Context: an optimization exercise on an open-source flow, tuned for a short achievable clock period and few clock cycles. The choices shown serve that exercise and are no tape-out recipe. At most, simulation tests tie the RTL to the original design; equivalence was not proved. Not every run is shown, and edits may drop behaviour that the tests do not exercise. Only the layout flow was run in runs 2 and 3; the RTL was not checked for function there.

## flow/config.mk

```make
export PLATFORM = sky130hd
export DESIGN_NAME = CPU
export DESIGN_NICKNAME = CPU
export VERILOG_FILES = /design/flow/design.v
export SDC_FILE = /design/flow/constraint.sdc
export NUM_CORES = 4
export LEC_CHECK = 0
export CAP_MARGIN = 40
export CORE_MARGIN = 2
export CORE_UTILIZATION = 25
export GPL_ROUTABILITY_DRIVEN = 1
export PLACE_DENSITY = 0.45
export SLEW_MARGIN = 40
```

## flow/constraint.sdc

```tcl
create_clock -name core_clock -period 11.0 [get_ports {clk}]
set_input_delay 2.2000 -clock core_clock [delete_from_list [all_inputs] [get_ports {clk}]]
set_output_delay 2.2000 -clock core_clock [all_outputs]
set_load 0.01 [all_outputs]
```

## flow/design.v

```verilog
module ALU(
    input [31:0] A, B,
    input [5:0] ALUFun,
    output reg [31:0] S
);
always @(*) begin
    case (ALUFun)
        6'b000000: S <= A+B;
        6'b000001: S <= A+~B+1;
        6'b011000: S <= A&B;
        6'b011110: S <= A|B;
        6'b010110: S <= A^B;
        6'b010001: S <= ~(A|B);
        6'b011010: S <= A;
        6'b100000: S <= B<<A[4:0];
        6'b100001: S <= B>>A[4:0];
        6'b100011: S <= {{31{B[31]}}, B}>>A[4:0];
        6'b110011: S <= A==B;
        6'b110001: S <= A!=B;
        6'b110101: S <= A<B;
        6'b111101: S <= A<=B;
        6'b111011: S <= A<B;
        6'b111111: S <= A>B;
      default: S <= 0;
    endcase
end
endmodule
module Control(
    input [5:0] opcode, funct,
    input IRQ,
    output [2:0] PCSrc,
    output [1:0] RegDst,
    output RegWr,
    output ALUSrc1, ALUSrc2,
    output [5:0] ALUFun,
    output MemWr, MemRd,
    output [1:0] MemToReg,
    output EXTOp,
    output LUOp
);
wire Undefined;
assign Undefined = !((opcode==0&&(funct==6'h20||funct==6'h21||funct==6'h22||funct==6'h23||funct==6'h24||funct==6'h25||funct==6'h26||funct==6'h27||funct==6'h00||funct==6'h02||funct==6'h03||funct==6'h2A||funct==6'h2B||funct==6'h08||funct==6'h09))
                    ||opcode==6'h23||opcode==6'h2B||opcode==6'h0F||opcode==6'h08||opcode==6'h09||opcode==6'h0C||opcode==6'h0D||opcode==6'h0A||opcode==6'h0B||opcode==6'h04||opcode==6'h05||opcode==6'h06||opcode==6'h07||opcode==6'h01
                    ||opcode==6'h02||opcode==6'h03);
assign PCSrc = IRQ ? 4 :
               Undefined ? 5 :
               (opcode==0&&(funct==6'h08||funct==6'h09)) ? 3 :
               (opcode==6'h04||opcode==6'h05||opcode==6'h06||opcode==6'h07||opcode==6'h01) ? 1 :
               (opcode==6'h02||opcode==6'h03) ? 2 : 0;
assign RegDst = IRQ||Undefined ? 3 :
                opcode==0 ? 0 :
                opcode==6'h03 ? 2 : 1;
assign RegWr = IRQ||Undefined ? 1 :
               (opcode==0&&funct==6'h08)||opcode==6'h2B||opcode==6'h04||opcode==6'h05||opcode==6'h06||opcode==6'h07||opcode==6'h01||opcode==6'h02 ? 0 : 1;
assign ALUSrc1 = opcode==0&&(funct==6'h00||funct==6'h02||funct==6'h03);
assign ALUSrc2 = opcode==6'h23||opcode==6'h2B||opcode==6'h0F||opcode==6'h08||opcode==6'h09||opcode==6'h0C||opcode==6'h0D||opcode==6'h0A||opcode==6'h0B;
assign ALUFun = (opcode==0&&(funct==6'h20||funct==6'h21))||opcode==6'h23||opcode==6'h2B||opcode==6'h0F||opcode==6'h08||opcode==6'h09 ? 6'b000_000 :
                opcode==0&&(funct==6'h22||funct==6'h23) ? 6'b000_001 :
                (opcode==0&&funct==6'h24)||opcode==6'h0C ? 6'b011_000 :
                (opcode==0&&funct==6'h25)||opcode==6'h0D ? 6'b011_110 :
                opcode==0&&funct==6'h26 ? 6'b010_110 :
                opcode==0&&funct==6'h27 ? 6'b010_001 :
                opcode==0&&funct==6'h00 ? 6'b100_000 :
                opcode==0&&funct==6'h02 ? 6'b100_001 :
                opcode==0&&funct==6'h03 ? 6'b100_011 :
                (opcode==0&&(funct==6'h2A||funct==6'h2B))||opcode==6'h0A||opcode==6'h0B ? 6'b110_101 :
                opcode==6'h04 ? 6'b110_011 :
                opcode==6'h05 ? 6'b110_001 :
                opcode==6'h06 ? 6'b111_101 :
                opcode==6'h07 ? 6'b111_111 :
                opcode==6'h01 ? 6'b111_011 : 6'b000_000;
assign MemWr = !IRQ && opcode==6'h2B;
assign MemRd = opcode==6'h23;
assign MemToReg = IRQ||Undefined||(opcode==0&&funct==6'h09)||opcode==6'h03 ? 2 :
                  opcode==6'h23 ? 1 : 0;
assign EXTOp = opcode!=6'h0C;
assign LUOp = opcode==6'h0F;
endmodule
module RegFile(
    input reset, clk, wr,
    input [4:0] addr1, addr2, addr3,
    input [31:0] data3,
    output [31:0] data1, data2
);
reg [31:0] RF_DATA[31:1];
integer i;
assign data1 = (addr1==5'b0) ? 32'b0 :
               (wr&&addr1==addr3) ? data3 : RF_DATA[addr1];
assign data2 = (addr2==5'b0) ? 32'b0 :
               (wr&&addr2==addr3) ? data3 : RF_DATA[addr2];
always @(negedge reset or posedge clk) begin
    if (~reset) begin
        for(i=1; i<32; i=i+1) RF_DATA[i] <= 32'b0;
    end
    else begin
        if(wr && addr3) RF_DATA[addr3] <= data3;
    end
end
endmodule
module AheadBranch(
    input [31:0] ID_DataBusA, ID_DataBusB,
    input [5:0] ID_ALUFun,
    output reg Branch
);
always @(*) begin
    case (ID_ALUFun)
        6'b110011: Branch <= ID_DataBusA==ID_DataBusB;
        6'b110001: Branch <= ID_DataBusA!=ID_DataBusB;
        6'b110101: Branch <= ID_DataBusA<ID_DataBusB;
        6'b111101: Branch <= ID_DataBusA<=ID_DataBusB;
        6'b111011: Branch <= ID_DataBusA<ID_DataBusB;
        6'b111111: Branch <= ID_DataBusA>ID_DataBusB;
      default: Branch <= 0;
    endcase
end
endmodule
module ALUIn_Forwarding(
    input [31:0] MEM_PC_4,
    input [4:0] MEM_Rd, MEM_Rt,
    input [31:0] MEM_ALUOut,
    input [1:0] MEM_RegDst,
    input MEM_RegWr,
    input [1:0] MEM_MemToReg,
    input [31:0] WB_PC_4,
    input [4:0] WB_Rd, WB_Rt,
    input [1:0] WB_RegDst,
    input [1:0] WB_MemToReg,
    input WB_RegWr,
    input [31:0] WB_ALUOut, WB_MemOut,
    input [4:0] ALUIn_reg,  
    input [31:0] ALUIn_prev,  
    output reg [31:0] ALUIn_forw  
);
always @(*) begin
    if (MEM_RegWr && MEM_MemToReg==0 && ALUIn_reg!=0
        && ( (MEM_RegDst==0 && ALUIn_reg==MEM_Rd)
           ||(MEM_RegDst==1 && ALUIn_reg==MEM_Rt)
           ||(MEM_RegDst==2 && ALUIn_reg==5'd31)
           ||(MEM_RegDst==3 && ALUIn_reg==5'd26)))
        ALUIn_forw <= MEM_ALUOut;  
    else  
    if (MEM_RegWr && MEM_MemToReg==2 && ALUIn_reg!=0
        && ( (MEM_RegDst==0 && ALUIn_reg==MEM_Rd)
           ||(MEM_RegDst==1 && ALUIn_reg==MEM_Rt)
           ||(MEM_RegDst==2 && ALUIn_reg==5'd31)
           ||(MEM_RegDst==3 && ALUIn_reg==5'd26)))
        ALUIn_forw <= MEM_PC_4;  
    else
    if (WB_RegWr && WB_MemToReg==0 && ALUIn_reg!=0
        && ( (WB_RegDst==0 && ALUIn_reg==WB_Rd)
           ||(WB_RegDst==1 && ALUIn_reg==WB_Rt)
           ||(WB_RegDst==2 && ALUIn_reg==5'd31)
           ||(WB_RegDst==3 && ALUIn_reg==5'd26)))
        ALUIn_forw <= WB_ALUOut;  
    else
    if (WB_RegWr && WB_MemToReg==1 && ALUIn_reg!=0
        && ( (WB_RegDst==0 && ALUIn_reg==WB_Rd)
           ||(WB_RegDst==1 && ALUIn_reg==WB_Rt)
           ||(WB_RegDst==2 && ALUIn_reg==5'd31)
           ||(WB_RegDst==3 && ALUIn_reg==5'd26)))
        ALUIn_forw <= WB_MemOut;  
    else
    if (WB_RegWr && WB_MemToReg==2 && ALUIn_reg!=0
    && ( (WB_RegDst==0 && ALUIn_reg==WB_Rd)
       ||(WB_RegDst==1 && ALUIn_reg==WB_Rt)
       ||(WB_RegDst==2 && ALUIn_reg==5'd31)
       ||(WB_RegDst==3 && ALUIn_reg==5'd26)))
        ALUIn_forw <= WB_PC_4;  
    else
        ALUIn_forw <= ALUIn_prev;
end
endmodule
module MEM_DataBusB_Forwarding(
    input [31:0] WB_PC_4,
    input [4:0] WB_Rd, WB_Rt,
    input [1:0] WB_RegDst,
    input [1:0] WB_MemToReg,
    input WB_RegWr,
    input [31:0] WB_ALUOut, WB_MemOut,
    input [4:0] MEM_DataBusB_reg,  
    input [31:0] MEM_DataBusB_prev,  
    output reg [31:0] MEM_DataBusB_forw  
);
always @(*) begin
    if (WB_RegWr && WB_MemToReg==0 && MEM_DataBusB_reg!=0
        && ( (WB_RegDst==0 && MEM_DataBusB_reg==WB_Rd)
           ||(WB_RegDst==1 && MEM_DataBusB_reg==WB_Rt)
           ||(WB_RegDst==2 && MEM_DataBusB_reg==5'd31)
           ||(WB_RegDst==3 && MEM_DataBusB_reg==5'd26)))
        MEM_DataBusB_forw <= WB_ALUOut;  
    else
    if (WB_RegWr && WB_MemToReg==1 && MEM_DataBusB_reg!=0
        && ( (WB_RegDst==0 && MEM_DataBusB_reg==WB_Rd)
           ||(WB_RegDst==1 && MEM_DataBusB_reg==WB_Rt)
           ||(WB_RegDst==2 && MEM_DataBusB_reg==5'd31)
           ||(WB_RegDst==3 && MEM_DataBusB_reg==5'd26)))
        MEM_DataBusB_forw <= WB_MemOut;  
    else
    if (WB_RegWr && WB_MemToReg==2 && MEM_DataBusB_reg!=0
        && ( (WB_RegDst==0 && MEM_DataBusB_reg==WB_Rd)
           ||(WB_RegDst==1 && MEM_DataBusB_reg==WB_Rt)
           ||(WB_RegDst==2 && MEM_DataBusB_reg==5'd31)
           ||(WB_RegDst==3 && MEM_DataBusB_reg==5'd26)))
        MEM_DataBusB_forw <= WB_PC_4;  
    else
        MEM_DataBusB_forw <= MEM_DataBusB_prev;
end
endmodule
module AheadBranch_Forwarding(
    input [31:0] MEM_PC_4,
    input [4:0] MEM_Rd, MEM_Rt,
    input [31:0] MEM_ALUOut,
    input [1:0] MEM_RegDst,
    input MEM_RegWr,
    input [1:0] MEM_MemToReg,
    input [31:0] EX_PC_4,
    input [4:0] EX_Rd, EX_Rt,
    input [1:0] EX_RegDst,
    input EX_RegWr,
    input [1:0] EX_MemToReg,
    input [4:0] In_reg,  
    input [31:0] In_prev,  
    output reg [31:0] In_forw  
);
always @(*) begin
    if (MEM_RegWr && MEM_MemToReg==0 && In_reg!=0
        && ( (MEM_RegDst==0 && In_reg==MEM_Rd)
           ||(MEM_RegDst==1 && In_reg==MEM_Rt)
           ||(MEM_RegDst==2 && In_reg==5'd31)
           ||(MEM_RegDst==3 && In_reg==5'd26)))
        In_forw <= MEM_ALUOut;  
    else  
    if (MEM_RegWr && MEM_MemToReg==2 && In_reg!=0
        && ( (MEM_RegDst==0 && In_reg==MEM_Rd)
           ||(MEM_RegDst==1 && In_reg==MEM_Rt)
           ||(MEM_RegDst==2 && In_reg==5'd31)
           ||(MEM_RegDst==3 && In_reg==5'd26)))
        In_forw <= MEM_PC_4;  
    else
    if (EX_RegWr && EX_MemToReg==2 && In_reg!=0
        && ( (EX_RegDst==0 && In_reg==EX_Rd)
           ||(EX_RegDst==1 && In_reg==EX_Rt)
           ||(EX_RegDst==2 && In_reg==5'd31)
           ||(EX_RegDst==3 && In_reg==5'd26)))
        In_forw <= EX_PC_4;  
    else
        In_forw <= In_prev;
end
endmodule
module Harzard(
    input [31:0] PC,
    input [5:0] opcode, funct,
    input [2:0] PCSrc,
    input [4:0] ID_Rt, ID_Rs,
    input ID_ALUSrc1, ID_ALUSrc2,
    input Branch,
    input [4:0] EX_Rt,
    input EX_MemRd,
    input IRQ, ID_NoIRQ,
    output reg [1:0] IF_ID_Src,
    output reg IF_NoIRQ,
               ID_EX_Stall,
               PCHold,
    output IRQ_h
);
assign IRQ_h = IRQ && !PC[31] &&
               !(ID_NoIRQ
               ||(opcode==0&&(funct==6'h08||funct==6'h09))  
               ||(opcode==6'h04||opcode==6'h05||opcode==6'h06||opcode==6'h07||opcode==6'h01)  
               ||(opcode==6'h02||opcode==6'h03));  
always @(*) begin
    if (PCSrc==4 || PCSrc==5) begin
        IF_ID_Src <= 1;  
        IF_NoIRQ <= 0;
        ID_EX_Stall <= 0;  
        PCHold <= 0;
    end else
    if (EX_MemRd &&
       ((ID_ALUSrc1==0 && ID_Rs==EX_Rt)
      ||(ID_ALUSrc2==0 && ID_Rt==EX_Rt))) begin
        IF_ID_Src <= 2;  
        IF_NoIRQ <= 0;
        ID_EX_Stall <= 1;
        PCHold <= 1;
    end else
    if (PCSrc==2 || PCSrc==3) begin
        IF_ID_Src <= 1;  
        IF_NoIRQ <= 1;
        ID_EX_Stall <= 0;
        PCHold <= 0;
    end else
    if (PCSrc==1 && Branch) begin
        IF_ID_Src <= 1;  
        IF_NoIRQ <= 1;
        ID_EX_Stall <= 0;
        PCHold <= 0;
    end else begin
        IF_ID_Src <= 0;
        IF_NoIRQ <= 0;
        ID_EX_Stall <= 0;
        PCHold <= 0;
    end
end
endmodule
module IF_ID(
    input reset, clk,
    input [1:0] Src,
    input [31:0] IF_PC_4,
    input [31:0] IF_Instruct,
    input IF_NoIRQ,
    output reg [31:0] ID_PC_4,
    output reg [31:0] ID_Instruct,
    output reg ID_NoIRQ
);
always @(negedge reset or posedge clk) begin
    if (~reset) begin
        ID_PC_4 <= 32'b0;
        ID_Instruct <= 32'b0;
        ID_NoIRQ <= 0;
    end else
    case (Src)
        0:begin
            ID_PC_4 <= IF_PC_4;
            ID_Instruct <= IF_Instruct;
            ID_NoIRQ <= IF_NoIRQ;
        end
        1:begin  
            ID_PC_4 <= IF_PC_4;  
            ID_Instruct <= 32'b0;
            ID_NoIRQ <= IF_NoIRQ;
        end
        2:begin  
            ID_PC_4 <= ID_PC_4;
            ID_Instruct <= ID_Instruct;
            ID_NoIRQ <= ID_NoIRQ;
        end
        default:begin
            ID_PC_4 <= IF_PC_4;
            ID_Instruct <= IF_Instruct;
            ID_NoIRQ <= IF_NoIRQ;
        end
    endcase
end
endmodule
module ID_EX(
    input reset, clk, Stall,
    input [31:0] ID_PC_4,
    input [4:0] ID_Shamt,
    input [4:0] ID_Rd, ID_Rt, ID_Rs,
    input [31:0] ID_DataBusA, ID_DataBusB,
    input ID_ALUSrc1, ID_ALUSrc2,
    input [1:0] ID_RegDst,
    input ID_RegWr,
    input [5:0] ID_ALUFun,
    input ID_MemWr, ID_MemRd,
    input [1:0] ID_MemToReg,
    input [31:0] ID_LUOut,
    output reg [31:0] EX_PC_4,
    output reg [4:0] EX_Shamt,
    output reg [4:0] EX_Rd, EX_Rt, EX_Rs,
    output reg [31:0] EX_DataBusA, EX_DataBusB,
    output reg EX_ALUSrc1, EX_ALUSrc2,
    output reg [1:0] EX_RegDst,
    output reg EX_RegWr,
    output reg [5:0] EX_ALUFun,
    output reg EX_MemWr, EX_MemRd,
    output reg [1:0] EX_MemToReg,
    output reg [31:0] EX_LUOut
);
always @(negedge reset or posedge clk) begin
    if (~reset) begin
        EX_PC_4 <= 32'b0;
        EX_Shamt <= 5'b0;
        EX_Rd <= 5'b0;
        EX_Rt <= 5'b0;
        EX_Rs <= 5'b0;
        EX_DataBusA <= 32'b0;
        EX_DataBusB <= 32'b0;
        EX_ALUSrc1 <= 1'b0;
        EX_ALUSrc2 <= 1'b0;
        EX_RegDst <= 2'b0;
        EX_RegWr <= 1'b0;
        EX_ALUFun <= 6'b0;
        EX_MemWr <= 1'b0;
        EX_MemRd <= 1'b0;
        EX_MemToReg <= 2'b0;
        EX_LUOut <= 32'b0;
    end else
    if (Stall) begin
        EX_PC_4 <= ID_PC_4;  
        EX_Shamt <= 5'b0;
        EX_Rd <= 5'b0;
        EX_Rt <= 5'b0;
        EX_Rs <= 5'b0;
        EX_DataBusA <= 32'b0;
        EX_DataBusB <= 32'b0;
        EX_ALUSrc1 <= 1'b0;
        EX_ALUSrc2 <= 1'b0;
        EX_RegDst <= 2'b0;
        EX_RegWr <= 1'b0;
        EX_ALUFun <= 6'b0;
        EX_MemWr <= 1'b0;
        EX_MemRd <= 1'b0;
        EX_MemToReg <= 2'b0;
        EX_LUOut <= 32'b0;
    end else begin
        EX_PC_4 <= reset ? ID_PC_4 : 32'b0;
        EX_Shamt <= ID_Shamt;
        EX_Rd <= ID_Rd;
        EX_Rt <= ID_Rt;
        EX_Rs <= ID_Rs;
        EX_DataBusA <= ID_DataBusA;
        EX_DataBusB <= ID_DataBusB;
        EX_ALUSrc1 <= ID_ALUSrc1;
        EX_ALUSrc2 <= ID_ALUSrc2;
        EX_RegDst <= ID_RegDst;
        EX_RegWr <= ID_RegWr;
        EX_ALUFun <= ID_ALUFun;
        EX_MemWr <= ID_MemWr;
        EX_MemRd <= ID_MemRd;
        EX_MemToReg <= ID_MemToReg;
        EX_LUOut <= ID_LUOut;
    end
end
endmodule
module EX_MEM(
    input reset, clk,
    input [31:0] EX_PC_4,
    input [4:0] EX_Rd, EX_Rt,
    input [31:0] EX_ALUOut,
    input [31:0] EX_DataBusB,
    input [1:0] EX_RegDst,
    input EX_RegWr,
    input EX_MemWr, EX_MemRd,
    input [1:0] EX_MemToReg,
    output reg [31:0] MEM_PC_4,
    output reg [4:0] MEM_Rd, MEM_Rt,
    output reg [31:0] MEM_ALUOut,
    output reg [31:0] MEM_DataBusB,
    output reg [1:0] MEM_RegDst,
    output reg MEM_RegWr,
    output reg MEM_MemWr, MEM_MemRd,
    output reg [1:0] MEM_MemToReg
);
always @(negedge reset or posedge clk) begin
    if (~reset) begin
        MEM_PC_4 <= 32'b0;
        MEM_Rd <= 5'b0;
        MEM_Rt <= 5'b0;
        MEM_ALUOut <= 32'b0;
        MEM_DataBusB <= 32'b0;
        MEM_RegDst <= 2'b0;
        MEM_RegWr <= 1'b0;
        MEM_MemWr <= 1'b0;
        MEM_MemRd <= 1'b0;
        MEM_MemToReg <= 2'b0;
    end else begin
        MEM_PC_4 <= EX_PC_4;
        MEM_Rd <= EX_Rd;
        MEM_Rt <= EX_Rt;
        MEM_ALUOut <= EX_ALUOut;
        MEM_DataBusB <= EX_DataBusB;
        MEM_RegDst <= EX_RegDst;
        MEM_RegWr <= EX_RegWr;
        MEM_MemWr <= EX_MemWr;
        MEM_MemRd <= EX_MemRd;
        MEM_MemToReg <= EX_MemToReg;
    end
end
endmodule
module MEM_WB(
    input reset, clk,
    input [31:0] MEM_PC_4,
    input [4:0] MEM_Rd, MEM_Rt,
    input [1:0] MEM_RegDst,
    input MEM_RegWr,
    input [1:0] MEM_MemToReg,
    input [31:0] MEM_ALUOut, MEM_MemOut,
    output reg [31:0] WB_PC_4,
    output reg [4:0] WB_Rd, WB_Rt,
    output reg [1:0] WB_RegDst,
    output reg WB_RegWr,
    output reg [1:0] WB_MemToReg,
    output reg [31:0] WB_ALUOut, WB_MemOut
);
always @(negedge reset or posedge clk) begin
    if (~reset) begin
        WB_PC_4 <= 32'b0;
        WB_Rd <= 2'b0;
        WB_Rt <= 2'b0;
        WB_RegDst <= 2'b0;
        WB_RegWr <= 1'b0;
        WB_MemToReg <= 2'b0;
        WB_ALUOut <= 2'b0;
        WB_MemOut <= 2'b0;
    end else begin
        WB_PC_4 <= MEM_PC_4;
        WB_Rd <= MEM_Rd;
        WB_Rt <= MEM_Rt;
        WB_RegDst <= MEM_RegDst;
        WB_RegWr <= MEM_RegWr;
        WB_MemToReg <= MEM_MemToReg;
        WB_ALUOut <= MEM_ALUOut;
        WB_MemOut <= MEM_MemOut;
    end
end
endmodule
module CPU(
    input reset, clk,
    output [31:0] imem_addr,
    input [31:0] imem_data,
    output [31:0] dmem_addr,
    output [31:0] dmem_wdata,
    output dmem_we, dmem_re,
    input [31:0] dmem_rdata
);
reg [31:0] PC;
wire [31:0] IF_PC_4;
wire [31:0] ConBA;
wire [25:0] JT;
wire [31:0] ILLOP;
wire [31:0] XADR;
wire [2:0] PCSrc;
reg [31:0] PC_next;
wire [31:0] IF_Instruct;
wire [1:0] IF_ID_Src;
wire PCHold;
wire IF_NoIRQ;  
wire [31:0] ID_PC_4, ID_Instruct;
wire [15:0] Imm16;
wire [4:0] ID_Shamt;
wire [4:0] ID_Rd, ID_Rt, ID_Rs;
wire [5:0] opcode, funct;
wire IRQ, IRQ_h;
wire EXTOp, LUOp;
wire ID_ALUSrc1, ID_ALUSrc2;
wire [1:0] ID_RegDst;
wire ID_RegWr;
wire [5:0] ID_ALUFun;
wire ID_MemWr, ID_MemRd;
wire [1:0] ID_MemToReg;
wire [31:0] ID_DataBusA, ID_DataBusB;
wire [31:0] ID_DataBusA_forw, ID_DataBusB_forw;
wire [31:0] ID_LUOut, EXTOut;
wire Branch;
wire ID_NoIRQ;  
wire [31:0] EX_PC_4;
wire [4:0] EX_Shamt;
wire [4:0] EX_Rd, EX_Rt, EX_Rs;
wire [31:0] EX_DataBusA, EX_DataBusB;
wire [31:0] EX_DataBusA_forw, EX_DataBusB_forw;
wire EX_ALUSrc1, EX_ALUSrc2;
wire [1:0] EX_RegDst;
wire EX_RegWr;
wire [5:0] EX_ALUFun;
wire EX_MemWr, EX_MemRd;
wire [1:0] EX_MemToReg;
wire [31:0] EX_LUOut;
wire [31:0] ALUIn1, ALUIn2, EX_ALUOut;
wire [31:0] MEM_PC_4;
wire [4:0] MEM_Rd, MEM_Rt;
wire [31:0] MEM_ALUOut;
wire [31:0] MEM_DataBusB, MEM_DataBusB_forw;
wire [1:0] MEM_RegDst;
wire MEM_RegWr;
wire MEM_MemWr, MEM_MemRd;
wire [1:0] MEM_MemToReg;
wire [31:0] MemOut1, MemOut2, MEM_MemOut;  
wire [31:0] WB_PC_4;
wire [4:0] WB_Rd, WB_Rt;
wire [1:0] WB_RegDst;
wire WB_RegWr;
wire [1:0] WB_MemToReg;
wire [31:0] WB_ALUOut, WB_MemOut;
reg [31:0] WB_DataBusC;
reg [4:0] WB_AddrC;
assign IF_PC_4 = {PC[31], PC[30:0]+31'd4};  
assign ILLOP = 32'h80000004;
assign XADR = 32'h80000008;
always @(*) begin
    case (PCSrc)
        0: PC_next <= IF_PC_4;
        1: PC_next <= Branch ? ConBA : IF_PC_4;  
        2: PC_next <= {IF_PC_4[31:28] ,JT, 2'b0};
        3: PC_next <= ID_DataBusA_forw;  
        4: PC_next <= ILLOP;  
        5: PC_next <= XADR;  
        default: PC_next <= 0;
    endcase
end
always @(negedge reset or posedge clk)
    if (~reset) PC <= 32'h80000000;
    else PC <= PCHold ? PC : PC_next;
assign imem_addr = PC;
assign IF_Instruct = imem_data;
IF_ID IF_ID_reg(reset, clk, IF_ID_Src,
                IF_PC_4, IF_Instruct, IF_NoIRQ,
                ID_PC_4, ID_Instruct, ID_NoIRQ);
assign JT = ID_Instruct[25:0],
       Imm16 = ID_Instruct[15:0],
       ID_Shamt = ID_Instruct[10:6],
       ID_Rd = ID_Instruct[15:11],
       ID_Rt = ID_Instruct[20:16],
       ID_Rs = ID_Instruct[25:21],
       opcode = ID_Instruct[31:26],
       funct = ID_Instruct[5:0];
Control control(opcode, funct, IRQ_h, PCSrc, ID_RegDst, ID_RegWr, ID_ALUSrc1, ID_ALUSrc2, ID_ALUFun, ID_MemWr, ID_MemRd, ID_MemToReg, EXTOp, LUOp);
RegFile regfile(reset, clk, WB_RegWr, ID_Rs, ID_Rt, WB_AddrC, WB_DataBusC, ID_DataBusA, ID_DataBusB);
assign EXTOut = EXTOp ? {{16{Imm16[15]}}, Imm16} : {16'b0, Imm16},
       ID_LUOut = LUOp ?  {Imm16, 16'b0} : EXTOut,
       ConBA = ID_PC_4+(EXTOut<<2);  
AheadBranch ab(ID_DataBusA_forw, ID_DataBusB_forw, ID_ALUFun, Branch);
AheadBranch_Forwarding ab_F1(MEM_PC_4, MEM_Rd, MEM_Rt, MEM_ALUOut, MEM_RegDst, MEM_RegWr, MEM_MemToReg,
                             EX_PC_4,  EX_Rd,  EX_Rt,  EX_RegDst, EX_RegWr, EX_MemToReg,
                             ID_Rs, ID_DataBusA, ID_DataBusA_forw);
AheadBranch_Forwarding ab_F2(MEM_PC_4, MEM_Rd, MEM_Rt, MEM_ALUOut, MEM_RegDst, MEM_RegWr, MEM_MemToReg,
                             EX_PC_4,  EX_Rd,  EX_Rt,  EX_RegDst, EX_RegWr, EX_MemToReg,
                             ID_Rt, ID_DataBusB, ID_DataBusB_forw);
Harzard harzard(PC,
                opcode, funct,
                PCSrc, ID_Rt, ID_Rs, ID_ALUSrc1, ID_ALUSrc2, Branch,
                EX_Rt, EX_MemRd,
                IRQ, ID_NoIRQ,
                IF_ID_Src, IF_NoIRQ,
                ID_EX_Stall, PCHold,
                IRQ_h);
ID_EX ID_EX_Reg(reset, clk, ID_EX_Stall,
                ID_PC_4, ID_Shamt, ID_Rd, ID_Rt, ID_Rs, ID_DataBusA, ID_DataBusB, ID_ALUSrc1, ID_ALUSrc2, ID_RegDst, ID_RegWr, ID_ALUFun, ID_MemWr, ID_MemRd, ID_MemToReg, ID_LUOut,
                EX_PC_4, EX_Shamt, EX_Rd, EX_Rt, EX_Rs, EX_DataBusA, EX_DataBusB, EX_ALUSrc1, EX_ALUSrc2, EX_RegDst, EX_RegWr, EX_ALUFun, EX_MemWr, EX_MemRd, EX_MemToReg, EX_LUOut);
assign ALUIn1 = EX_ALUSrc1 ? EX_Shamt : EX_DataBusA_forw,
       ALUIn2 = EX_ALUSrc2 ? EX_LUOut : EX_DataBusB_forw;
ALU alu(ALUIn1, ALUIn2, EX_ALUFun, EX_ALUOut);
ALUIn_Forwarding ALUIn_F1(MEM_PC_4, MEM_Rd, MEM_Rt, MEM_ALUOut, MEM_RegDst,  MEM_RegWr, MEM_MemToReg,
                          WB_PC_4,  WB_Rd,  WB_Rt,  WB_RegDst,  WB_MemToReg, WB_RegWr,  WB_ALUOut, WB_MemOut,
                          EX_Rs, EX_DataBusA, EX_DataBusA_forw);
ALUIn_Forwarding ALUIn_F2(MEM_PC_4, MEM_Rd, MEM_Rt, MEM_ALUOut, MEM_RegDst,  MEM_RegWr, MEM_MemToReg,
                          WB_PC_4,  WB_Rd,  WB_Rt,  WB_RegDst,  WB_MemToReg, WB_RegWr,  WB_ALUOut, WB_MemOut,
                          EX_Rt, EX_DataBusB, EX_DataBusB_forw);
EX_MEM EX_MEM_reg(reset, clk, EX_PC_4,  EX_Rd,  EX_Rt,  EX_ALUOut,  EX_DataBusB_forw,  EX_RegDst,  EX_RegWr,  EX_MemWr,  EX_MemRd,  EX_MemToReg,
                              MEM_PC_4, MEM_Rd, MEM_Rt, MEM_ALUOut, MEM_DataBusB,      MEM_RegDst, MEM_RegWr, MEM_MemWr, MEM_MemRd, MEM_MemToReg);
assign dmem_addr = MEM_ALUOut,
       dmem_wdata = MEM_DataBusB_forw,
       dmem_we = MEM_MemWr,
       dmem_re = MEM_MemRd;
assign IRQ = 1'b0;
assign MEM_MemOut = dmem_rdata;
MEM_DataBusB_Forwarding MEM_DataBusB_F (WB_PC_4, WB_Rd, WB_Rt, WB_RegDst, WB_MemToReg, WB_RegWr, WB_ALUOut, WB_MemOut,
                                        MEM_Rt, MEM_DataBusB, MEM_DataBusB_forw);
MEM_WB MEM_WB_reg(reset, clk, MEM_PC_4, MEM_Rd, MEM_Rt, MEM_RegDst, MEM_RegWr, MEM_MemToReg, MEM_ALUOut, MEM_MemOut,
                              WB_PC_4,  WB_Rd,  WB_Rt,  WB_RegDst,  WB_RegWr,  WB_MemToReg,  WB_ALUOut,  WB_MemOut);
always @(*) begin
    case (WB_MemToReg)
        0: WB_DataBusC <= WB_ALUOut;
        1: WB_DataBusC <= WB_MemOut;
        2: WB_DataBusC <= WB_PC_4;
        default: WB_DataBusC <= 32'b0;
    endcase
end
always @(*) begin
    case (WB_RegDst)
        0: WB_AddrC <= WB_Rd;
        1: WB_AddrC <= WB_Rt;
        2: WB_AddrC <= 5'd31;  
        3: WB_AddrC <= 5'd26;  
    endcase
end
endmodule
```

## flow/run.sh

```bash
#!/bin/bash
# synth_recipe.tcl (not shown) runs the flow's synth.tcl, then flattens the netlist and writes it again
# the make line also repeats each setting of config.mk as NAME=value (left out here)
make -C /OpenROAD-flow-scripts/flow DESIGN_CONFIG=/design/flow/config.mk WORK_HOME=/design/flow/orfs CLKGATE_MAP_FILE= SYNTH_SCRIPT=/design/flow/synth_recipe.tcl finish
```

==> run notes, run 1 <==
crit path launch IF_ID_reg.ID_Instruct[22]$_DFFE_PN0P_; DRC 0; PostCTS Resize Cnt 0; Tcrit/Tclk final between 80% and 90%; Worst path depth 26; CTS root buf clkbuf_16; CP most frequent cell buf_4; Compound-Gate Fraction of Synth Area 26.10%; slowest stage cell on the critical path and2_2; most numerous cell in the Yosys netlist dfrtp_1; # setup viols final 0; Setup crit end PC[22]$_DFFE_PN0N_; DP Cell Count ~14000; gr ovfl total 0; CTS tree built; fin nets about 10000; Mapped Cells between 9000 and 10000; clock buffer depth 4; Final Max Tran Viols 0; Worst Skew approximately 0.12 ns; top_reg_cell synth dfrtp_1; initial antenna violation count 37; fin cells ~14000; Worst slew margin 31.29%; Reg-to-Reg Start IF_ID_reg.ID_Instruct[22]$_DFFE_PN0P_; mux cell area share after synthesis a little over 3%; Hold Crit Class flop to flop; routed length per instance around 37 µm; outcome complete, no violations; fmax between 100 and 150 MHz; xor and xnor area share after synthesis about 1.6%; top cells by area, synth dfrtp_1, a21oi_1, a22oi_1; Post-Synth Adder-Cell Area about 2.4%; final core occ 29.60%; Clock Sinks 1475; sequential share of the synthesized area 43.92%; postcts setup bufs 0; DR pass1 iterations 9; Final Hold Viols 0; placed inst area 92410 µm²; Warnings, synthesis 14; share of cells above drive strength 1 about a tenth; leading cell type in the layout, fill and taps excluded dfrtp_1; Rows approximately 210
Testbench counts for the RTL of run 1, summed over its fixed seeds: cycles 25,002.
run 1: cell type report:
class	instances	share of cell area (%)
antenna	24	0.06075
timing repair buffer	548	5.246
multi-input combinational	7317	44.93
inverter	161	0.6126
clock buffer	252	5.253
sequential	1475	37.35
tap	4387	5.553
clock inverter	81	0.9961
run 1: metal layers:
layer	part of all wire [%]	vias up	routed length [µm]	global-route usage, %
met1	41	43750	214100	39.82
met4	6.4	18	33780	15.64
met3	12	1604	62830	9.577
met2	41	6624	216300	42.87
met5	0.021	-	112	0.02835
li1	-	35690	-	-
run 1: worst reg2reg max path, stage by stage, from the launching register on:
cell,delay (ns)
dfrtp_1,0.76
nor3b_2,0.48
buf_4,0.50
and2_2,0.81
buf_4,0.51
a22oi_1,0.18
nand2_1,0.12
or4_1,0.13
o32a_1,0.26
mux2i_1,0.22
nor3_1,0.45
a211oi_1,0.11
o21ai_0,0.67
ha_1,0.23
nand2_1,0.06
or3_1,0.38
nor2_1,0.17
nand4_1,0.15
a21o_1,0.21
o2111ai_1,0.11
a31oi_2,0.14
buf_4,0.24
nor2_1,0.23
nand3_1,0.46
o41ai_1,0.79
a21oi_1,0.20
o211ai_1,0.22
run 1: logic make-up after synthesis:
logic type	after synthesis
AOI/OAI and AO/OA	3424
buffers and inverters	1051
and+or+nand+nor	3323
adders and majority gates	161
DFF	1475
muxes	252
xor gates and xnor gates	157
run 1: stage by stage:
step / hold WS, ns / worst slack [ns]
2_1_floorplan: 0.3312 / 5.041
3_3_place_gp: 0.3397 / 2.309
3_5_place_dp: 0.3509 / 2.423
4_1_cts: 0.3169 / 2.294
5_1_grt: 0.3349 / 2.055
6_report: 0.3137 / 2.033
### The routed nets, run 1

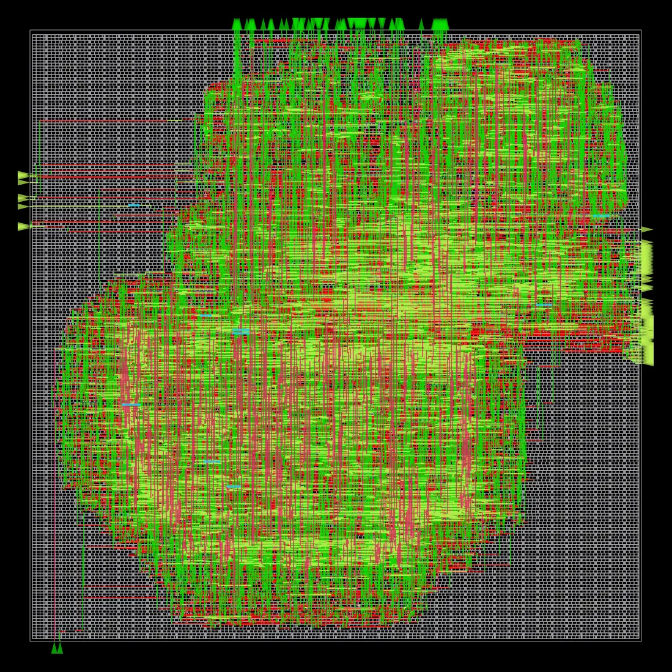
vias post-DR: 87690
final wirelength: 527.1 mm

### Signal wires on met2, run 1

Drawn at 1 px/µm.
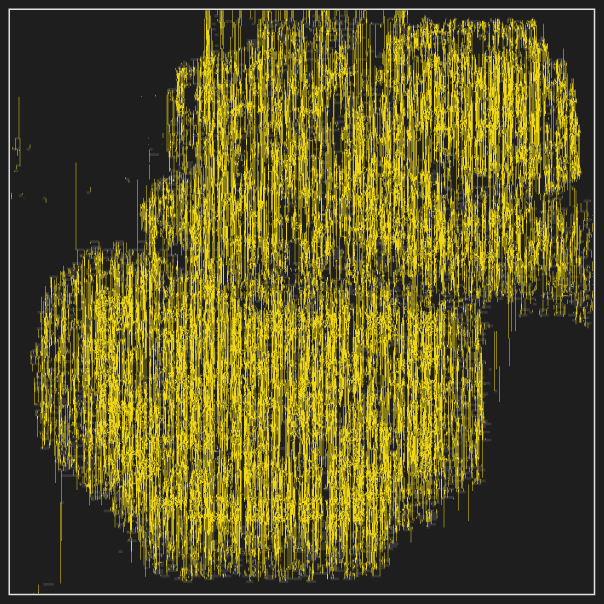
- wire length on this layer: 216 mm
- main direction: vertical

### PDN straps and rails, run 1

Drawn at 0.5 px/µm. Pins as bars on the die edge.
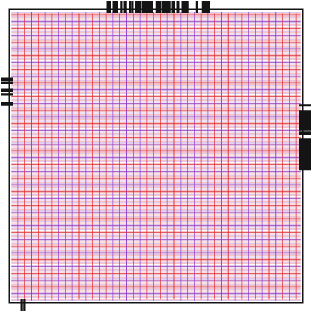
- VDD: red
- VSS: purple
- met4 straps: 42
- met5 straps: 42
die width: 583.8 µm
Die Height: 583.8 µm
core area: 334000 µm²

### Sequential cells grouped by signal name, run 1

Drawn at 1 px/µm. Other sequential cells in the stronger gray, the rest of the logic in the fainter gray.
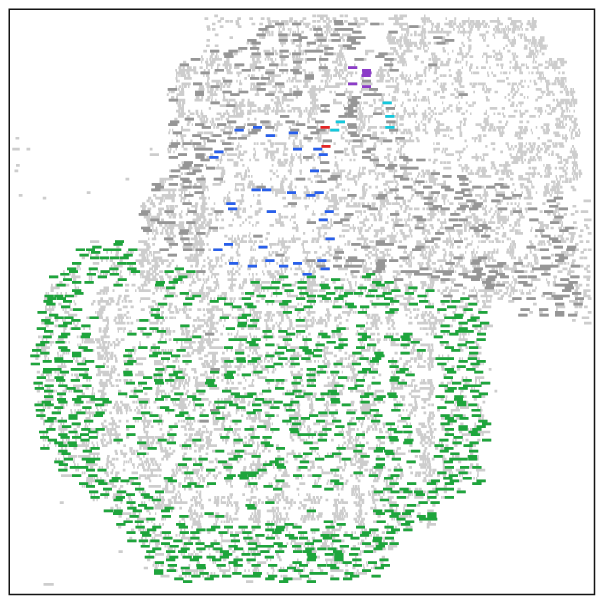

--- run 2 (changed files replaced; the others as in run 1) ---
==> flow/design.v <==
module CPU(
    input reset, clk,
    output [31:0] imem_addr,
    input [31:0] imem_data,
    output [31:0] dmem_addr,
    output [31:0] dmem_wdata,
    output dmem_we, dmem_re,
    input [31:0] dmem_rdata
);
reg [31:0] PC;
reg [31:0] ras;                  
reg [31:0] D_inst, D_pc4, D_ras;
reg        D_pred;
reg [31:0] E_a, E_b, E_sd;
reg [4:0]  E_sh, E_rd;
reg        E_load, E_store;
reg        E_fAM, E_fAW, E_fBM, E_fBW, E_fSM, E_fSW, E_sdL;
reg        E_sub, E_add, E_and, E_or, E_xor, E_nor, E_slt, E_sll, E_srl, E_sra;
reg [31:0] M_res, M_sd;
reg [4:0]  M_rd, M_frd;
reg        M_load, M_store, M_sdW;
reg [31:0] W_val;
reg [4:0]  W_rd;
reg [31:0] rf [1:31];
wire [31:0] pc4 = {PC[31], PC[30:0] + 31'd4};
wire [31:0] inst = imem_data;
wire [5:0]  f_op = inst[31:26];
wire f_j   = (f_op == 6'h02) | (f_op == 6'h03);
wire f_br  = (f_op[5:2] == 4'b0001);
wire f_bt  = f_br & (f_op[0] | inst[15]);
wire f_jr  = (f_op == 6'h00) & (inst[5:0] == 6'h08) & (inst[25:21] == 5'd31);
wire f_pred = f_j | f_bt | f_jr;
wire [31:0] f_brtgt = pc4 + {{14{inst[15]}}, inst[15:0], 2'b00};
wire [31:0] f_ptgt = f_j  ? {pc4[31:28], inst[25:0], 2'b00} :
                     f_bt ? f_brtgt : ras;
assign imem_addr = PC;
wire [5:0] op = D_inst[31:26];
wire [5:0] fn = D_inst[5:0];
wire [4:0] rs = D_inst[25:21];
wire [4:0] rt = D_inst[20:16];
wire [4:0] rd = D_inst[15:11];
wire [15:0] imm = D_inst[15:0];
wire rtype  = (op == 6'h00);
wire i_jr   = rtype & (fn == 6'h08);
wire i_jalr = rtype & (fn == 6'h09);
wire i_sll  = rtype & (fn == 6'h00);
wire i_srl  = rtype & (fn == 6'h02);
wire i_sra  = rtype & (fn == 6'h03);
wire i_shift = i_sll | i_srl | i_sra;
wire i_j    = (op == 6'h02);
wire i_jal  = (op == 6'h03);
wire i_beq  = (op == 6'h04);
wire i_bne  = (op == 6'h05);
wire i_blez = (op == 6'h06);
wire i_bgtz = (op == 6'h07);
wire i_br   = (op[5:2] == 4'b0001);
wire i_lw   = (op == 6'h23);
wire i_sw   = (op == 6'h2B);
wire i_lui  = (op == 6'h0F);
wire i_andi = (op == 6'h0C);
wire i_imm  = (op == 6'h08) | (op == 6'h09) | (op == 6'h0A) | (op == 6'h0B) |
              i_andi | (op == 6'h0D) | i_lui | i_lw | i_sw;
wire i_link = i_jal | i_jalr;
wire d_add = (rtype & ((fn == 6'h20) | (fn == 6'h21))) | (op == 6'h08) | (op == 6'h09) |
             i_lui | i_lw | i_sw | i_link;
wire d_sub = rtype & ((fn == 6'h22) | (fn == 6'h23));
wire d_and = (rtype & (fn == 6'h24)) | i_andi;
wire d_or  = (rtype & (fn == 6'h25)) | (op == 6'h0D);
wire d_xor = rtype & (fn == 6'h26);
wire d_nor = rtype & (fn == 6'h27);
wire d_slt = (rtype & ((fn == 6'h2A) | (fn == 6'h2B))) | (op == 6'h0A) | (op == 6'h0B);
wire [4:0] d_rd = i_jal ? 5'd31 :
                  (rtype & ~i_jr) ? rd :
                  (i_imm & ~i_sw) ? rt : 5'd0;
wire [31:0] immv = i_lui  ? {imm, 16'b0} :
                   i_andi ? {16'b0, imm} : {{16{imm[15]}}, imm};
wire [31:0] rf_a = (rs == 5'd0) ? 32'b0 : rf[rs];
wire [31:0] rf_b = (rt == 5'd0) ? 32'b0 : rf[rt];
wire [31:0] rs_rf = (W_rd == rs && W_rd != 5'd0) ? W_val : rf_a;
wire [31:0] rt_rf = (W_rd == rt && W_rd != 5'd0) ? W_val : rf_b;
wire [31:0] rs_v = (M_frd == rs && M_frd != 5'd0) ? M_res : rs_rf;
wire [31:0] rt_v = (M_frd == rt && M_frd != 5'd0) ? M_res : rt_rf;
wire eq = (rs_v == rt_v);
wire le = (rs_v <= rt_v);
wire taken = (i_beq & eq) | (i_bne & ~eq) | (i_blez & le) | (i_bgtz & ~le);
wire [31:0] d_brtgt = D_pc4 + {{14{imm[15]}}, imm, 2'b00};
wire [31:0] d_jtgt = {D_pc4[31:28], D_inst[25:0], 2'b00};
wire use_rs = ~(i_j | i_jal | i_shift);
wire use_rt = rtype | i_beq | i_bne | i_blez | i_bgtz;
wire stall = E_load & (E_rd != 5'd0) &
             ((use_rs & (rs == E_rd)) | (use_rt & (rt == E_rd)));
wire mis_br = i_br & (taken ^ D_pred) & (imm != 16'd0);
wire mis_jr = (i_jr | i_jalr) & ~(D_pred & (rs_v == D_ras));
wire mis_j  = (i_j | i_jal) & ~D_pred;
wire redirect = ~stall & (mis_br | mis_jr | mis_j);
wire [31:0] rtgt = (i_jr | i_jalr) ? rs_v :
                   (i_j | i_jal) ? d_jtgt :
                   taken ? d_brtgt : D_pc4;
wire a_used = use_rs & ~i_link;
wire b_reg  = ~i_imm & ~i_link;
wire fAM = a_used & (rs != 5'd0) & (E_rd == rs);
wire fAW = a_used & (rs != 5'd0) & (M_rd == rs) & ~fAM;
wire fBM = b_reg & (rt != 5'd0) & (E_rd == rt);
wire fBW = b_reg & (rt != 5'd0) & (M_rd == rt) & ~fBM;
wire fSE = i_sw & (rt != 5'd0) & (E_rd == rt);
wire fSM = fSE & ~E_load;
wire fSL = fSE & E_load;
wire fSW = i_sw & (rt != 5'd0) & (M_rd == rt) & ~fSE;
always @(negedge reset or posedge clk) begin
    if (~reset) begin
        PC <= 32'h80000000;
        ras <= 32'b0;
        D_inst <= 32'b0;
        D_pc4 <= 32'b0;
        D_ras <= 32'b0;
        D_pred <= 1'b0;
    end else begin
        if (redirect) begin
            PC <= rtgt;
            D_inst <= 32'b0;
            D_pred <= 1'b0;
        end else if (~stall) begin
            PC <= f_pred ? f_ptgt : pc4;
            D_inst <= inst;
            D_pc4 <= pc4;
            D_ras <= ras;
            D_pred <= f_pred;
        end
        if (~stall & i_link)
            ras <= D_pc4;
    end
end
always @(negedge reset or posedge clk) begin
    if (~reset) begin
        E_a <= 32'b0; E_b <= 32'b0; E_sd <= 32'b0;
        E_sh <= 5'b0; E_rd <= 5'b0;
        E_load <= 1'b0; E_store <= 1'b0;
        E_fAM <= 1'b0; E_fAW <= 1'b0; E_fBM <= 1'b0; E_fBW <= 1'b0;
        E_fSM <= 1'b0; E_fSW <= 1'b0; E_sdL <= 1'b0;
        E_sub <= 1'b0; E_add <= 1'b0; E_and <= 1'b0; E_or <= 1'b0; E_xor <= 1'b0;
        E_nor <= 1'b0; E_slt <= 1'b0; E_sll <= 1'b0; E_srl <= 1'b0; E_sra <= 1'b0;
    end else if (stall) begin
        E_rd <= 5'b0;
        E_load <= 1'b0; E_store <= 1'b0;
        E_fSM <= 1'b0; E_fSW <= 1'b0; E_sdL <= 1'b0;
    end else begin
        E_a <= a_used ? rs_rf : 32'b0;
        E_b <= i_link ? D_pc4 : i_imm ? immv : rt_rf;
        E_sd <= rt_rf;
        E_sh <= D_inst[10:6];
        E_rd <= d_rd;
        E_load <= i_lw;
        E_store <= i_sw;
        E_fAM <= fAM; E_fAW <= fAW; E_fBM <= fBM; E_fBW <= fBW;
        E_fSM <= fSM; E_fSW <= fSW; E_sdL <= fSL;
        E_sub <= d_sub | d_slt;
        E_add <= d_add | d_sub;
        E_and <= d_and; E_or <= d_or; E_xor <= d_xor; E_nor <= d_nor;
        E_slt <= d_slt;
        E_sll <= i_sll; E_srl <= i_srl; E_sra <= i_sra;
    end
end
wire [31:0] A  = E_fAM ? M_res : E_fAW ? W_val : E_a;
wire [31:0] B  = E_fBM ? M_res : E_fBW ? W_val : E_b;
wire [31:0] SD = E_fSM ? M_res : E_fSW ? W_val : E_sd;
wire [31:0] Bx = B ^ {32{E_sub}};
wire [32:0] sum = {1'b0, A} + {1'b0, Bx} + {32'b0, E_sub};
wire lt = ~sum[32];
wire signed [31:0] Bs = B;
wire [31:0] sra_r = Bs >>> E_sh;
wire [31:0] res = ({32{E_add}} & sum[31:0]) |
                  ({32{E_and}} & (A & B)) |
                  ({32{E_or}}  & (A | B)) |
                  ({32{E_xor}} & (A ^ B)) |
                  ({32{E_nor}} & ~(A | B)) |
                  ({32{E_slt}} & {31'b0, lt}) |
                  ({32{E_sll}} & (B << E_sh)) |
                  ({32{E_srl}} & (B >> E_sh)) |
                  ({32{E_sra}} & sra_r);
always @(negedge reset or posedge clk) begin
    if (~reset) begin
        M_res <= 32'b0; M_sd <= 32'b0;
        M_rd <= 5'b0; M_frd <= 5'b0;
        M_load <= 1'b0; M_store <= 1'b0; M_sdW <= 1'b0;
    end else begin
        M_res <= res;
        M_sd <= SD;
        M_rd <= E_rd;
        M_frd <= E_load ? 5'b0 : E_rd;
        M_load <= E_load;
        M_store <= E_store;
        M_sdW <= E_sdL;
    end
end
assign dmem_addr = M_res;
assign dmem_wdata = M_sdW ? W_val : M_sd;
assign dmem_we = M_store;
assign dmem_re = M_load;
always @(negedge reset or posedge clk) begin
    if (~reset) begin
        W_val <= 32'b0;
        W_rd <= 5'b0;
    end else begin
        W_val <= M_load ? dmem_rdata : M_res;
        W_rd <= M_rd;
    end
end
integer i;
always @(negedge reset or posedge clk) begin
    if (~reset) begin
        for (i = 1; i < 32; i = i + 1) rf[i] <= 32'b0;
    end else if (W_rd != 5'd0) begin
        rf[W_rd] <= W_val;
    end
end
endmodule
### Sequential cells grouped by signal name, run 2

Drawn at 1 px/µm. Other sequential cells in the stronger gray, the rest of the logic in the fainter gray.
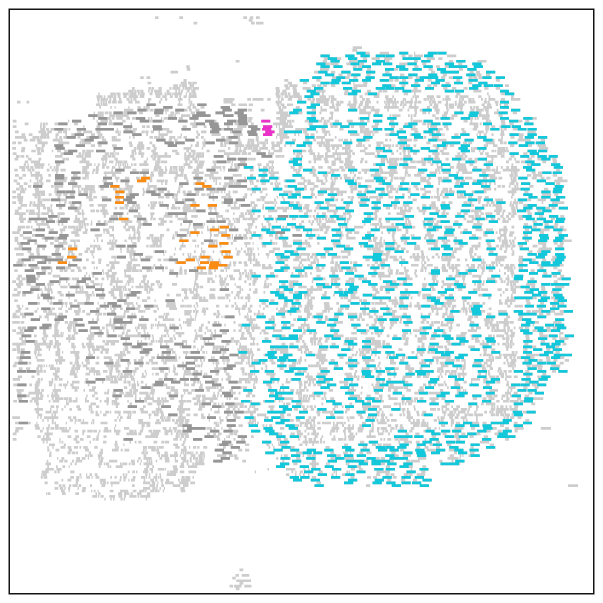
- `W_rd`: magenta (flops 5; where top middle)
- `D_ras`: orange (flops 32)
- `rf`: cyan (flops 992)

==> run 2 against run 1 <==
Against the previous run: worst setup slack better by 0.37 ns; count of clock-buffer cells in the layout is 16 lower; synthesized cell count is 12% lower; via count is 7.4% lower; die area is 0.28% lower; sequential share of layout area is 1.8 points lower; non-clock buffer count is 3 lower; first-iteration DRC count is 9.6% lower; global-route usage is 1.8 points lower.
==> run notes, run 2 <==
Worst Skew 0.1042 ns (-0.02021 ns); leading cell type in the layout, fill and taps excluded dfrtp_1; Final Hold Viols 0 (unchanged); DRC 0 (unchanged); CTS tree built; initial antenna violation count 40 (+8.1%); share of cells above drive strength 1 22.30% (+12 points); Die Height 583.0 µm (-0.14%); RSZ-0062 raised after global routing no; Tcrit/Tclk final 78.17% (-3.3 points); worst slew pin tran 1.019 ns; fin nets 8784 (-11%); Rows 212 (unchanged); Warnings, synthesis 2 (-12); # fillers 34790; CP most frequent cell buf_4; DR pass1 iterations 22 (+13); routed length per instance 37.98 µm (+2.6%); final worst slack 2.401 ns (+0.3681 ns); postcts setup bufs 0 (unchanged); Clock Sinks 1392 (-5.6%); Hold Crit Class flop to flop; Yosys reg bits about 1400; top cells by area, synth dfrtp_1, mux2_2, nand3_1; top_reg_cell synth dfrtp_1; met1 GRT Util 36.35% (-3.5 points); Synth top cells by count dfrtp_1, mux2_2, nand3_1; Hold WS 0.3418 ns (+0.02807 ns); gr ovfl total 0 (unchanged); GRT Max-Usage Layer met2; crit path max fanout 20; clock buffer depth 4 (unchanged); Mapped Cells 8636 (-12%); final core occ 29.39% (-0.21 points); pre-CTS setup slack 2.691 ns (+0.2681 ns); sequential share of the synthesized area 41.56% (-2.4 points); fmax 116.3 MHz (+4.3%); DP Cell Count 12740 (-8.2%); GRT met3 Usage 8.799% (-0.78 points); outcome complete, no violations; Worst slew margin 31.93% (+0.64 points); fin cells 13050 (-8.4%); CTS root buf clkbuf_16; Setup TNS 0 ns; most numerous cell in the Yosys netlist dfrtp_1; die width 583.0 µm (-0.14%); Worst-path clk slew around 0.06 ns; placed inst area 92190 µm² (-0.24%); PostCTS Resize Cnt 0 (unchanged); slowest stage cell on the critical path nand2b_1; # setup viols final 0 (unchanged)
### Signal wires on met2, run 2

Drawn at 1 px/µm.
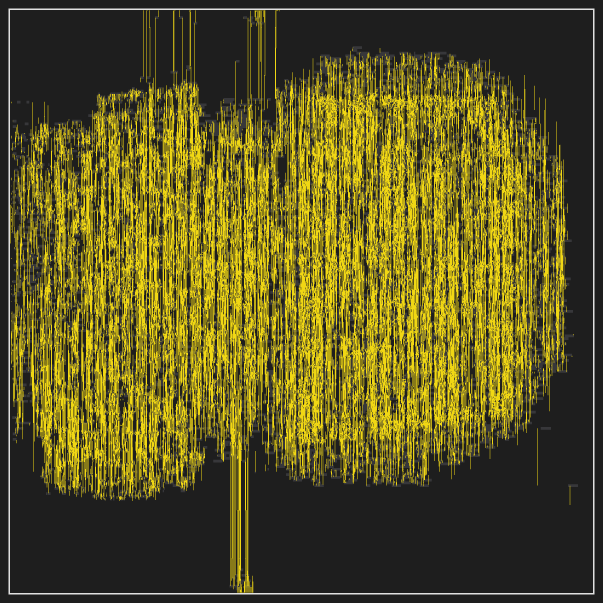
- share of all routed wire: 42%
- longest straight run: 195 µm
- main direction: vertical
- nets with wire on the layer: 7410
- wire length on this layer: 208 mm
vias post-DR: 81250
met2 Usage GRT: 41.49%
final wirelength: 495.6 mm

-- run 2: final timing paths --
check                           depth (start not counted)                      to                   start  slack (ns)
worst max-delay path                                   26       PC[5]$_DFFE_PN0P_  D_inst[16]$_DFFE_PN0P_        2.40
worst min-delay path                                    0         M_sdW$_DFF_PN0_         E_sdL$_DFF_PN0_        0.34
worst max register to register                         26       PC[5]$_DFFE_PN0P_  D_inst[16]$_DFFE_PN0P_        2.40
worst min register to register                          0         M_sdW$_DFF_PN0_         E_sdL$_DFF_PN0_        0.34
max in group asynchronous                               6      PC[10]$_DFFE_PN0P_                   reset        7.03
min in group asynchronous                               1  rf[10][21]$_DFFE_PN0P_                   reset        1.23
-- run 2: layout make-up --
| class | instances | area (µm²) | share of cell area [%] |
|---|---|---|---|
| Tap cell | 4387 | 5489 | 5.597 |
| Sequential cell | 1392 | 34870 | 35.56 |
| Clock inverter | 54 | 716.9 | 0.7310 |
| Clock buffer | 236 | 4902 | 4.998 |
| Multi-Input combinational cell | 6268 | 46280 | 47.19 |
| Timing Repair Buffer | 545 | 5200 | 5.302 |
| Antenna cell | 15 | 37.54 | 0.03827 |
| Inverter | 154 | 578.1 | 0.5894 |
-- run 2: kinds of logic after synthesis --
| kind of cell | share of synthesized area [%] |
|---|---|
| AOI/OAI and AO/OA | 17.27 |
| and+or+nand+nor | 14.60 |
| adders and majority gates | 2.848 |
| buffers and inverters | 4.689 |
| DFF | 41.56 |
| muxes | 17.18 |
| xor gates and xnor gates | 1.850 |
-- run 2: metal layers --
metal,vias up,part of all wire (%)
li1,32080,-
met1,41290,39
met2,6239,42
met3,1614,12
met4,22,6.7
met5,-,0.080
### PDN straps and rails, run 2

Drawn at 0.5 px/µm. Pins as bars on the die edge.
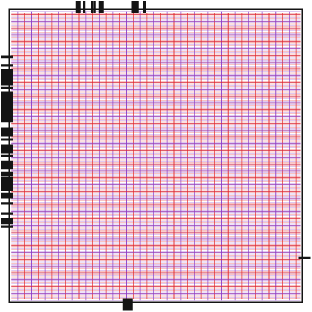

## Run 3: files that changed since run 2, shown whole
removed: flow/run.sh
==> flow/design.v <==
module CPU(
    input reset, clk,
    output [31:0] imem_addr,
    input [31:0] imem_data,
    output [31:0] dmem_addr,
    output [31:0] dmem_wdata,
    output dmem_we, dmem_re,
    input [31:0] dmem_rdata
);
reg [31:0] PC;
reg [31:0] ras;                  
reg        D_valid, D_pred;
reg [31:0] D_inst, D_pc4, D_ras;
reg [31:0] D_rsoh, D_rtoh;       
reg        D_rsW, D_rtW;         
reg [4:0]  E_rd;
reg        E_load, E_store, E_br, E_brv, E_jr, E_slow;
reg [31:0] E_a, E_b, E_sd, E_pc4, E_brtgt, E_alt, E_ras;
reg [4:0]  E_sh;
reg        E_pred, E_neg, E_nz, E_x, E_jp;
reg        E_fAM, E_fAW, E_fBM, E_fBW, E_fSM, E_fSW, E_sdL;
reg        E_sub, E_add, E_and, E_or, E_xor, E_nor, E_slt, E_sll, E_srl, E_sra, E_lnk;
reg [4:0]  M_rd;
reg        M_load, M_store, M_slow;
reg [31:0] M_res, M_sd, M_pc4, M_brtgt;
reg        M_sdW, M_le, M_neg, M_pred, M_nz;
reg [4:0]  W_rd;
reg [31:0] W_val;
reg [31:0] rf [1:31];
wire stall, e_red, m_red;
wire [31:0] e_tgt, m_tgt;
wire [31:0] pc4 = {PC[31], PC[30:0] + 31'd4};
wire [31:0] inst = imem_data;
wire [5:0]  f_op = inst[31:26];
wire f_rtype = (f_op == 6'h00);
wire f_j   = (f_op == 6'h02) | (f_op == 6'h03);
wire f_br  = (f_op[5:2] == 4'b0001);
wire f_bt  = f_br & (f_op[0] | inst[15]);
wire f_jr  = f_rtype & (inst[5:0] == 6'h08) & (inst[25:21] == 5'd31);
wire f_call = (f_op == 6'h03) | (f_rtype & (inst[5:0] == 6'h09));
wire f_pred = f_j | f_bt | f_jr;
wire [16:0] f_lo   = {1'b0, PC[17:2]} + {1'b0, inst[15:0]} + 17'd1;
wire [13:0] f_hi   = PC[31:18];
wire [13:0] f_hip1 = PC[31:18] + 14'd1;
wire [13:0] f_him1 = PC[31:18] - 14'd1;
wire        f_wrap = &PC[30:2];
wire [13:0] f_hisel = (f_lo[16] == inst[15]) ? f_hi : f_lo[16] ? f_hip1 : f_him1;
wire [31:0] f_brtgt = {f_hisel[13] ^ f_wrap, f_hisel[12:0], f_lo[15:0], 2'b00};
wire [31:0] f_ptgt = f_j  ? {pc4[31:28], inst[25:0], 2'b00} :
                     f_bt ? f_brtgt : ras;
assign imem_addr = PC;
always @(negedge reset or posedge clk) begin
    if (~reset) begin
        PC <= 32'h80000000;
        ras <= 32'b0;
        D_valid <= 1'b0;
    end else begin
        if (e_red) PC <= e_tgt;
        else if (m_red) PC <= m_tgt;
        else if (~stall) PC <= f_pred ? f_ptgt : pc4;
        if (~stall & f_call) ras <= pc4;
        if (e_red | m_red) D_valid <= 1'b0;
        else if (~stall) D_valid <= 1'b1;
    end
end
wire [4:0] n_rs = stall ? D_inst[25:21] : inst[25:21];
wire [4:0] n_rt = stall ? D_inst[20:16] : inst[20:16];
wire [31:0] f_rsoh = 32'b1 << inst[25:21];
wire [31:0] f_rtoh = 32'b1 << inst[20:16];
always @(posedge clk) begin
    if (~stall) begin
        D_inst <= inst;
        D_pc4 <= pc4;
        D_ras <= ras;
        D_pred <= f_pred;
        D_rsoh <= {f_rsoh[31:1], 1'b0};
        D_rtoh <= {f_rtoh[31:1], 1'b0};
    end
    D_rsW <= (M_rd != 5'd0) & (M_rd == n_rs);
    D_rtW <= (M_rd != 5'd0) & (M_rd == n_rt);
end
wire [5:0] op = D_inst[31:26];
wire [5:0] fn = D_inst[5:0];
wire [4:0] rs = D_inst[25:21];
wire [4:0] rt = D_inst[20:16];
wire [4:0] rd = D_inst[15:11];
wire [15:0] imm = D_inst[15:0];
wire rtype  = (op == 6'h00);
wire i_jr   = rtype & (fn == 6'h08);
wire i_jalr = rtype & (fn == 6'h09);
wire i_sll  = rtype & (fn == 6'h00);
wire i_srl  = rtype & (fn == 6'h02);
wire i_sra  = rtype & (fn == 6'h03);
wire i_shift = i_sll | i_srl | i_sra;
wire i_j    = (op == 6'h02);
wire i_jal  = (op == 6'h03);
wire i_beq  = (op == 6'h04);
wire i_bne  = (op == 6'h05);
wire i_blez = (op == 6'h06);
wire i_bgtz = (op == 6'h07);
wire i_br   = (op[5:2] == 4'b0001);
wire i_lw   = (op == 6'h23);
wire i_sw   = (op == 6'h2B);
wire i_lui  = (op == 6'h0F);
wire i_andi = (op == 6'h0C);
wire i_imm  = (op == 6'h08) | (op == 6'h09) | (op == 6'h0A) | (op == 6'h0B) |
              i_andi | (op == 6'h0D) | i_lui | i_lw | i_sw;
wire i_link = i_jal | i_jalr;
wire d_add = (rtype & ((fn == 6'h20) | (fn == 6'h21))) | (op == 6'h08) | (op == 6'h09) |
             i_lui | i_lw | i_sw;
wire d_sub = rtype & ((fn == 6'h22) | (fn == 6'h23));
wire d_and = (rtype & (fn == 6'h24)) | i_andi;
wire d_or  = (rtype & (fn == 6'h25)) | (op == 6'h0D);
wire d_xor = rtype & (fn == 6'h26);
wire d_nor = rtype & (fn == 6'h27);
wire d_slt = (rtype & ((fn == 6'h2A) | (fn == 6'h2B))) | (op == 6'h0A) | (op == 6'h0B);
wire [4:0] d_rd = i_jal ? 5'd31 :
                  (rtype & ~i_jr) ? rd :
                  (i_imm & ~i_sw) ? rt : 5'd0;
wire [31:0] immv = i_lui  ? {imm, 16'b0} :
                   i_andi ? {16'b0, imm} : {{16{imm[15]}}, imm};
reg [31:0] rf_a, rf_b;
integer k;
always @(*) begin
    rf_a = 32'b0;
    rf_b = 32'b0;
    for (k = 1; k < 32; k = k + 1) begin
        rf_a = rf_a | ({32{D_rsoh[k]}} & rf[k]);
        rf_b = rf_b | ({32{D_rtoh[k]}} & rf[k]);
    end
end
wire [31:0] rs_rf = D_rsW ? W_val : rf_a;
wire [31:0] rt_rf = D_rtW ? W_val : rf_b;
wire [31:0] d_brtgt = D_pc4 + {{14{imm[15]}}, imm, 2'b00};
wire use_rs = ~(i_j | i_jal | i_shift);
wire use_rt = rtype | i_br;
assign stall = D_valid & ((E_load & (E_rd != 5'd0) &
                           ((use_rs & (rs == E_rd)) | (use_rt & (rt == E_rd)))) | E_slow);
wire b_reg = ~i_imm & ~i_link;
wire fAM = use_rs & (rs != 5'd0) & (E_rd == rs);
wire fAW = use_rs & (rs != 5'd0) & (M_rd == rs) & ~fAM;
wire fBM = b_reg & (rt != 5'd0) & (E_rd == rt);
wire fBW = b_reg & (rt != 5'd0) & (M_rd == rt) & ~fBM;
wire fSE = i_sw & (rt != 5'd0) & (E_rd == rt);
wire fSM = fSE & ~E_load;
wire fSL = fSE & E_load;
wire fSW = i_sw & (rt != 5'd0) & (M_rd == rt) & ~fSE;
wire e_bubble = stall | e_red | m_red;
always @(negedge reset or posedge clk) begin
    if (~reset) begin
        E_rd <= 5'b0;
        E_load <= 1'b0; E_store <= 1'b0;
        E_br <= 1'b0; E_brv <= 1'b0; E_jr <= 1'b0; E_slow <= 1'b0;
    end else if (e_bubble | ~D_valid) begin
        E_rd <= 5'b0;
        E_load <= 1'b0; E_store <= 1'b0;
        E_br <= 1'b0; E_brv <= 1'b0; E_jr <= 1'b0; E_slow <= 1'b0;
    end else begin
        E_rd <= d_rd;
        E_load <= i_lw; E_store <= i_sw;
        E_br <= i_br & ~((i_blez | i_bgtz) & (rt != 5'd0));
        E_brv <= i_br & ~((i_blez | i_bgtz) & (rt != 5'd0)) & (imm != 16'd0);
        E_jr <= i_jr | i_jalr;
        E_slow <= (i_blez | i_bgtz) & (rt != 5'd0);
    end
end
always @(posedge clk) begin
    E_a <= use_rs ? rs_rf : 32'b0;
    E_b <= i_link ? D_pc4 : i_imm ? immv : rt_rf;
    E_sd <= rt_rf;
    E_sh <= D_inst[10:6];
    E_pc4 <= D_pc4;
    E_brtgt <= d_brtgt;
    E_alt <= D_pred ? D_pc4 : d_brtgt;
    E_x <= D_pred ^ (i_bne | i_bgtz);
    E_jp <= D_pred;
    E_ras <= D_ras;
    E_pred <= D_pred;
    E_neg <= i_bne | i_bgtz;
    E_nz <= (imm != 16'd0);
    E_fAM <= fAM; E_fAW <= fAW; E_fBM <= fBM; E_fBW <= fBW;
    E_fSM <= fSM; E_fSW <= fSW; E_sdL <= fSL;
    E_sub <= d_sub | d_slt | i_br;
    E_add <= d_add | d_sub;
    E_and <= d_and; E_or <= d_or; E_xor <= d_xor; E_nor <= d_nor;
    E_slt <= d_slt;
    E_sll <= i_sll; E_srl <= i_srl; E_sra <= i_sra;
    E_lnk <= i_link;
end
wire [31:0] A  = E_fAM ? M_res : E_fAW ? W_val : E_a;
wire [31:0] B  = E_fBM ? M_res : E_fBW ? W_val : E_b;
wire [31:0] SD = E_fSM ? M_res : E_fSW ? W_val : E_sd;
wire [31:0] Bx = B ^ {32{E_sub}};
wire [32:0] sum = {1'b0, A} + {1'b0, Bx} + {32'b0, E_sub};
wire lt = ~sum[32];
wire signed [31:0] Bs = B;
wire [31:0] sra_r = Bs >>> E_sh;
wire [31:0] res = ({32{E_add}} & sum[31:0]) |
                  ({32{E_and}} & (A & B)) |
                  ({32{E_or}}  & (A | B)) |
                  ({32{E_xor}} & (A ^ B)) |
                  ({32{E_nor}} & ~(A | B)) |
                  ({32{E_slt}} & {31'b0, lt}) |
                  ({32{E_sll}} & (B << E_sh)) |
                  ({32{E_srl}} & (B >> E_sh)) |
                  ({32{E_sra}} & sra_r) |
                  ({32{E_lnk}} & E_b);
wire E_fAE = ~E_fAM & ~E_fAW;
wire E_fBE = ~E_fBM & ~E_fBW;
wire eq_mw = (M_res == W_val);
wire eq_me = (M_res == E_b);
wire eq_em = (E_a == M_res);
wire eq_we = (W_val == E_b);
wire eq_ew = (E_a == W_val);
wire eq_ee = (E_a == E_b);
wire eq = (E_fAM & E_fBM) | (E_fAW & E_fBW) |
          (E_fAM & E_fBW & eq_mw) | (E_fAW & E_fBM & eq_mw) |
          (E_fAM & E_fBE & eq_me) | (E_fAE & E_fBM & eq_em) |
          (E_fAW & E_fBE & eq_we) | (E_fAE & E_fBW & eq_ew) |
          (E_fAE & E_fBE & eq_ee);
wire eqr = (E_fAM & (M_res == E_ras)) | (E_fAW & (W_val == E_ras)) | (E_fAE & (E_a == E_ras));
wire taken = eq ^ E_neg;
assign e_red = (E_brv & (eq ^ E_x)) | (E_jr & ~(E_jp & eqr));
assign e_tgt = E_jr ? A : E_alt;
always @(negedge reset or posedge clk) begin
    if (~reset) begin
        M_rd <= 5'b0;
        M_load <= 1'b0; M_store <= 1'b0; M_slow <= 1'b0;
    end else begin
        M_rd <= E_rd;
        M_load <= E_load;
        M_store <= E_store;
        M_slow <= E_slow;
    end
end
always @(posedge clk) begin
    M_res <= res;
    M_sd <= SD;
    M_sdW <= E_sdL;
    M_le <= eq | lt;
    M_neg <= E_neg;
    M_pred <= E_pred;
    M_nz <= E_nz;
    M_pc4 <= E_pc4;
    M_brtgt <= E_brtgt;
end
assign dmem_addr = M_res;
assign dmem_wdata = M_sdW ? W_val : M_sd;
assign dmem_we = M_store;
assign dmem_re = M_load;
wire m_taken = M_le ^ M_neg;
assign m_red = M_slow & (m_taken ^ M_pred) & M_nz;
assign m_tgt = m_taken ? M_brtgt : M_pc4;
always @(negedge reset or posedge clk) begin
    if (~reset) W_rd <= 5'b0;
    else W_rd <= M_rd;
end
always @(posedge clk) begin
    W_val <= M_load ? dmem_rdata : M_res;
end
integer i;
always @(negedge reset or posedge clk) begin
    if (~reset) begin
        for (i = 1; i < 32; i = i + 1) rf[i] <= 32'b0;
    end else if (W_rd != 5'd0) begin
        rf[W_rd] <= W_val;
    end
end
endmodule
==> flow/flow/run.sh <==
#!/bin/bash
set -euo pipefail
cd "$(dirname "$0")/.."
bash standard.sh SETUP_SLACK_MARGIN=${FLOW_MARGIN:-7} finish > flow_standard.log 2>&1
==> flow/standard.sh <==
#!/bin/bash
# synth_recipe.tcl (not shown) runs the flow's synth.tcl, then flattens the netlist and writes it again
# the make line also repeats each setting of config.mk as NAME=value (left out here)
make -C /OpenROAD-flow-scripts/flow DESIGN_CONFIG=/design/flow/config.mk WORK_HOME=/design/flow/orfs CLKGATE_MAP_FILE= SYNTH_SCRIPT=/design/flow/synth_recipe.tcl "${@:-finish}"
==> flow/config.mk <==
export PLATFORM = sky130hd
export DESIGN_NAME = CPU
export DESIGN_NICKNAME = CPU
export VERILOG_FILES = /design/flow/design.v
export SDC_FILE = /design/flow/constraint.sdc
export NUM_CORES = 4
export LEC_CHECK = 0
export CAP_MARGIN = 20
export CORE_MARGIN = 2
export CORE_UTILIZATION = 40
export GPL_ROUTABILITY_DRIVEN = 1
export GPL_TIMING_DRIVEN = 1
export PLACE_DENSITY = 0.6
export SLEW_MARGIN = 20
### PDN straps and rails, run 3

Pins as bars on the die edge.
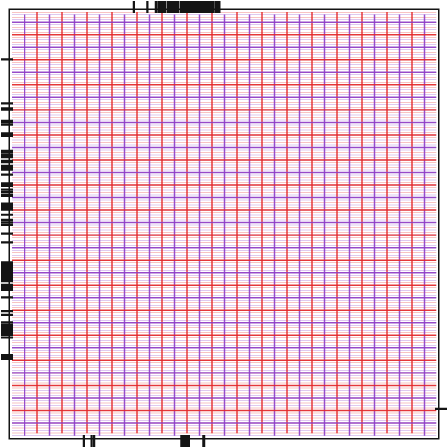
- VSS: purple
- VDD: red
- met1 rails: 170
- met4 straps: 33
- met5 straps: 33
- signal pins: 164
- rows: 169

==> run 3 against run 2 <==
Against the previous run: the layout now fails its checks (capacitance limit, slew limit); synthesized cell count down 2.7%; register-to-register slack better by 4.2 ns; hold slack worse by 0.021 ns; worst setup slack better by 3.3 ns; global-route usage up 10 points; fmax up 61%; largest cell class unchanged.
==> run notes, run 3 <==
Setup crit end PC[30]$_DFFE_PN0P_; Rows 169 (-20%); Multi-input gate area 42390 µm² (-8.4%); RSZ-0062 raised after global routing yes; fmax 187.5 MHz (+61%); top layer in use met5; DRC 0 (unchanged); Worst Skew 0.05144 ns (-0.05278 ns); CTS root buf clkbuf_16; sequential share of the synthesized area 47.16% (+5.6 points); Final Instance Area just under 100000 µm²; crit path max fanout 5 (-75%); Die Height 464.8 µm (-20%); top cells by area, synth dfrtp_1, dfxtp_1, mux2_2; worst slew pin tran 1.563 ns (+0.5447 ns); Reg-to-Reg Start PC[2]$_DFFE_PN0P_; share of cells above drive strength 1 19.13% (-3.2 points); Final Hold Viols 0 (unchanged); Final Max Tran Viols 4; Tcrit/Tclk final 48.50% (-30 points); placed inst area 89730 µm² (-2.7%); slowest stage cell on the critical path fa_2; Worst path depth 20 (-23%); top_reg_cell synth dfrtp_1; Warnings, synthesis 2 (unchanged); final wirelength 431.8 mm (-13%); r2r worst-path depth 21 (-19%); Hold Crit Class flop to flop; # setup viols final 0 (unchanged); gr ovfl total 0 (unchanged); fin nets 8670 (-1.3%); reg-to-reg slack, setup 6.56 ns (+4.16 ns); vias post-DR 79730 (-1.9%); outcome complete, but fails checks; most numerous cell in the Yosys netlist dfrtp_1; Max-Cap Viols 1; Synth top cells by count dfrtp_1, nand2_1, o21ai_0; Clock Sinks 1651 (+19%); layout check failures capacitance limit, slew limit; Worst-path clk slew 0.07 ns (about the same); CTS tree built; Yosys reg bits 1651 (+19%); leading cell type in the layout, fill and taps excluded dfrtp_1
### Sequential cells grouped by signal name, run 3

Drawn at 1 px/µm. Other sequential cells in the stronger gray, the rest of the logic in the fainter gray.
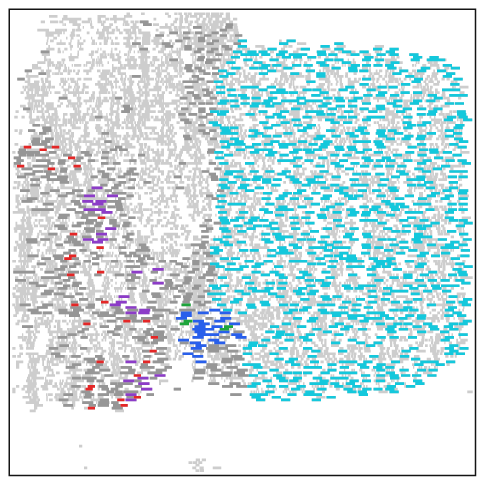
- `M_pc4`: red (flops 30)
- `D_ras`: purple (flops 32)
- `rf`: cyan (flops 992)
- `W_rd`: green (flops 5)
- `D_rsoh`: blue (flops 31)
- not colored: 561
FF+latch area: 40220 µm²
final core occ: 46.74%
Seq area share: 40.65%

==> run 3: cell types whose count changed after synthesis, sizes merged, moves of 83 or more <==
cell / change
xor2: +184
dfxtp: +412
nand3: -589
a21oi: -175
dfrtp: -312
nor2: -134
edfxtp: +159
mux2: -503
a221oi: +92
o21ai: +330
nand2: +351
a22oi: +239
xnor2: +83
==> run 3: worst min path at each step <==
stage	start	endpoint	slack, ns	cells after the start
2_1_floorplan	E_brtgt[10]$_DFF_P_	M_brtgt[10]$_DFF_P_	0.31	0
3_3_place_gp	E_neg$_DFF_P_	M_neg$_DFF_P_	0.31	0
3_5_place_dp	E_brtgt[22]$_DFF_P_	M_brtgt[22]$_DFF_P_	0.31	0
4_1_cts	E_pc4[22]$_DFF_P_	M_pc4[22]$_DFF_P_	0.32	0
5_1_grt	E_brtgt[14]$_DFF_P_	M_brtgt[14]$_DFF_P_	0.32	0
6_report	E_brtgt[14]$_DFF_P_	M_brtgt[14]$_DFF_P_	0.32	0
==> run 3: layout make-up <==
class | count | share of cell area [%]
tap | 2821 | 3.568
clock inverter | 69 | 0.8549
multi-input combinational | 5823 | 42.84
sequential | 1651 | 40.65
timing repair buffer | 642 | 6.340
antenna | 23 | 0.05817
inverter | 157 | 0.6260
clock buffer | 246 | 5.062
==> run 3: logic make-up (layout without fill, tap and decap cells) <==
family          count (synthesis)  after routing  synth area share [%]
compound gates               2435           2435                 19.47
simple gates                 1933           1933                 10.43
xor+xnor                      444            444                 4.579
other cells                     0             23                     0
buf+inv                       927           1114                 4.358
fa+ha+maj                     157            157                 2.348
mux                           854            854                 11.66
flops                        1651           1651                 47.16
==> run 3: metal layers <==
metal / global-route usage [%] / up-vias
met2: 53.10 / 7299
met3: 18.49 / 2374
li1: - / 31200
met5: 2.607 / -
met4: 27.26 / 50
met1: 46.66 / 38820
==> run 3: timing repair <==
item / 4_1_cts / 5_1_grt
endpoints found under the setup margin: 238 / 247
resized for setup: 510 / 111
pin swaps: 53 / 41
cloned: 10 / 3
buffers inserted: 130 / 48
==> run 3: metrics by stage <==
step	util [%]	worst slack (ns)	cells	hold WS, ns
after floorplan	-	4.918	8401	0.3096
after global placement	42.36	3.711	10900	0.3099
after detailed placement	42.39	3.732	10900	0.3121
after CTS	46.23	5.582	11360	0.3203
after global routing	46.73	5.494	11420	0.3224
final	46.74	5.665	11430	0.3206
### The routed nets, run 3

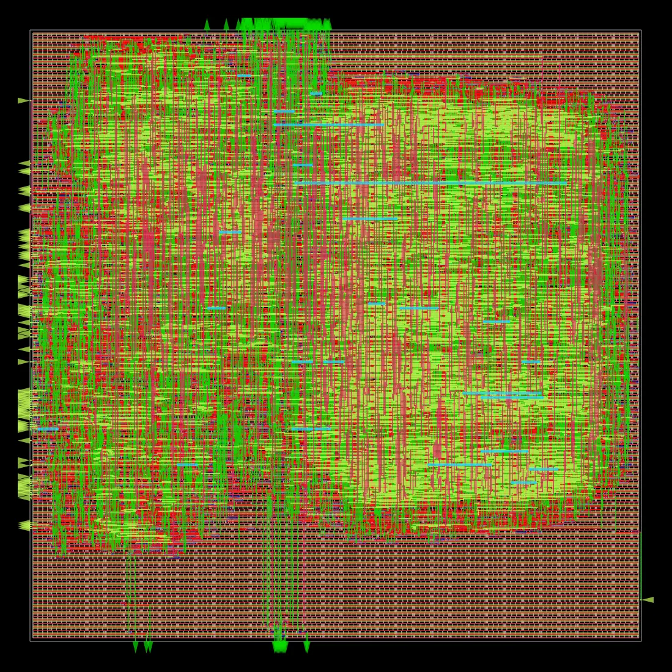

## Run 4: what changed since run 3
--- a/flow/design.v
+++ b/flow/design.v
@@ -18,7 +18,7 @@
 reg [31:0] E_a, E_b, E_sd, E_pc4, E_brtgt, E_alt, E_ras;
 reg [4:0]  E_sh;
 reg        E_pred, E_neg, E_nz, E_x, E_jp;
-reg        E_fAM, E_fAW, E_fBM, E_fBW, E_fSM, E_fSW, E_sdL;
+reg        E_fAM, E_fAW, E_fAE, E_fBM, E_fBW, E_fBE, E_fSM, E_fSW, E_fSE, E_sdL;
 reg        E_sub, E_add, E_and, E_or, E_xor, E_nor, E_slt, E_sll, E_srl, E_sra, E_lnk;
 reg [4:0]  M_rd;
 reg        M_load, M_store, M_slow;
@@ -35,19 +35,30 @@
 wire f_rtype = (f_op == 6'h00);
 wire f_j   = (f_op == 6'h02) | (f_op == 6'h03);
 wire f_br  = (f_op[5:2] == 4'b0001);
-wire f_bt  = f_br & (f_op[0] | inst[15]);
+wire f_small = (inst[15:6] == 10'h000) | (inst[15:6] == 10'h3FF);
+wire f_bt  = f_br & (f_op[0] | inst[15]) & f_small;
 wire f_jr  = f_rtype & (inst[5:0] == 6'h08) & (inst[25:21] == 5'd31);
 wire f_call = (f_op == 6'h03) | (f_rtype & (inst[5:0] == 6'h09));
 wire f_pred = f_j | f_bt | f_jr;
-wire [16:0] f_lo   = {1'b0, PC[17:2]} + {1'b0, inst[15:0]} + 17'd1;
-wire [13:0] f_hi   = PC[31:18];
-wire [13:0] f_hip1 = PC[31:18] + 14'd1;
-wire [13:0] f_him1 = PC[31:18] - 14'd1;
+wire [6:0] f_lo;
+wire       f_c;
+KSAdd #(.N(7), .L(3)) if_add(.a(PC[8:2]), .b(inst[6:0]), .ci(1'b1), .s(f_lo), .co(f_c));
+wire [22:0] f_hi   = PC[31:9];
+wire [22:0] f_hip1 = PC[31:9] + 23'd1;
+wire [22:0] f_him1 = PC[31:9] - 23'd1;
 wire        f_wrap = &PC[30:2];
-wire [13:0] f_hisel = (f_lo[16] == inst[15]) ? f_hi : f_lo[16] ? f_hip1 : f_him1;
-wire [31:0] f_brtgt = {f_hisel[13] ^ f_wrap, f_hisel[12:0], f_lo[15:0], 2'b00};
-wire [31:0] f_ptgt = f_j  ? {pc4[31:28], inst[25:0], 2'b00} :
-                     f_bt ? f_brtgt : ras;
+wire [22:0] f_hisel;
+HiSel if_hisel(.c(f_c), .sg(inst[15]),
+               .h0({f_hi[22] ^ f_wrap, f_hi[21:0]}),
+               .hp({f_hip1[22] ^ f_wrap, f_hip1[21:0]}),
+               .hm({f_him1[22] ^ f_wrap, f_him1[21:0]}),
+               .h(f_hisel));
+wire [31:0] f_brtgt = {f_hisel, f_lo, 2'b00};
+wire [31:0] pc_next;
+PcNext pc_mux(.e_red(e_red), .e_tgt(e_tgt), .m_red(m_red), .m_tgt(m_tgt),
+              .stall(stall), .pc(PC), .f_j(f_j), .f_bt(f_bt), .f_jr(f_jr),
+              .jtgt({pc4[31:28], inst[25:0], 2'b00}), .brtgt(f_brtgt), .ras(ras),
+              .pc4(pc4), .next(pc_next));
 assign imem_addr = PC;
 always @(negedge reset or posedge clk) begin
     if (~reset) begin
@@ -55,9 +66,7 @@
         ras <= 32'b0;
         D_valid <= 1'b0;
     end else begin
-        if (e_red) PC <= e_tgt;
-        else if (m_red) PC <= m_tgt;
-        else if (~stall) PC <= f_pred ? f_ptgt : pc4;
+        PC <= pc_next;
         if (~stall & f_call) ras <= pc4;
         if (e_red | m_red) D_valid <= 1'b0;
         else if (~stall) D_valid <= 1'b1;
@@ -180,6 +189,7 @@
     E_nz <= (imm != 16'd0);
     E_fAM <= fAM; E_fAW <= fAW; E_fBM <= fBM; E_fBW <= fBW;
     E_fSM <= fSM; E_fSW <= fSW; E_sdL <= fSL;
+    E_fAE <= ~fAM & ~fAW; E_fBE <= ~fBM & ~fBW; E_fSE <= ~fSM & ~fSW;
     E_sub <= d_sub | d_slt | i_br;
     E_add <= d_add | d_sub;
     E_and <= d_and; E_or <= d_or; E_xor <= d_xor; E_nor <= d_nor;
@@ -187,26 +197,14 @@
     E_sll <= i_sll; E_srl <= i_srl; E_sra <= i_sra;
     E_lnk <= i_link;
 end
-wire [31:0] A  = E_fAM ? M_res : E_fAW ? W_val : E_a;
-wire [31:0] B  = E_fBM ? M_res : E_fBW ? W_val : E_b;
-wire [31:0] SD = E_fSM ? M_res : E_fSW ? W_val : E_sd;
-wire [31:0] Bx = B ^ {32{E_sub}};
-wire [32:0] sum = {1'b0, A} + {1'b0, Bx} + {32'b0, E_sub};
-wire lt = ~sum[32];
-wire signed [31:0] Bs = B;
-wire [31:0] sra_r = Bs >>> E_sh;
-wire [31:0] res = ({32{E_add}} & sum[31:0]) |
-                  ({32{E_and}} & (A & B)) |
-                  ({32{E_or}}  & (A | B)) |
-                  ({32{E_xor}} & (A ^ B)) |
-                  ({32{E_nor}} & ~(A | B)) |
-                  ({32{E_slt}} & {31'b0, lt}) |
-                  ({32{E_sll}} & (B << E_sh)) |
-                  ({32{E_srl}} & (B >> E_sh)) |
-                  ({32{E_sra}} & sra_r) |
-                  ({32{E_lnk}} & E_b);
-wire E_fAE = ~E_fAM & ~E_fAW;
-wire E_fBE = ~E_fBM & ~E_fBW;
+wire [31:0] A  = ({32{E_fAM}} & M_res) | ({32{E_fAW}} & W_val) | ({32{E_fAE}} & E_a);
+wire [31:0] B  = ({32{E_fBM}} & M_res) | ({32{E_fBW}} & W_val) | ({32{E_fBE}} & E_b);
+wire [31:0] SD = ({32{E_fSM}} & M_res) | ({32{E_fSW}} & W_val) | ({32{E_fSE}} & E_sd);
+wire [31:0] res;
+wire lt;
+ExAlu alu(.a(A), .b(B), .sh(E_sh), .sub(E_sub), .add(E_add), .land(E_and), .lor(E_or),
+          .lxor(E_xor), .lnor(E_nor), .slt(E_slt), .sll(E_sll), .srl(E_srl), .sra(E_sra),
+          .lnk(E_lnk), .link(E_b), .res(res), .lt(lt));
 wire eq_mw = (M_res == W_val);
 wire eq_me = (M_res == E_b);
 wire eq_em = (E_a == M_res);
@@ -267,3 +265,96 @@
     end
 end
 endmodule
+module KSAdd #(parameter N = 32, parameter L = 5) (
+    input [N-1:0] a, b,
+    input ci,
+    output [N-1:0] s,
+    output co
+);
+wire [N-1:0] p = a ^ b;
+wire [N-1:0] t = a | b;
+wire [N-1:0] g1 = (a & b) | (t & {a[N-2:0] & b[N-2:0], 1'b0});
+wire [N-1:0] t1 = t & {t[N-2:0], 1'b1};
+genvar l, i;
+generate
+    for (l = 1; l <= L; l = l + 1) begin : lvl
+        wire [N-1:0] g, tt;
+        if (l == 1) begin : first
+            assign g = g1;
+            assign tt = t1;
+        end else begin : next
+            for (i = 0; i < N; i = i + 1) begin : pos
+                if (i >= (1 << (l - 1))) begin : comb
+                    assign g[i] = lvl[l-1].g[i] | (lvl[l-1].tt[i] & lvl[l-1].g[i - (1 << (l - 1))]);
+                    assign tt[i] = lvl[l-1].tt[i] & lvl[l-1].tt[i - (1 << (l - 1))];
+                end else begin : pass
+                    assign g[i] = lvl[l-1].g[i];
+                    assign tt[i] = lvl[l-1].tt[i];
+                end
+            end
+        end
+    end
+endgenerate
+wire [N-1:0] G = lvl[L].g;
+wire [N-1:0] T = lvl[L].tt;
+wire [N-1:0] c = G | (T & {N{ci}});
+assign s = p ^ {c[N-2:0], ci};
+assign co = c[N-1];
+endmodule
+module ExAlu(
+    input [31:0] a, b,
+    input [4:0] sh,
+    input sub, add, land, lor, lxor, lnor, slt, sll, srl, sra, lnk,
+    input [31:0] link,
+    output [31:0] res,
+    output lt
+);
+wire [31:0] sum;
+wire co;
+KSAdd #(.N(32), .L(5)) add32(.a(a), .b(b ^ {32{sub}}), .ci(sub), .s(sum), .co(co));
+assign lt = ~co;
+wire signed [31:0] bs = b;
+wire [31:0] sra_r = bs >>> sh;
+wire [31:0] other = ({32{land}} & (a & b)) |
+                    ({32{lor}}  & (a | b)) |
+                    ({32{lxor}} & (a ^ b)) |
+                    ({32{lnor}} & ~(a | b)) |
+                    ({32{sll}}  & (b << sh)) |
+                    ({32{srl}}  & (b >> sh)) |
+                    ({32{sra}}  & sra_r) |
+                    ({32{lnk}}  & link);
+Mux2 #(.N(31)) res_mux(.s(add), .a(other[31:1]), .b(sum[31:1]), .y(res[31:1]));
+Sel3 res0_sel(.sa(add), .a(sum[0]), .sb(slt), .b(lt), .sc(~add & ~slt), .c(other[0]), .y(res[0]));
+endmodule
+module HiSel(
+    input c, sg,
+    input [22:0] h0, hp, hm,
+    output [22:0] h
+);
+assign h = (c == sg) ? h0 : c ? hp : hm;
+endmodule
+module PcNext(
+    input e_red, m_red, stall, f_j, f_bt, f_jr,
+    input [31:0] e_tgt, m_tgt, pc, jtgt, brtgt, ras, pc4,
+    output [31:0] next
+);
+assign next = e_red ? e_tgt :
+              m_red ? m_tgt :
+              stall ? pc :
+              f_j ? jtgt :
+              f_bt ? brtgt :
+              f_jr ? ras : pc4;
+endmodule
+module Mux2 #(parameter N = 32) (
+    input s,
+    input [N-1:0] a, b,
+    output [N-1:0] y
+);
+assign y = s ? b : a;
+endmodule
+module Sel3(
+    input sa, a, sb, b, sc, c,
+    output y
+);
+assign y = (sa & a) | (sb & b) | (sc & c);
+endmodule
==> flow/config.mk (replaced) <==
export PLATFORM = sky130hd
export DESIGN_NAME = CPU
export DESIGN_NICKNAME = CPU
export VERILOG_FILES = /design/flow/design.v
export SDC_FILE = /design/flow/constraint.sdc
export NUM_CORES = 4
export LEC_CHECK = 0
export CAP_MARGIN = 40
export CORE_MARGIN = 2
export CORE_UTILIZATION = 25
export GPL_ROUTABILITY_DRIVEN = 1
export GPL_TIMING_DRIVEN = 1
export PLACE_DENSITY = 0.45
export SLEW_MARGIN = 40
export SYNTH_HIERARCHICAL = 1
### The routed nets, run 4

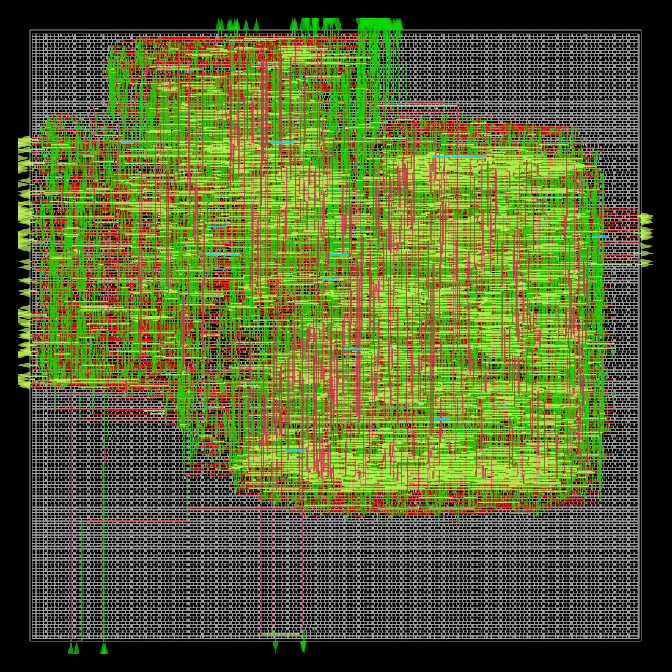
M1 WL: 199.1 mm
top layer in use: met5
routed length on met3: 65.34 mm
final wirelength: 493.2 mm
GRT Overall Usage: 26.87%

==> run 4 against run 3 <==
Against the previous run: now clean on timing, DRC and antenna; synthesized area increased by 2.5%; via count increased by 1.3%; die area increased by 63%; first-iteration DRC count decreased by 4.3%; worst setup slack improved by 0.86 ns; synthesized cell count increased by 3.3%; global-route usage decreased by 12 points; sequential share of layout area decreased by 1.4 points; count of clock-buffer cells in the layout increased by 42.
==> run notes, run 4 <==
FF+latch area 40270 µm² (+0.13%); Clock Sinks 1654 (+0.18%); final core occ 29.66% (-17 points); top_reg_cell synth dfrtp_1; CTS root buf clkbuf_16; Final Hold Viols 0 (unchanged); Setup crit end dmem_wdata[25]; gr ovfl total 0 (unchanged); largest family of logic cells by synthesized area compound AO/OA/AOI/OAI gates; share of cells above drive strength 1 19.05% (-0.079 points); Worst-path clk slew 0.07 ns (about the same); top cells by area, synth dfrtp_1, dfxtp_1, mux2_2; Compound-Gate Fraction of Synth Area 19.21% (-0.26 points); Max-Cap Viols 0 (-1); leading cell type in the layout, fill and taps excluded dfrtp_1; DP Cell Count 12930 (+19%); Post-Synth Adder-Cell Area 2.628% (+0.28 points); Rows 216 (+28%); Die Height 594.0 µm (+28%); fmax 223.3 MHz (+19%); Final Max Tran Viols 0 (-4); DRC 0 (unchanged); slowest stage cell on the critical path dfxtp_4; Hold Crit Class flop to flop; mux cell area share after synthesis 10.97% (-0.69 points); Warnings, synthesis 8 (+6); reg-to-reg slack, setup 6.97 ns (+0.41 ns); # setup viols final 0 (unchanged); most numerous cell in the Yosys netlist dfrtp_1; Final Instance Area 102700 µm² (+3.8%); Synth top cells by count dfrtp_1, nand2_1, clkbuf_1; Worst Skew 0.1198 ns (+0.06832 ns); vias post-DR 80800 (+1.3%); fin cells 13400 (+17%); Simple-Gate Fraction of Synth Area 10.94% (+0.51 points); Yosys reg bits 1654 (+0.18%); Tcrit/Tclk final 40.71% (-7.8 points); sequential share of the synthesized area 46.09% (-1.1 points); Multi-input gate area 43290 µm² (+2.1%); outcome complete, no violations; Reg-to-Reg Start W_val[3]$_DFF_P_; CTS tree built
Testbench counts for the RTL of run 4, summed over its fixed seeds: cycles 23,949.
### Sequential cells grouped by signal name, run 4

Drawn at 1 px/µm. Other sequential cells in the stronger gray, the rest of the logic in the fainter gray.
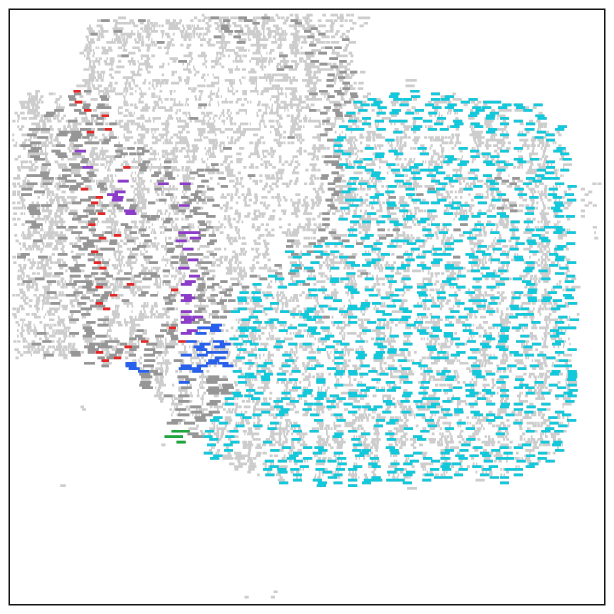
- `D_ras`: purple (flops 32)
- `D_rsoh`: blue (flops 31)
- `M_pc4`: red (flops 30)
- `rf`: cyan (flops 992)
- `W_rd`: green (flops 5; where bottom left)
- not colored: 564

-- run 4: cell types whose count changed in the layout (fill, tap and decap cells not counted), moves of 60 or more --
cell      change
o21ai_0     -114
inv_1       +177
nand2_1      -92
xor2_1       +86
mux2i_1      -80
a222oi_1     +96
xnor2_1      -60
-- run 4: layer usage --
metal	up-vias	wire length, µm	global-route usage (%)
met3	1577	65340	9.590
met1	41020	199100	35.98
met4	24	29250	13.73
met5	-	212	0
li1	31920	-	-
met2	6254	199300	37.71
-- run 4: worst min path at each step --
stage                              startpoint                  end  depth (start not counted)
after floorplan           E_brtgt[10]$_DFF_P_  M_brtgt[10]$_DFF_P_                          0
after global placement      E_pc4[20]$_DFF_P_    M_pc4[20]$_DFF_P_                          0
after detailed placement        E_sdL$_DFF_P_        M_sdW$_DFF_P_                          0
after CTS                  E_brtgt[7]$_DFF_P_   M_brtgt[7]$_DFF_P_                          0
after global routing         E_pc4[3]$_DFF_P_     M_pc4[3]$_DFF_P_                          0
final                      E_brtgt[7]$_DFF_P_   M_brtgt[7]$_DFF_P_                          0
-- run 4: through the flow --
| step | worst slack, ns | hold WS [ns] |
|---|---|---|
| 6_report | 6.522 | 0.3198 |
| 5_1_grt | 6.526 | 0.3286 |
| 3_5_place_dp | 5.152 | 0.3120 |
| 3_3_place_gp | 5.206 | 0.3101 |
| 4_1_cts | 6.536 | 0.3156 |
| 2_1_floorplan | 5.697 | 0.3096 |
-- run 4: cell type report --
cell class	instances	area share [%]
Multi-Input combinational cell	5862	42.15
Sequential cell	1654	39.21
Timing Repair Buffer	605	5.755
Tap cell	4578	5.578
Clock buffer	288	5.483
Inverter	339	1.246
Clock inverter	54	0.5154
Antenna cell	23	0.05605
-- run 4: what timing repair did --
item,CTS,global route
setup buffers,68,26
gates cloned,12,1
pin swaps,11,26
endpoints found under the setup margin,182,106
endpoints found under the hold margin,0,0
resized for setup,474,90
### PDN straps and rails, run 4

Drawn at 0.5 px/µm. Pins as bars on the die edge.
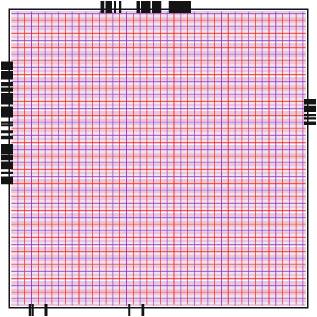

## Run 5: what changed since run 4
==> flow/run.sh (new file) <==
#!/bin/bash
# synth_recipe.tcl (not shown) runs the flow's synth.tcl, then flattens the netlist and writes it again
# the make line also repeats each setting of config.mk as NAME=value (left out here)
make -C /OpenROAD-flow-scripts/flow DESIGN_CONFIG=/design/flow/config.mk WORK_HOME=/design/flow/orfs CLKGATE_MAP_FILE= SYNTH_SCRIPT=/design/flow/synth_recipe.tcl finish
--- a/flow/config.mk
+++ b/flow/config.mk
@@ -11,5 +11,6 @@
 export GPL_ROUTABILITY_DRIVEN = 1
 export GPL_TIMING_DRIVEN = 1
 export PLACE_DENSITY = 0.45
+export SETUP_SLACK_MARGIN = 5
 export SLEW_MARGIN = 40
 export SYNTH_HIERARCHICAL = 1
removed: flow/flow/run.sh
removed: flow/standard.sh
### PDN straps and rails, run 5

Drawn at 0.5 px/µm. Pins as bars on the die edge.
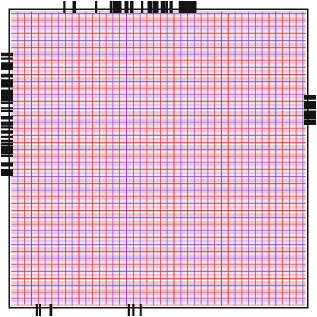
- VDD: red
- VSS: purple
- met1 rails: 217
- signal pins: 164
- met4 straps: 43

==> run 5 against run 4 <==
Against the previous run: fmax down 15%; register-to-register slack worse by 0.91 ns; global-route usage increased by 0.096 points; sequential cell count is the same; synthesized area unchanged; die area is the same; highest routed layer unchanged.
==> run notes, run 5 <==
Synth top cells by count dfrtp_1, nand2_1, clkbuf_1; max reg flops ~1000; Max-Cap Viols 0 (unchanged); outcome complete, no violations; CTS root buf clkbuf_16; gr ovfl total 0 (unchanged); global-route wire length before repair approximately 670 mm; Clock Sinks 1654 (unchanged); Rows 216 (unchanged); leading cell type in the layout, fill and taps excluded dfrtp_1; Setup crit end dmem_wdata[3]; slowest stage cell on the critical path dfxtp_1; # setup viols final 0 (unchanged); postcts setup bufs 0 (-100%); GRT Overall Usage 26.97% (+0.096 points); Die Height 594.0 µm (unchanged); final wirelength 494.6 mm (+0.30%); vias post-DR 80130 (-0.83%); Final Instance Area 100800 µm² (-1.8%); reg-to-reg slack, setup 6.06 ns (-0.91 ns); top cells by area, synth dfrtp_1, dfxtp_1, mux2_2; PostCTS Resize Cnt 0 (-100%); final core occ 29.12% (-0.55 points); fmax 190.3 MHz (-15%); Hold WS 0.2753 ns (-0.04452 ns); sequential share of the synthesized area 46.09% (unchanged); Final Hold Viols 0 (unchanged); Worst Skew 0.09441 ns (-0.02535 ns); Hold Crit Class flop to flop; Avg Cell Area, Syn 10.03 µm²; Reg-to-Reg Start M_res[16]$_DFF_P_; Final Max Tran Viols 0 (unchanged); top_reg_cell synth dfrtp_1; DP Cell Count 12900 (-0.18%); fin cells 13290 (-0.81%); Crit. End Element output port; CTS tree built; DRC 0 (unchanged); Tcrit/Tclk final 47.78% (+7.1 points); share of cells above drive strength 1 16.54% (-2.5 points); Warnings, synthesis 8 (unchanged); Worst-path clk slew 0.06 ns (about the same); Yosys reg bits 1654 (unchanged); DR pass1 iterations 16; most numerous cell in the Yosys netlist dfrtp_1; CP bufs+invs 2
### Signal wires on met2, run 5

Drawn at 1 px/µm.
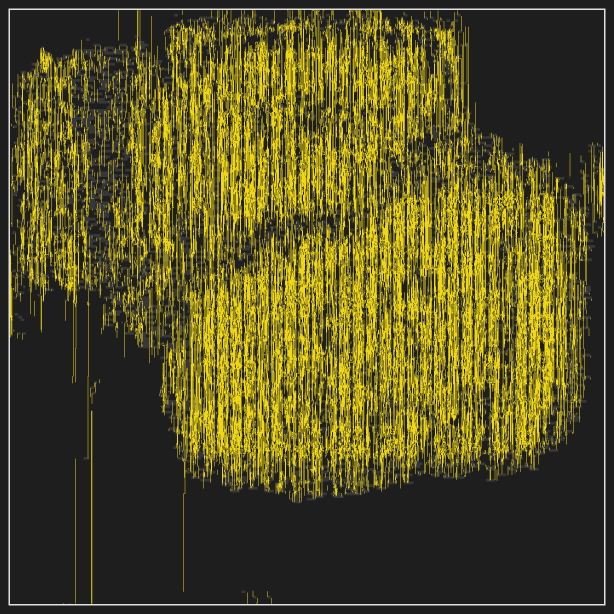
- nets with wire on the layer: 7059
- main direction: vertical

run 5: cell counts after synthesis:
No cell type changed its count.
run 5: routing by layer:
metal	global-route usage (%)	vias up	wire (µm)
met5	0	-	268
met3	9.501	1547	64790
met4	13.54	30	29140
met1	37.51	40390	208600
li1	-	31700	-
met2	36.34	6459	191900
run 5: layout make-up:
type	instances	area [µm²]
Fill cell	35980	245400
Multi-Input combinational cell	5861	42830
Sequential cell	1654	40160
Tap cell	4578	5728
Clock buffer	264	5569
Timing Repair Buffer	478	4329
Inverter	339	1275
Clock inverter	82	812.0
Antenna cell	38	95.09
run 5: worst register-to-register path, delay by kind of cell, from the launching register on:
kind | cells | cell delay (ns)
buffers and inverters | 2 | 0.63
multiplexers | 1 | 0.28
adder cells (fa/ha/maj) | 1 | 0.25
AND/OR/NAND/NOR | 1 | 0.36
XOR/XNOR | 2 | 0.45
flip-flops | 1 | 0.86
AO/OA/AOI/OAI | 6 | 1.97
run 5: worst min path at each step:
stage / to / cells past startpoint / from / slack, ns
floorplan: M_brtgt[10]$_DFF_P_ / 0 / E_brtgt[10]$_DFF_P_ / 0.31
global placement: M_pc4[7]$_DFF_P_ / 0 / E_pc4[7]$_DFF_P_ / 0.31
detailed placement: M_sdW$_DFF_P_ / 0 / E_sdL$_DFF_P_ / 0.31
CTS: M_pc4[24]$_DFF_P_ / 0 / E_pc4[24]$_DFF_P_ / 0.27
global route: M_pc4[24]$_DFF_P_ / 0 / E_pc4[24]$_DFF_P_ / 0.26
finish: M_pc4[24]$_DFF_P_ / 0 / E_pc4[24]$_DFF_P_ / 0.28
run 5: per-stage QoR:
stage	setup WS [ns]
after global routing	5.744
final	5.744
after floorplan	5.547
after CTS	5.760
after global placement	5.305
after detailed placement	5.241
run 5: cells by family after synthesis:
logic type      share of synthesized area [%]
mux                                     10.97
buf+inv                                 5.382
compound gates                          19.21
xor+xnor                                4.768
other cells                          0.008630
simple gates                            10.94
fa+ha+maj                               2.628
flops                                   46.09
### The routed nets, run 5

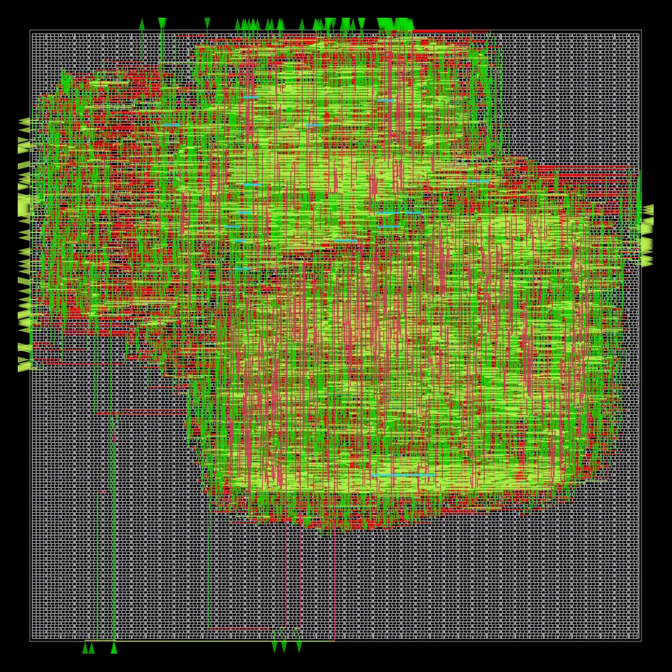

## Run 6: what changed since run 5
--- a/flow/design.v
+++ b/flow/design.v
@@ -23,7 +23,7 @@
 reg [4:0]  M_rd;
 reg        M_load, M_store, M_slow;
 reg [31:0] M_res, M_sd, M_pc4, M_brtgt;
-reg        M_sdW, M_le, M_neg, M_pred, M_nz;
+reg        M_le, M_neg, M_pred, M_nz;
 reg [4:0]  W_rd;
 reg [31:0] W_val;
 reg [31:0] rf [1:31];
@@ -199,10 +199,12 @@
 end
 wire [31:0] A  = ({32{E_fAM}} & M_res) | ({32{E_fAW}} & W_val) | ({32{E_fAE}} & E_a);
 wire [31:0] B  = ({32{E_fBM}} & M_res) | ({32{E_fBW}} & W_val) | ({32{E_fBE}} & E_b);
+wire [31:0] Bx = ({32{E_fBM}} & (M_res ^ {32{E_sub}})) | ({32{E_fBW}} & (W_val ^ {32{E_sub}})) |
+                 ({32{E_fBE}} & (E_b ^ {32{E_sub}}));
 wire [31:0] SD = ({32{E_fSM}} & M_res) | ({32{E_fSW}} & W_val) | ({32{E_fSE}} & E_sd);
 wire [31:0] res;
 wire lt;
-ExAlu alu(.a(A), .b(B), .sh(E_sh), .sub(E_sub), .add(E_add), .land(E_and), .lor(E_or),
+ExAlu alu(.a(A), .b(B), .bx(Bx), .sh(E_sh), .sub(E_sub), .add(E_add), .land(E_and), .lor(E_or),
           .lxor(E_xor), .lnor(E_nor), .slt(E_slt), .sll(E_sll), .srl(E_srl), .sra(E_sra),
           .lnk(E_lnk), .link(E_b), .res(res), .lt(lt));
 wire eq_mw = (M_res == W_val);
@@ -233,8 +235,7 @@
 end
 always @(posedge clk) begin
     M_res <= res;
-    M_sd <= SD;
-    M_sdW <= E_sdL;
+    M_sd <= E_sdL ? dmem_rdata : SD;
     M_le <= eq | lt;
     M_neg <= E_neg;
     M_pred <= E_pred;
@@ -243,7 +244,7 @@
     M_brtgt <= E_brtgt;
 end
 assign dmem_addr = M_res;
-assign dmem_wdata = M_sdW ? W_val : M_sd;
+assign dmem_wdata = M_sd;
 assign dmem_we = M_store;
 assign dmem_re = M_load;
 wire m_taken = M_le ^ M_neg;
@@ -302,7 +303,7 @@
 assign co = c[N-1];
 endmodule
 module ExAlu(
-    input [31:0] a, b,
+    input [31:0] a, b, bx,
     input [4:0] sh,
     input sub, add, land, lor, lxor, lnor, slt, sll, srl, sra, lnk,
     input [31:0] link,
@@ -311,7 +312,7 @@
 );
 wire [31:0] sum;
 wire co;
-KSAdd #(.N(32), .L(5)) add32(.a(a), .b(b ^ {32{sub}}), .ci(sub), .s(sum), .co(co));
+KSAdd #(.N(32), .L(5)) add32(.a(a), .b(bx), .ci(sub), .s(sum), .co(co));
 assign lt = ~co;
 wire signed [31:0] bs = b;
 wire [31:0] sra_r = bs >>> sh;
==> flow/flow/run.sh (new file) <==
#!/bin/bash
set -euo pipefail
cd "$(dirname "$0")/.."
bash standard.sh SETUP_SLACK_MARGIN=${FLOW_MARGIN:-7} finish > flow_standard.log 2>&1
==> flow/standard.sh (new file) <==
#!/bin/bash
# synth_recipe.tcl (not shown) runs the flow's synth.tcl, then flattens the netlist and writes it again
# the make line also repeats each setting of config.mk as NAME=value (left out here)
make -C /OpenROAD-flow-scripts/flow DESIGN_CONFIG=/design/flow/config.mk WORK_HOME=/design/flow/orfs CLKGATE_MAP_FILE= SYNTH_SCRIPT=/design/flow/synth_recipe.tcl "${@:-finish}"
--- a/flow/config.mk
+++ b/flow/config.mk
@@ -11,6 +11,5 @@
 export GPL_ROUTABILITY_DRIVEN = 1
 export GPL_TIMING_DRIVEN = 1
 export PLACE_DENSITY = 0.45
-export SETUP_SLACK_MARGIN = 5
 export SLEW_MARGIN = 40
 export SYNTH_HIERARCHICAL = 1
removed: flow/run.sh
### The routed nets, run 6

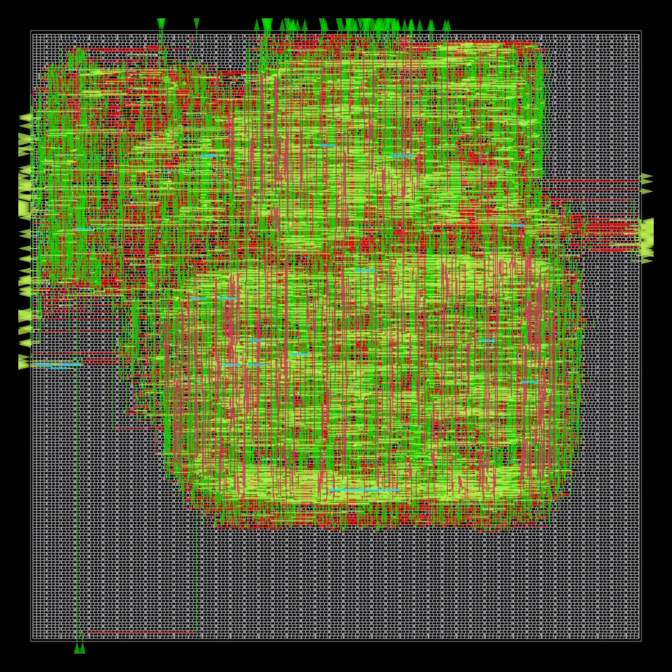
final wirelength: 512.0 mm
M1 WL: 214.1 mm
routed length per instance: 37.60 µm
routed length on met3: 64.64 mm
Met2 Wirelength: 203.0 mm

==> run 6 against run 5 <==
Against the previous run: still clean on timing, DRC and antenna; clock skew shrank 0.0070 ns; cell count rose by 2.4%; via count up 3.1%; sequential cell count fell by 1; global-route usage increased by 0.53 points; wire length increased by 3.5%; non-clock buffer count is 133 higher; sequential share of layout area down 0.83 points; worst setup slack improved by 1.2 ns; synthesized area rose by 0.92%.
==> run notes, run 6 <==
DR pass1 iterations 11 (-5); DRC 0 (unchanged); Synth top cells by count dfrtp_1, nand2_1, o21ai_0; Worst Skew 0.08743 ns (-0.006979 ns); slowest stage cell on the critical path dfxtp_1; DP Cell Count 13140 (+1.8%); Worst-path clk slew 0.06 ns (about the same); share of cells above drive strength 1 18.27% (+1.7 points); top cells by area, synth dfrtp_1, dfxtp_1, mux2_2; dominant cell type by area after synthesis dfrtp_1; top_reg_cell synth dfrtp_1; CP bufs+invs 2 (unchanged); Largest delay share family, worst path simple AND/OR/NAND/NOR gates; largest family of logic cells by synthesized area compound AO/OA/AOI/OAI gates; sequential share of the synthesized area 45.65% (-0.44 points); final worst slack 6.908 ns (+1.164 ns); Rows 217 (+0.46%); Yosys reg bits 1653 (-0.060%); GRT Overall Usage 27.50% (+0.53 points); Clock Sinks 1653 (-0.060%); gr ovfl total 0 (unchanged); mux cell area share after synthesis 10.69% (-0.28 points); GRT Max-Usage Layer met1; Simple-Gate Fraction of Synth Area 11.34% (+0.40 points); Die Height 596.7 µm (+0.46%); global-route wire length before repair 683.3 mm (+2.3%); Max-Cap Viols 0 (unchanged); dpl hpwl 327.4 mm; leading cell type in the layout, fill and taps excluded dfrtp_1; Reg-to-Reg Start E_b[27]$_DFF_P_; CTS tree built; xor and xnor area share after synthesis 4.418% (-0.35 points); # setup viols final 0 (unchanged); fmax 244.4 MHz (+28%); outcome complete, no violations; pre-CTS setup slack 5.284 ns (+0.04227 ns); Crit. End Element flop; Tcrit/Tclk final 37.20% (-11 points); CTS buffer count around 190; Final Max Tran Viols 0 (unchanged); RSZ-0062 raised after global routing yes; CTS root buf clkbuf_16; Avg Cell Area, Syn 9.909 µm² (-1.2%); top layer in use met5; fin cells 13620 (+2.4%); Warnings, synthesis 8 (unchanged); reg-to-reg slack, setup 6.91 ns (+0.85 ns)
Testbench counts for the RTL of run 6, summed over its fixed seeds: cycles 23,949.
### Signal wires on met2, run 6

Drawn at 1 px/µm.
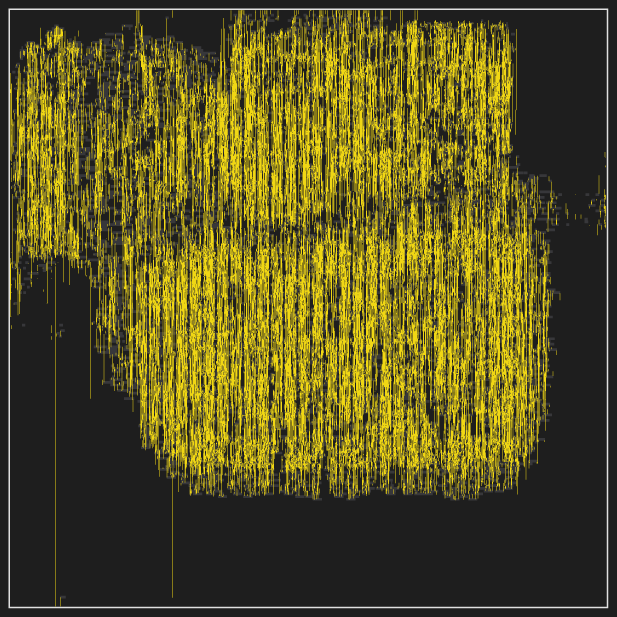
- nets with wire on the layer: 7357
- wire length on this layer: 203 mm
- main direction: vertical
vias post-DR: 82620
met2 Usage GRT: 37.78%

## run 6: area by class of cell
cell class	count	area [µm²]
clock inverters	71	777.0
multi-input cells	6011	43620
inverters	377	1479
repair buffers	611	5842
clock buffers	268	5475
repair inverters	7	35.03
well taps	4599	5754
fillers	36030	246100
flip-flops and latches	1653	40310
diodes	21	52.55
## run 6: path summary, 6_finish.rpt
path	to	cells past startpoint
max	PC[2]$_DFF_PN0_	12
max reg2reg	PC[2]$_DFF_PN0_	12
min in group asynchronous	rf[8][27]$_DFFE_PN0P_	1
max in group asynchronous	rf[24][5]$_DFFE_PN0P_	5
min reg2reg	M_pc4[5]$_DFF_P_	0
min	M_pc4[5]$_DFF_P_	0
## run 6: cells by family (layout without fill, tap and decap cells)
group                      Yosys count  in the layout
xor gates and xnor gates           443            443
buffers and inverters             1204           1334
muxes                              786            786
adders and majority gates          181            181
AOI/OAI and AO/OA                 2468           2468
other                                2             27
DFF                               1653           1653
and+or+nand+nor                   2125           2127
## run 6: through the flow
step | area [µm²] | hold WS, ns | utilization [%]
6_report | 103300 | 0.3206 | 29.57
5_1_grt | 103300 | 0.3268 | 29.56
4_1_cts | 102100 | 0.3245 | 29.22
3_5_place_dp | 95000 | 0.3121 | 27.19
3_3_place_gp | 94440 | 0.3101 | 27.03
2_1_floorplan | 87870 | 0.3096 | -
## run 6: repair_timing
item / CTS / global route
pin swaps: 4 / 28
gates resized for setup: 289 / 138
gates cloned: 9 / 11
endpoints found under the setup margin: 172 / 90
setup buffers: 46 / 50
endpoints found under the hold margin: 0 / 0
## run 6: worst register-to-register path: cells and delay by family, from the launching register on
family | cells | cell delay [ns]
DFF | 1 | 0.59
AOI/OAI and AO/OA | 3 | 0.87
and+or+nand+nor | 6 | 1.61
buffers and inverters | 2 | 0.44
xor gates and xnor gates | 1 | 0.45
## run 6: modules after synthesis, one instance, submodules excluded, excerpt
module,copies in the design,cells
CPU,1,7302
ExAlu,1,735
PcNext,1,263
HiSel,1,77
Sel3,1,2
### PDN straps and rails, run 6

Drawn at 0.5 px/µm. Pins as bars on the die edge.
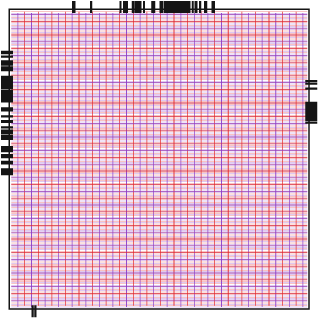

## Run 7: what changed since run 6
==> flow/flow/run.sh (replaced) <==
#!/bin/bash
set -euo pipefail
cd "$(dirname "$0")/.."
bash standard.sh SETUP_SLACK_MARGIN=${FLOW_MARGIN:-8} finish > flow_standard.log 2>&1
### PDN straps and rails, run 7

Drawn at 0.5 px/µm. Pins as bars on the die edge.
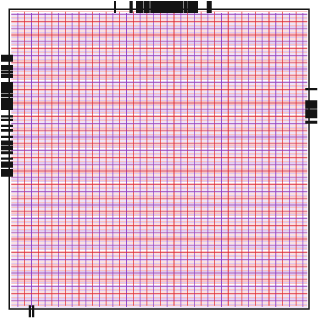
- VDD: red
- VSS: purple
- met5 straps: 43
- rows: 217
- met4 straps: 43
- signal pins: 164

==> run 7 against run 6 <==
Against the previous run: core utilization is 1.9 points higher; synthesized area stayed put; design area is 6.3% higher; die area is the same; critical path depth fell by 11; synthesized cell count unchanged; sequential cell count unchanged; critical path type is now flop to output port.
==> run notes, run 7 <==
routed length on met3 72.42 mm (+12%); Crit. End Element output port; Worst-path clk slew 0.06 ns (about the same); Largest delay share family, worst path flip-flops; Worst Skew 0.1136 ns (+0.02621 ns); GRT Overall Usage 28.75% (+1.3 points); Reg-to-Reg Start E_fBE$_DFF_P_; CP bufs+invs 1 (-1); share of cells above drive strength 1 26.15% (+7.9 points); Max-Cap Viols 0 (unchanged); routed length per instance 38.23 µm (+1.7%); dpl hpwl 330.5 mm (+0.95%); final core occ 31.44% (+1.9 points); Met2 Wirelength 210.2 mm (+3.5%); crit path cell chain buf_6; DR pass1 iterations 13 (+2); Synth top cells by count dfrtp_1, nand2_1, o21ai_0; CTS root buf clkbuf_16; slowest stage cell on the critical path dfrtp_2; Avg Cell Area, Syn 9.909 µm² (unchanged); CTS tree built; RSZ-0062 raised after global routing yes; DRC 0 (unchanged); sequential share of the synthesized area 45.65% (unchanged); Clock Sinks 1653 (unchanged); gr ovfl total 0 (unchanged); top layer in use met5; Netlist Area Pre-Place about 88000 µm²; M1 WL 214.1 mm (about the same); CTS buffer count 192 (+0.52%); fmax 266.6 MHz (+9.1%); # setup viols final 0 (unchanged); Final Hold Viols 0; Die Height 596.7 µm (unchanged); Warnings, synthesis 8 (unchanged); Rows 217 (unchanged); GRT Max-Usage Layer met2; global-route wire length before repair 712.1 mm (+4.2%); Yosys reg bits 1653 (unchanged); top cells by area, synth dfrtp_1, dfxtp_1, mux2_2; Final Max Tran Viols 0 (unchanged); outcome complete, no violations; final worst slack 7.249 ns (+0.3413 ns); worst endpoint required time between 8 and 9 ns; leading cell type in the layout, fill and taps excluded dfrtp_1; top_reg_cell synth dfrtp_1; dominant cell type by area after synthesis dfrtp_1; pre-CTS setup slack 5.508 ns (+0.2249 ns)
### Signal wires on met2, run 7

Drawn at 1 px/µm.
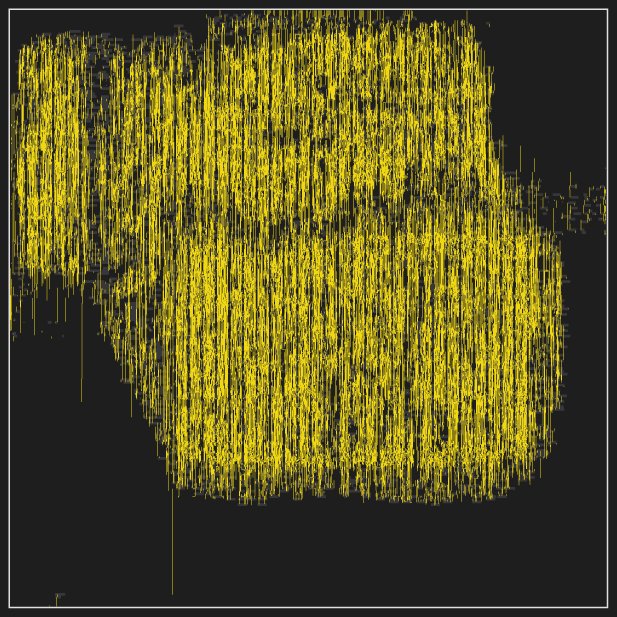
- nets with wire on the layer: 7732
- wire length on this layer: 210 mm
- longest straight run: 156 µm
- share of all routed wire: 39%
vias post-DR: 85200
met2 Usage GRT: 39.63%
final wirelength: 534.0 mm

## run 7: cell counts after synthesis
No cell type changed its count.
## run 7: cells by family after synthesis
kind of cell / count (synthesis) / share of synthesized area [%]
and+or+nand+nor: 2125 / 11.34
other: 2 / 0.008552
DFF: 1653 / 45.65
buffers and inverters: 1204 / 5.789
muxes: 786 / 10.69
AOI/OAI and AO/OA: 2468 / 19.50
xor gates and xnor gates: 443 / 4.418
adders and majority gates: 181 / 2.604
## run 7: final cells by class
type | count | area (µm²)
Clock inverter | 66 | 738.2
Antenna cell | 35 | 87.58
Fill cell | 35580 | 239600
Tap cell | 4599 | 5754
Clock buffer | 275 | 5563
Multi-Input combinational cell | 6019 | 45810
Timing Repair Buffer | 927 | 9799
Inverter | 377 | 1585
Sequential cell | 1653 | 40430
Timing Repair inverter | 15 | 85.08
## run 7: modules after synthesis (local to each module, per instance), a selection
module,cell area (µm²),flops+latches
HiSel,799.5,0
CPU,75560,1653
PcNext,1859,0
Sel3,13.76,0
ExAlu,6072,0
## run 7: through the flow
| stage | std cells | hold WS [ns] | cell area, µm² |
|---|---|---|---|
| detailed placement | 13140 | 0.3121 | 95140 |
| CTS | 13830 | 0.3224 | 108000 |
| floorplan | 8866 | 0.3096 | 88270 |
| finish | 13970 | 0.3214 | 109800 |
| global placement | 13120 | 0.3104 | 94670 |
| global route | 13940 | 0.3307 | 109800 |
## run 7: what timing repair did
action / CTS / global route
resized for setup: 1402 / 213
pin swaps: 211 / 134
buffers inserted: 296 / 80
endpoints found under the setup margin: 772 / 883
gates cloned: 60 / 14
## run 7: final timing paths
check	slack, ns	cells after the start	to
worst min register to register	0.32	0	M_pc4[17]$_DFF_P_
max in group asynchronous	8.20	5	rf[20][16]$_DFFE_PN0P_
worst min-delay path	0.32	0	M_pc4[17]$_DFF_P_
worst max register to register	7.26	17	M_res[30]$_DFF_P_
worst max-delay path	7.25	1	dmem_re
min in group asynchronous	1.30	2	E_store$_DFF_PN0_

what the ideal ports hide:
The flow's constraints put no driver on any port. The routed layouts listed below were extracted and timed again, unchanged, in two steps.
Step 1 sets driving cells, clkbuf_16 on the clock port and buf_2 on the other inputs (assumed; they add their load-dependent delay and slew).
Step 2, shift: input delay + t, output delay - t, t = (earliest + latest rising clock arrival at the registers) / 2. This alone moves slack from input paths to output paths.
Slacks: no drivers / after step 1 / after step 2; pairs: no drivers / after step 1.
| run | t, ns | setup slack, ns | hold WS [ns] | worst slew at a driven data input, ns |
|---|---|---|---|---|
| run 1 | 1.002 | 2.033 / 2.033 / 2.033 | 0.314 / 0.314 / 0.314 | 0.10 |
| run 2 | 0.959 | 2.401 / 2.401 / 2.401 | 0.342 / 0.342 / 0.342 | 0.10 |
| run 3 | 0.930 | 5.665 / 5.700 / 4.769 | 0.321 / 0.321 / 0.321 | 0.12 |
| run 4 | 0.998 | 6.522 / 6.404 / 6.159 | 0.320 / 0.320 / 0.320 | 0.12 |
| run 5 | 0.970 | 5.744 / 5.643 / 5.301 | 0.275 / 0.275 / 0.275 | 0.13 |
| run 6 | 0.984 | 6.908 / 6.900 / 6.150 | 0.321 / 0.321 / 0.321 | 0.11 |
| run 7 | 0.970 | 7.249 / 7.134 / 6.521 | 0.321 / 0.321 / 0.321 | 0.12 |
The setup slack of run 3, which loses most, moves by +0.035 ns with the drivers and by -0.896 ns with both steps.
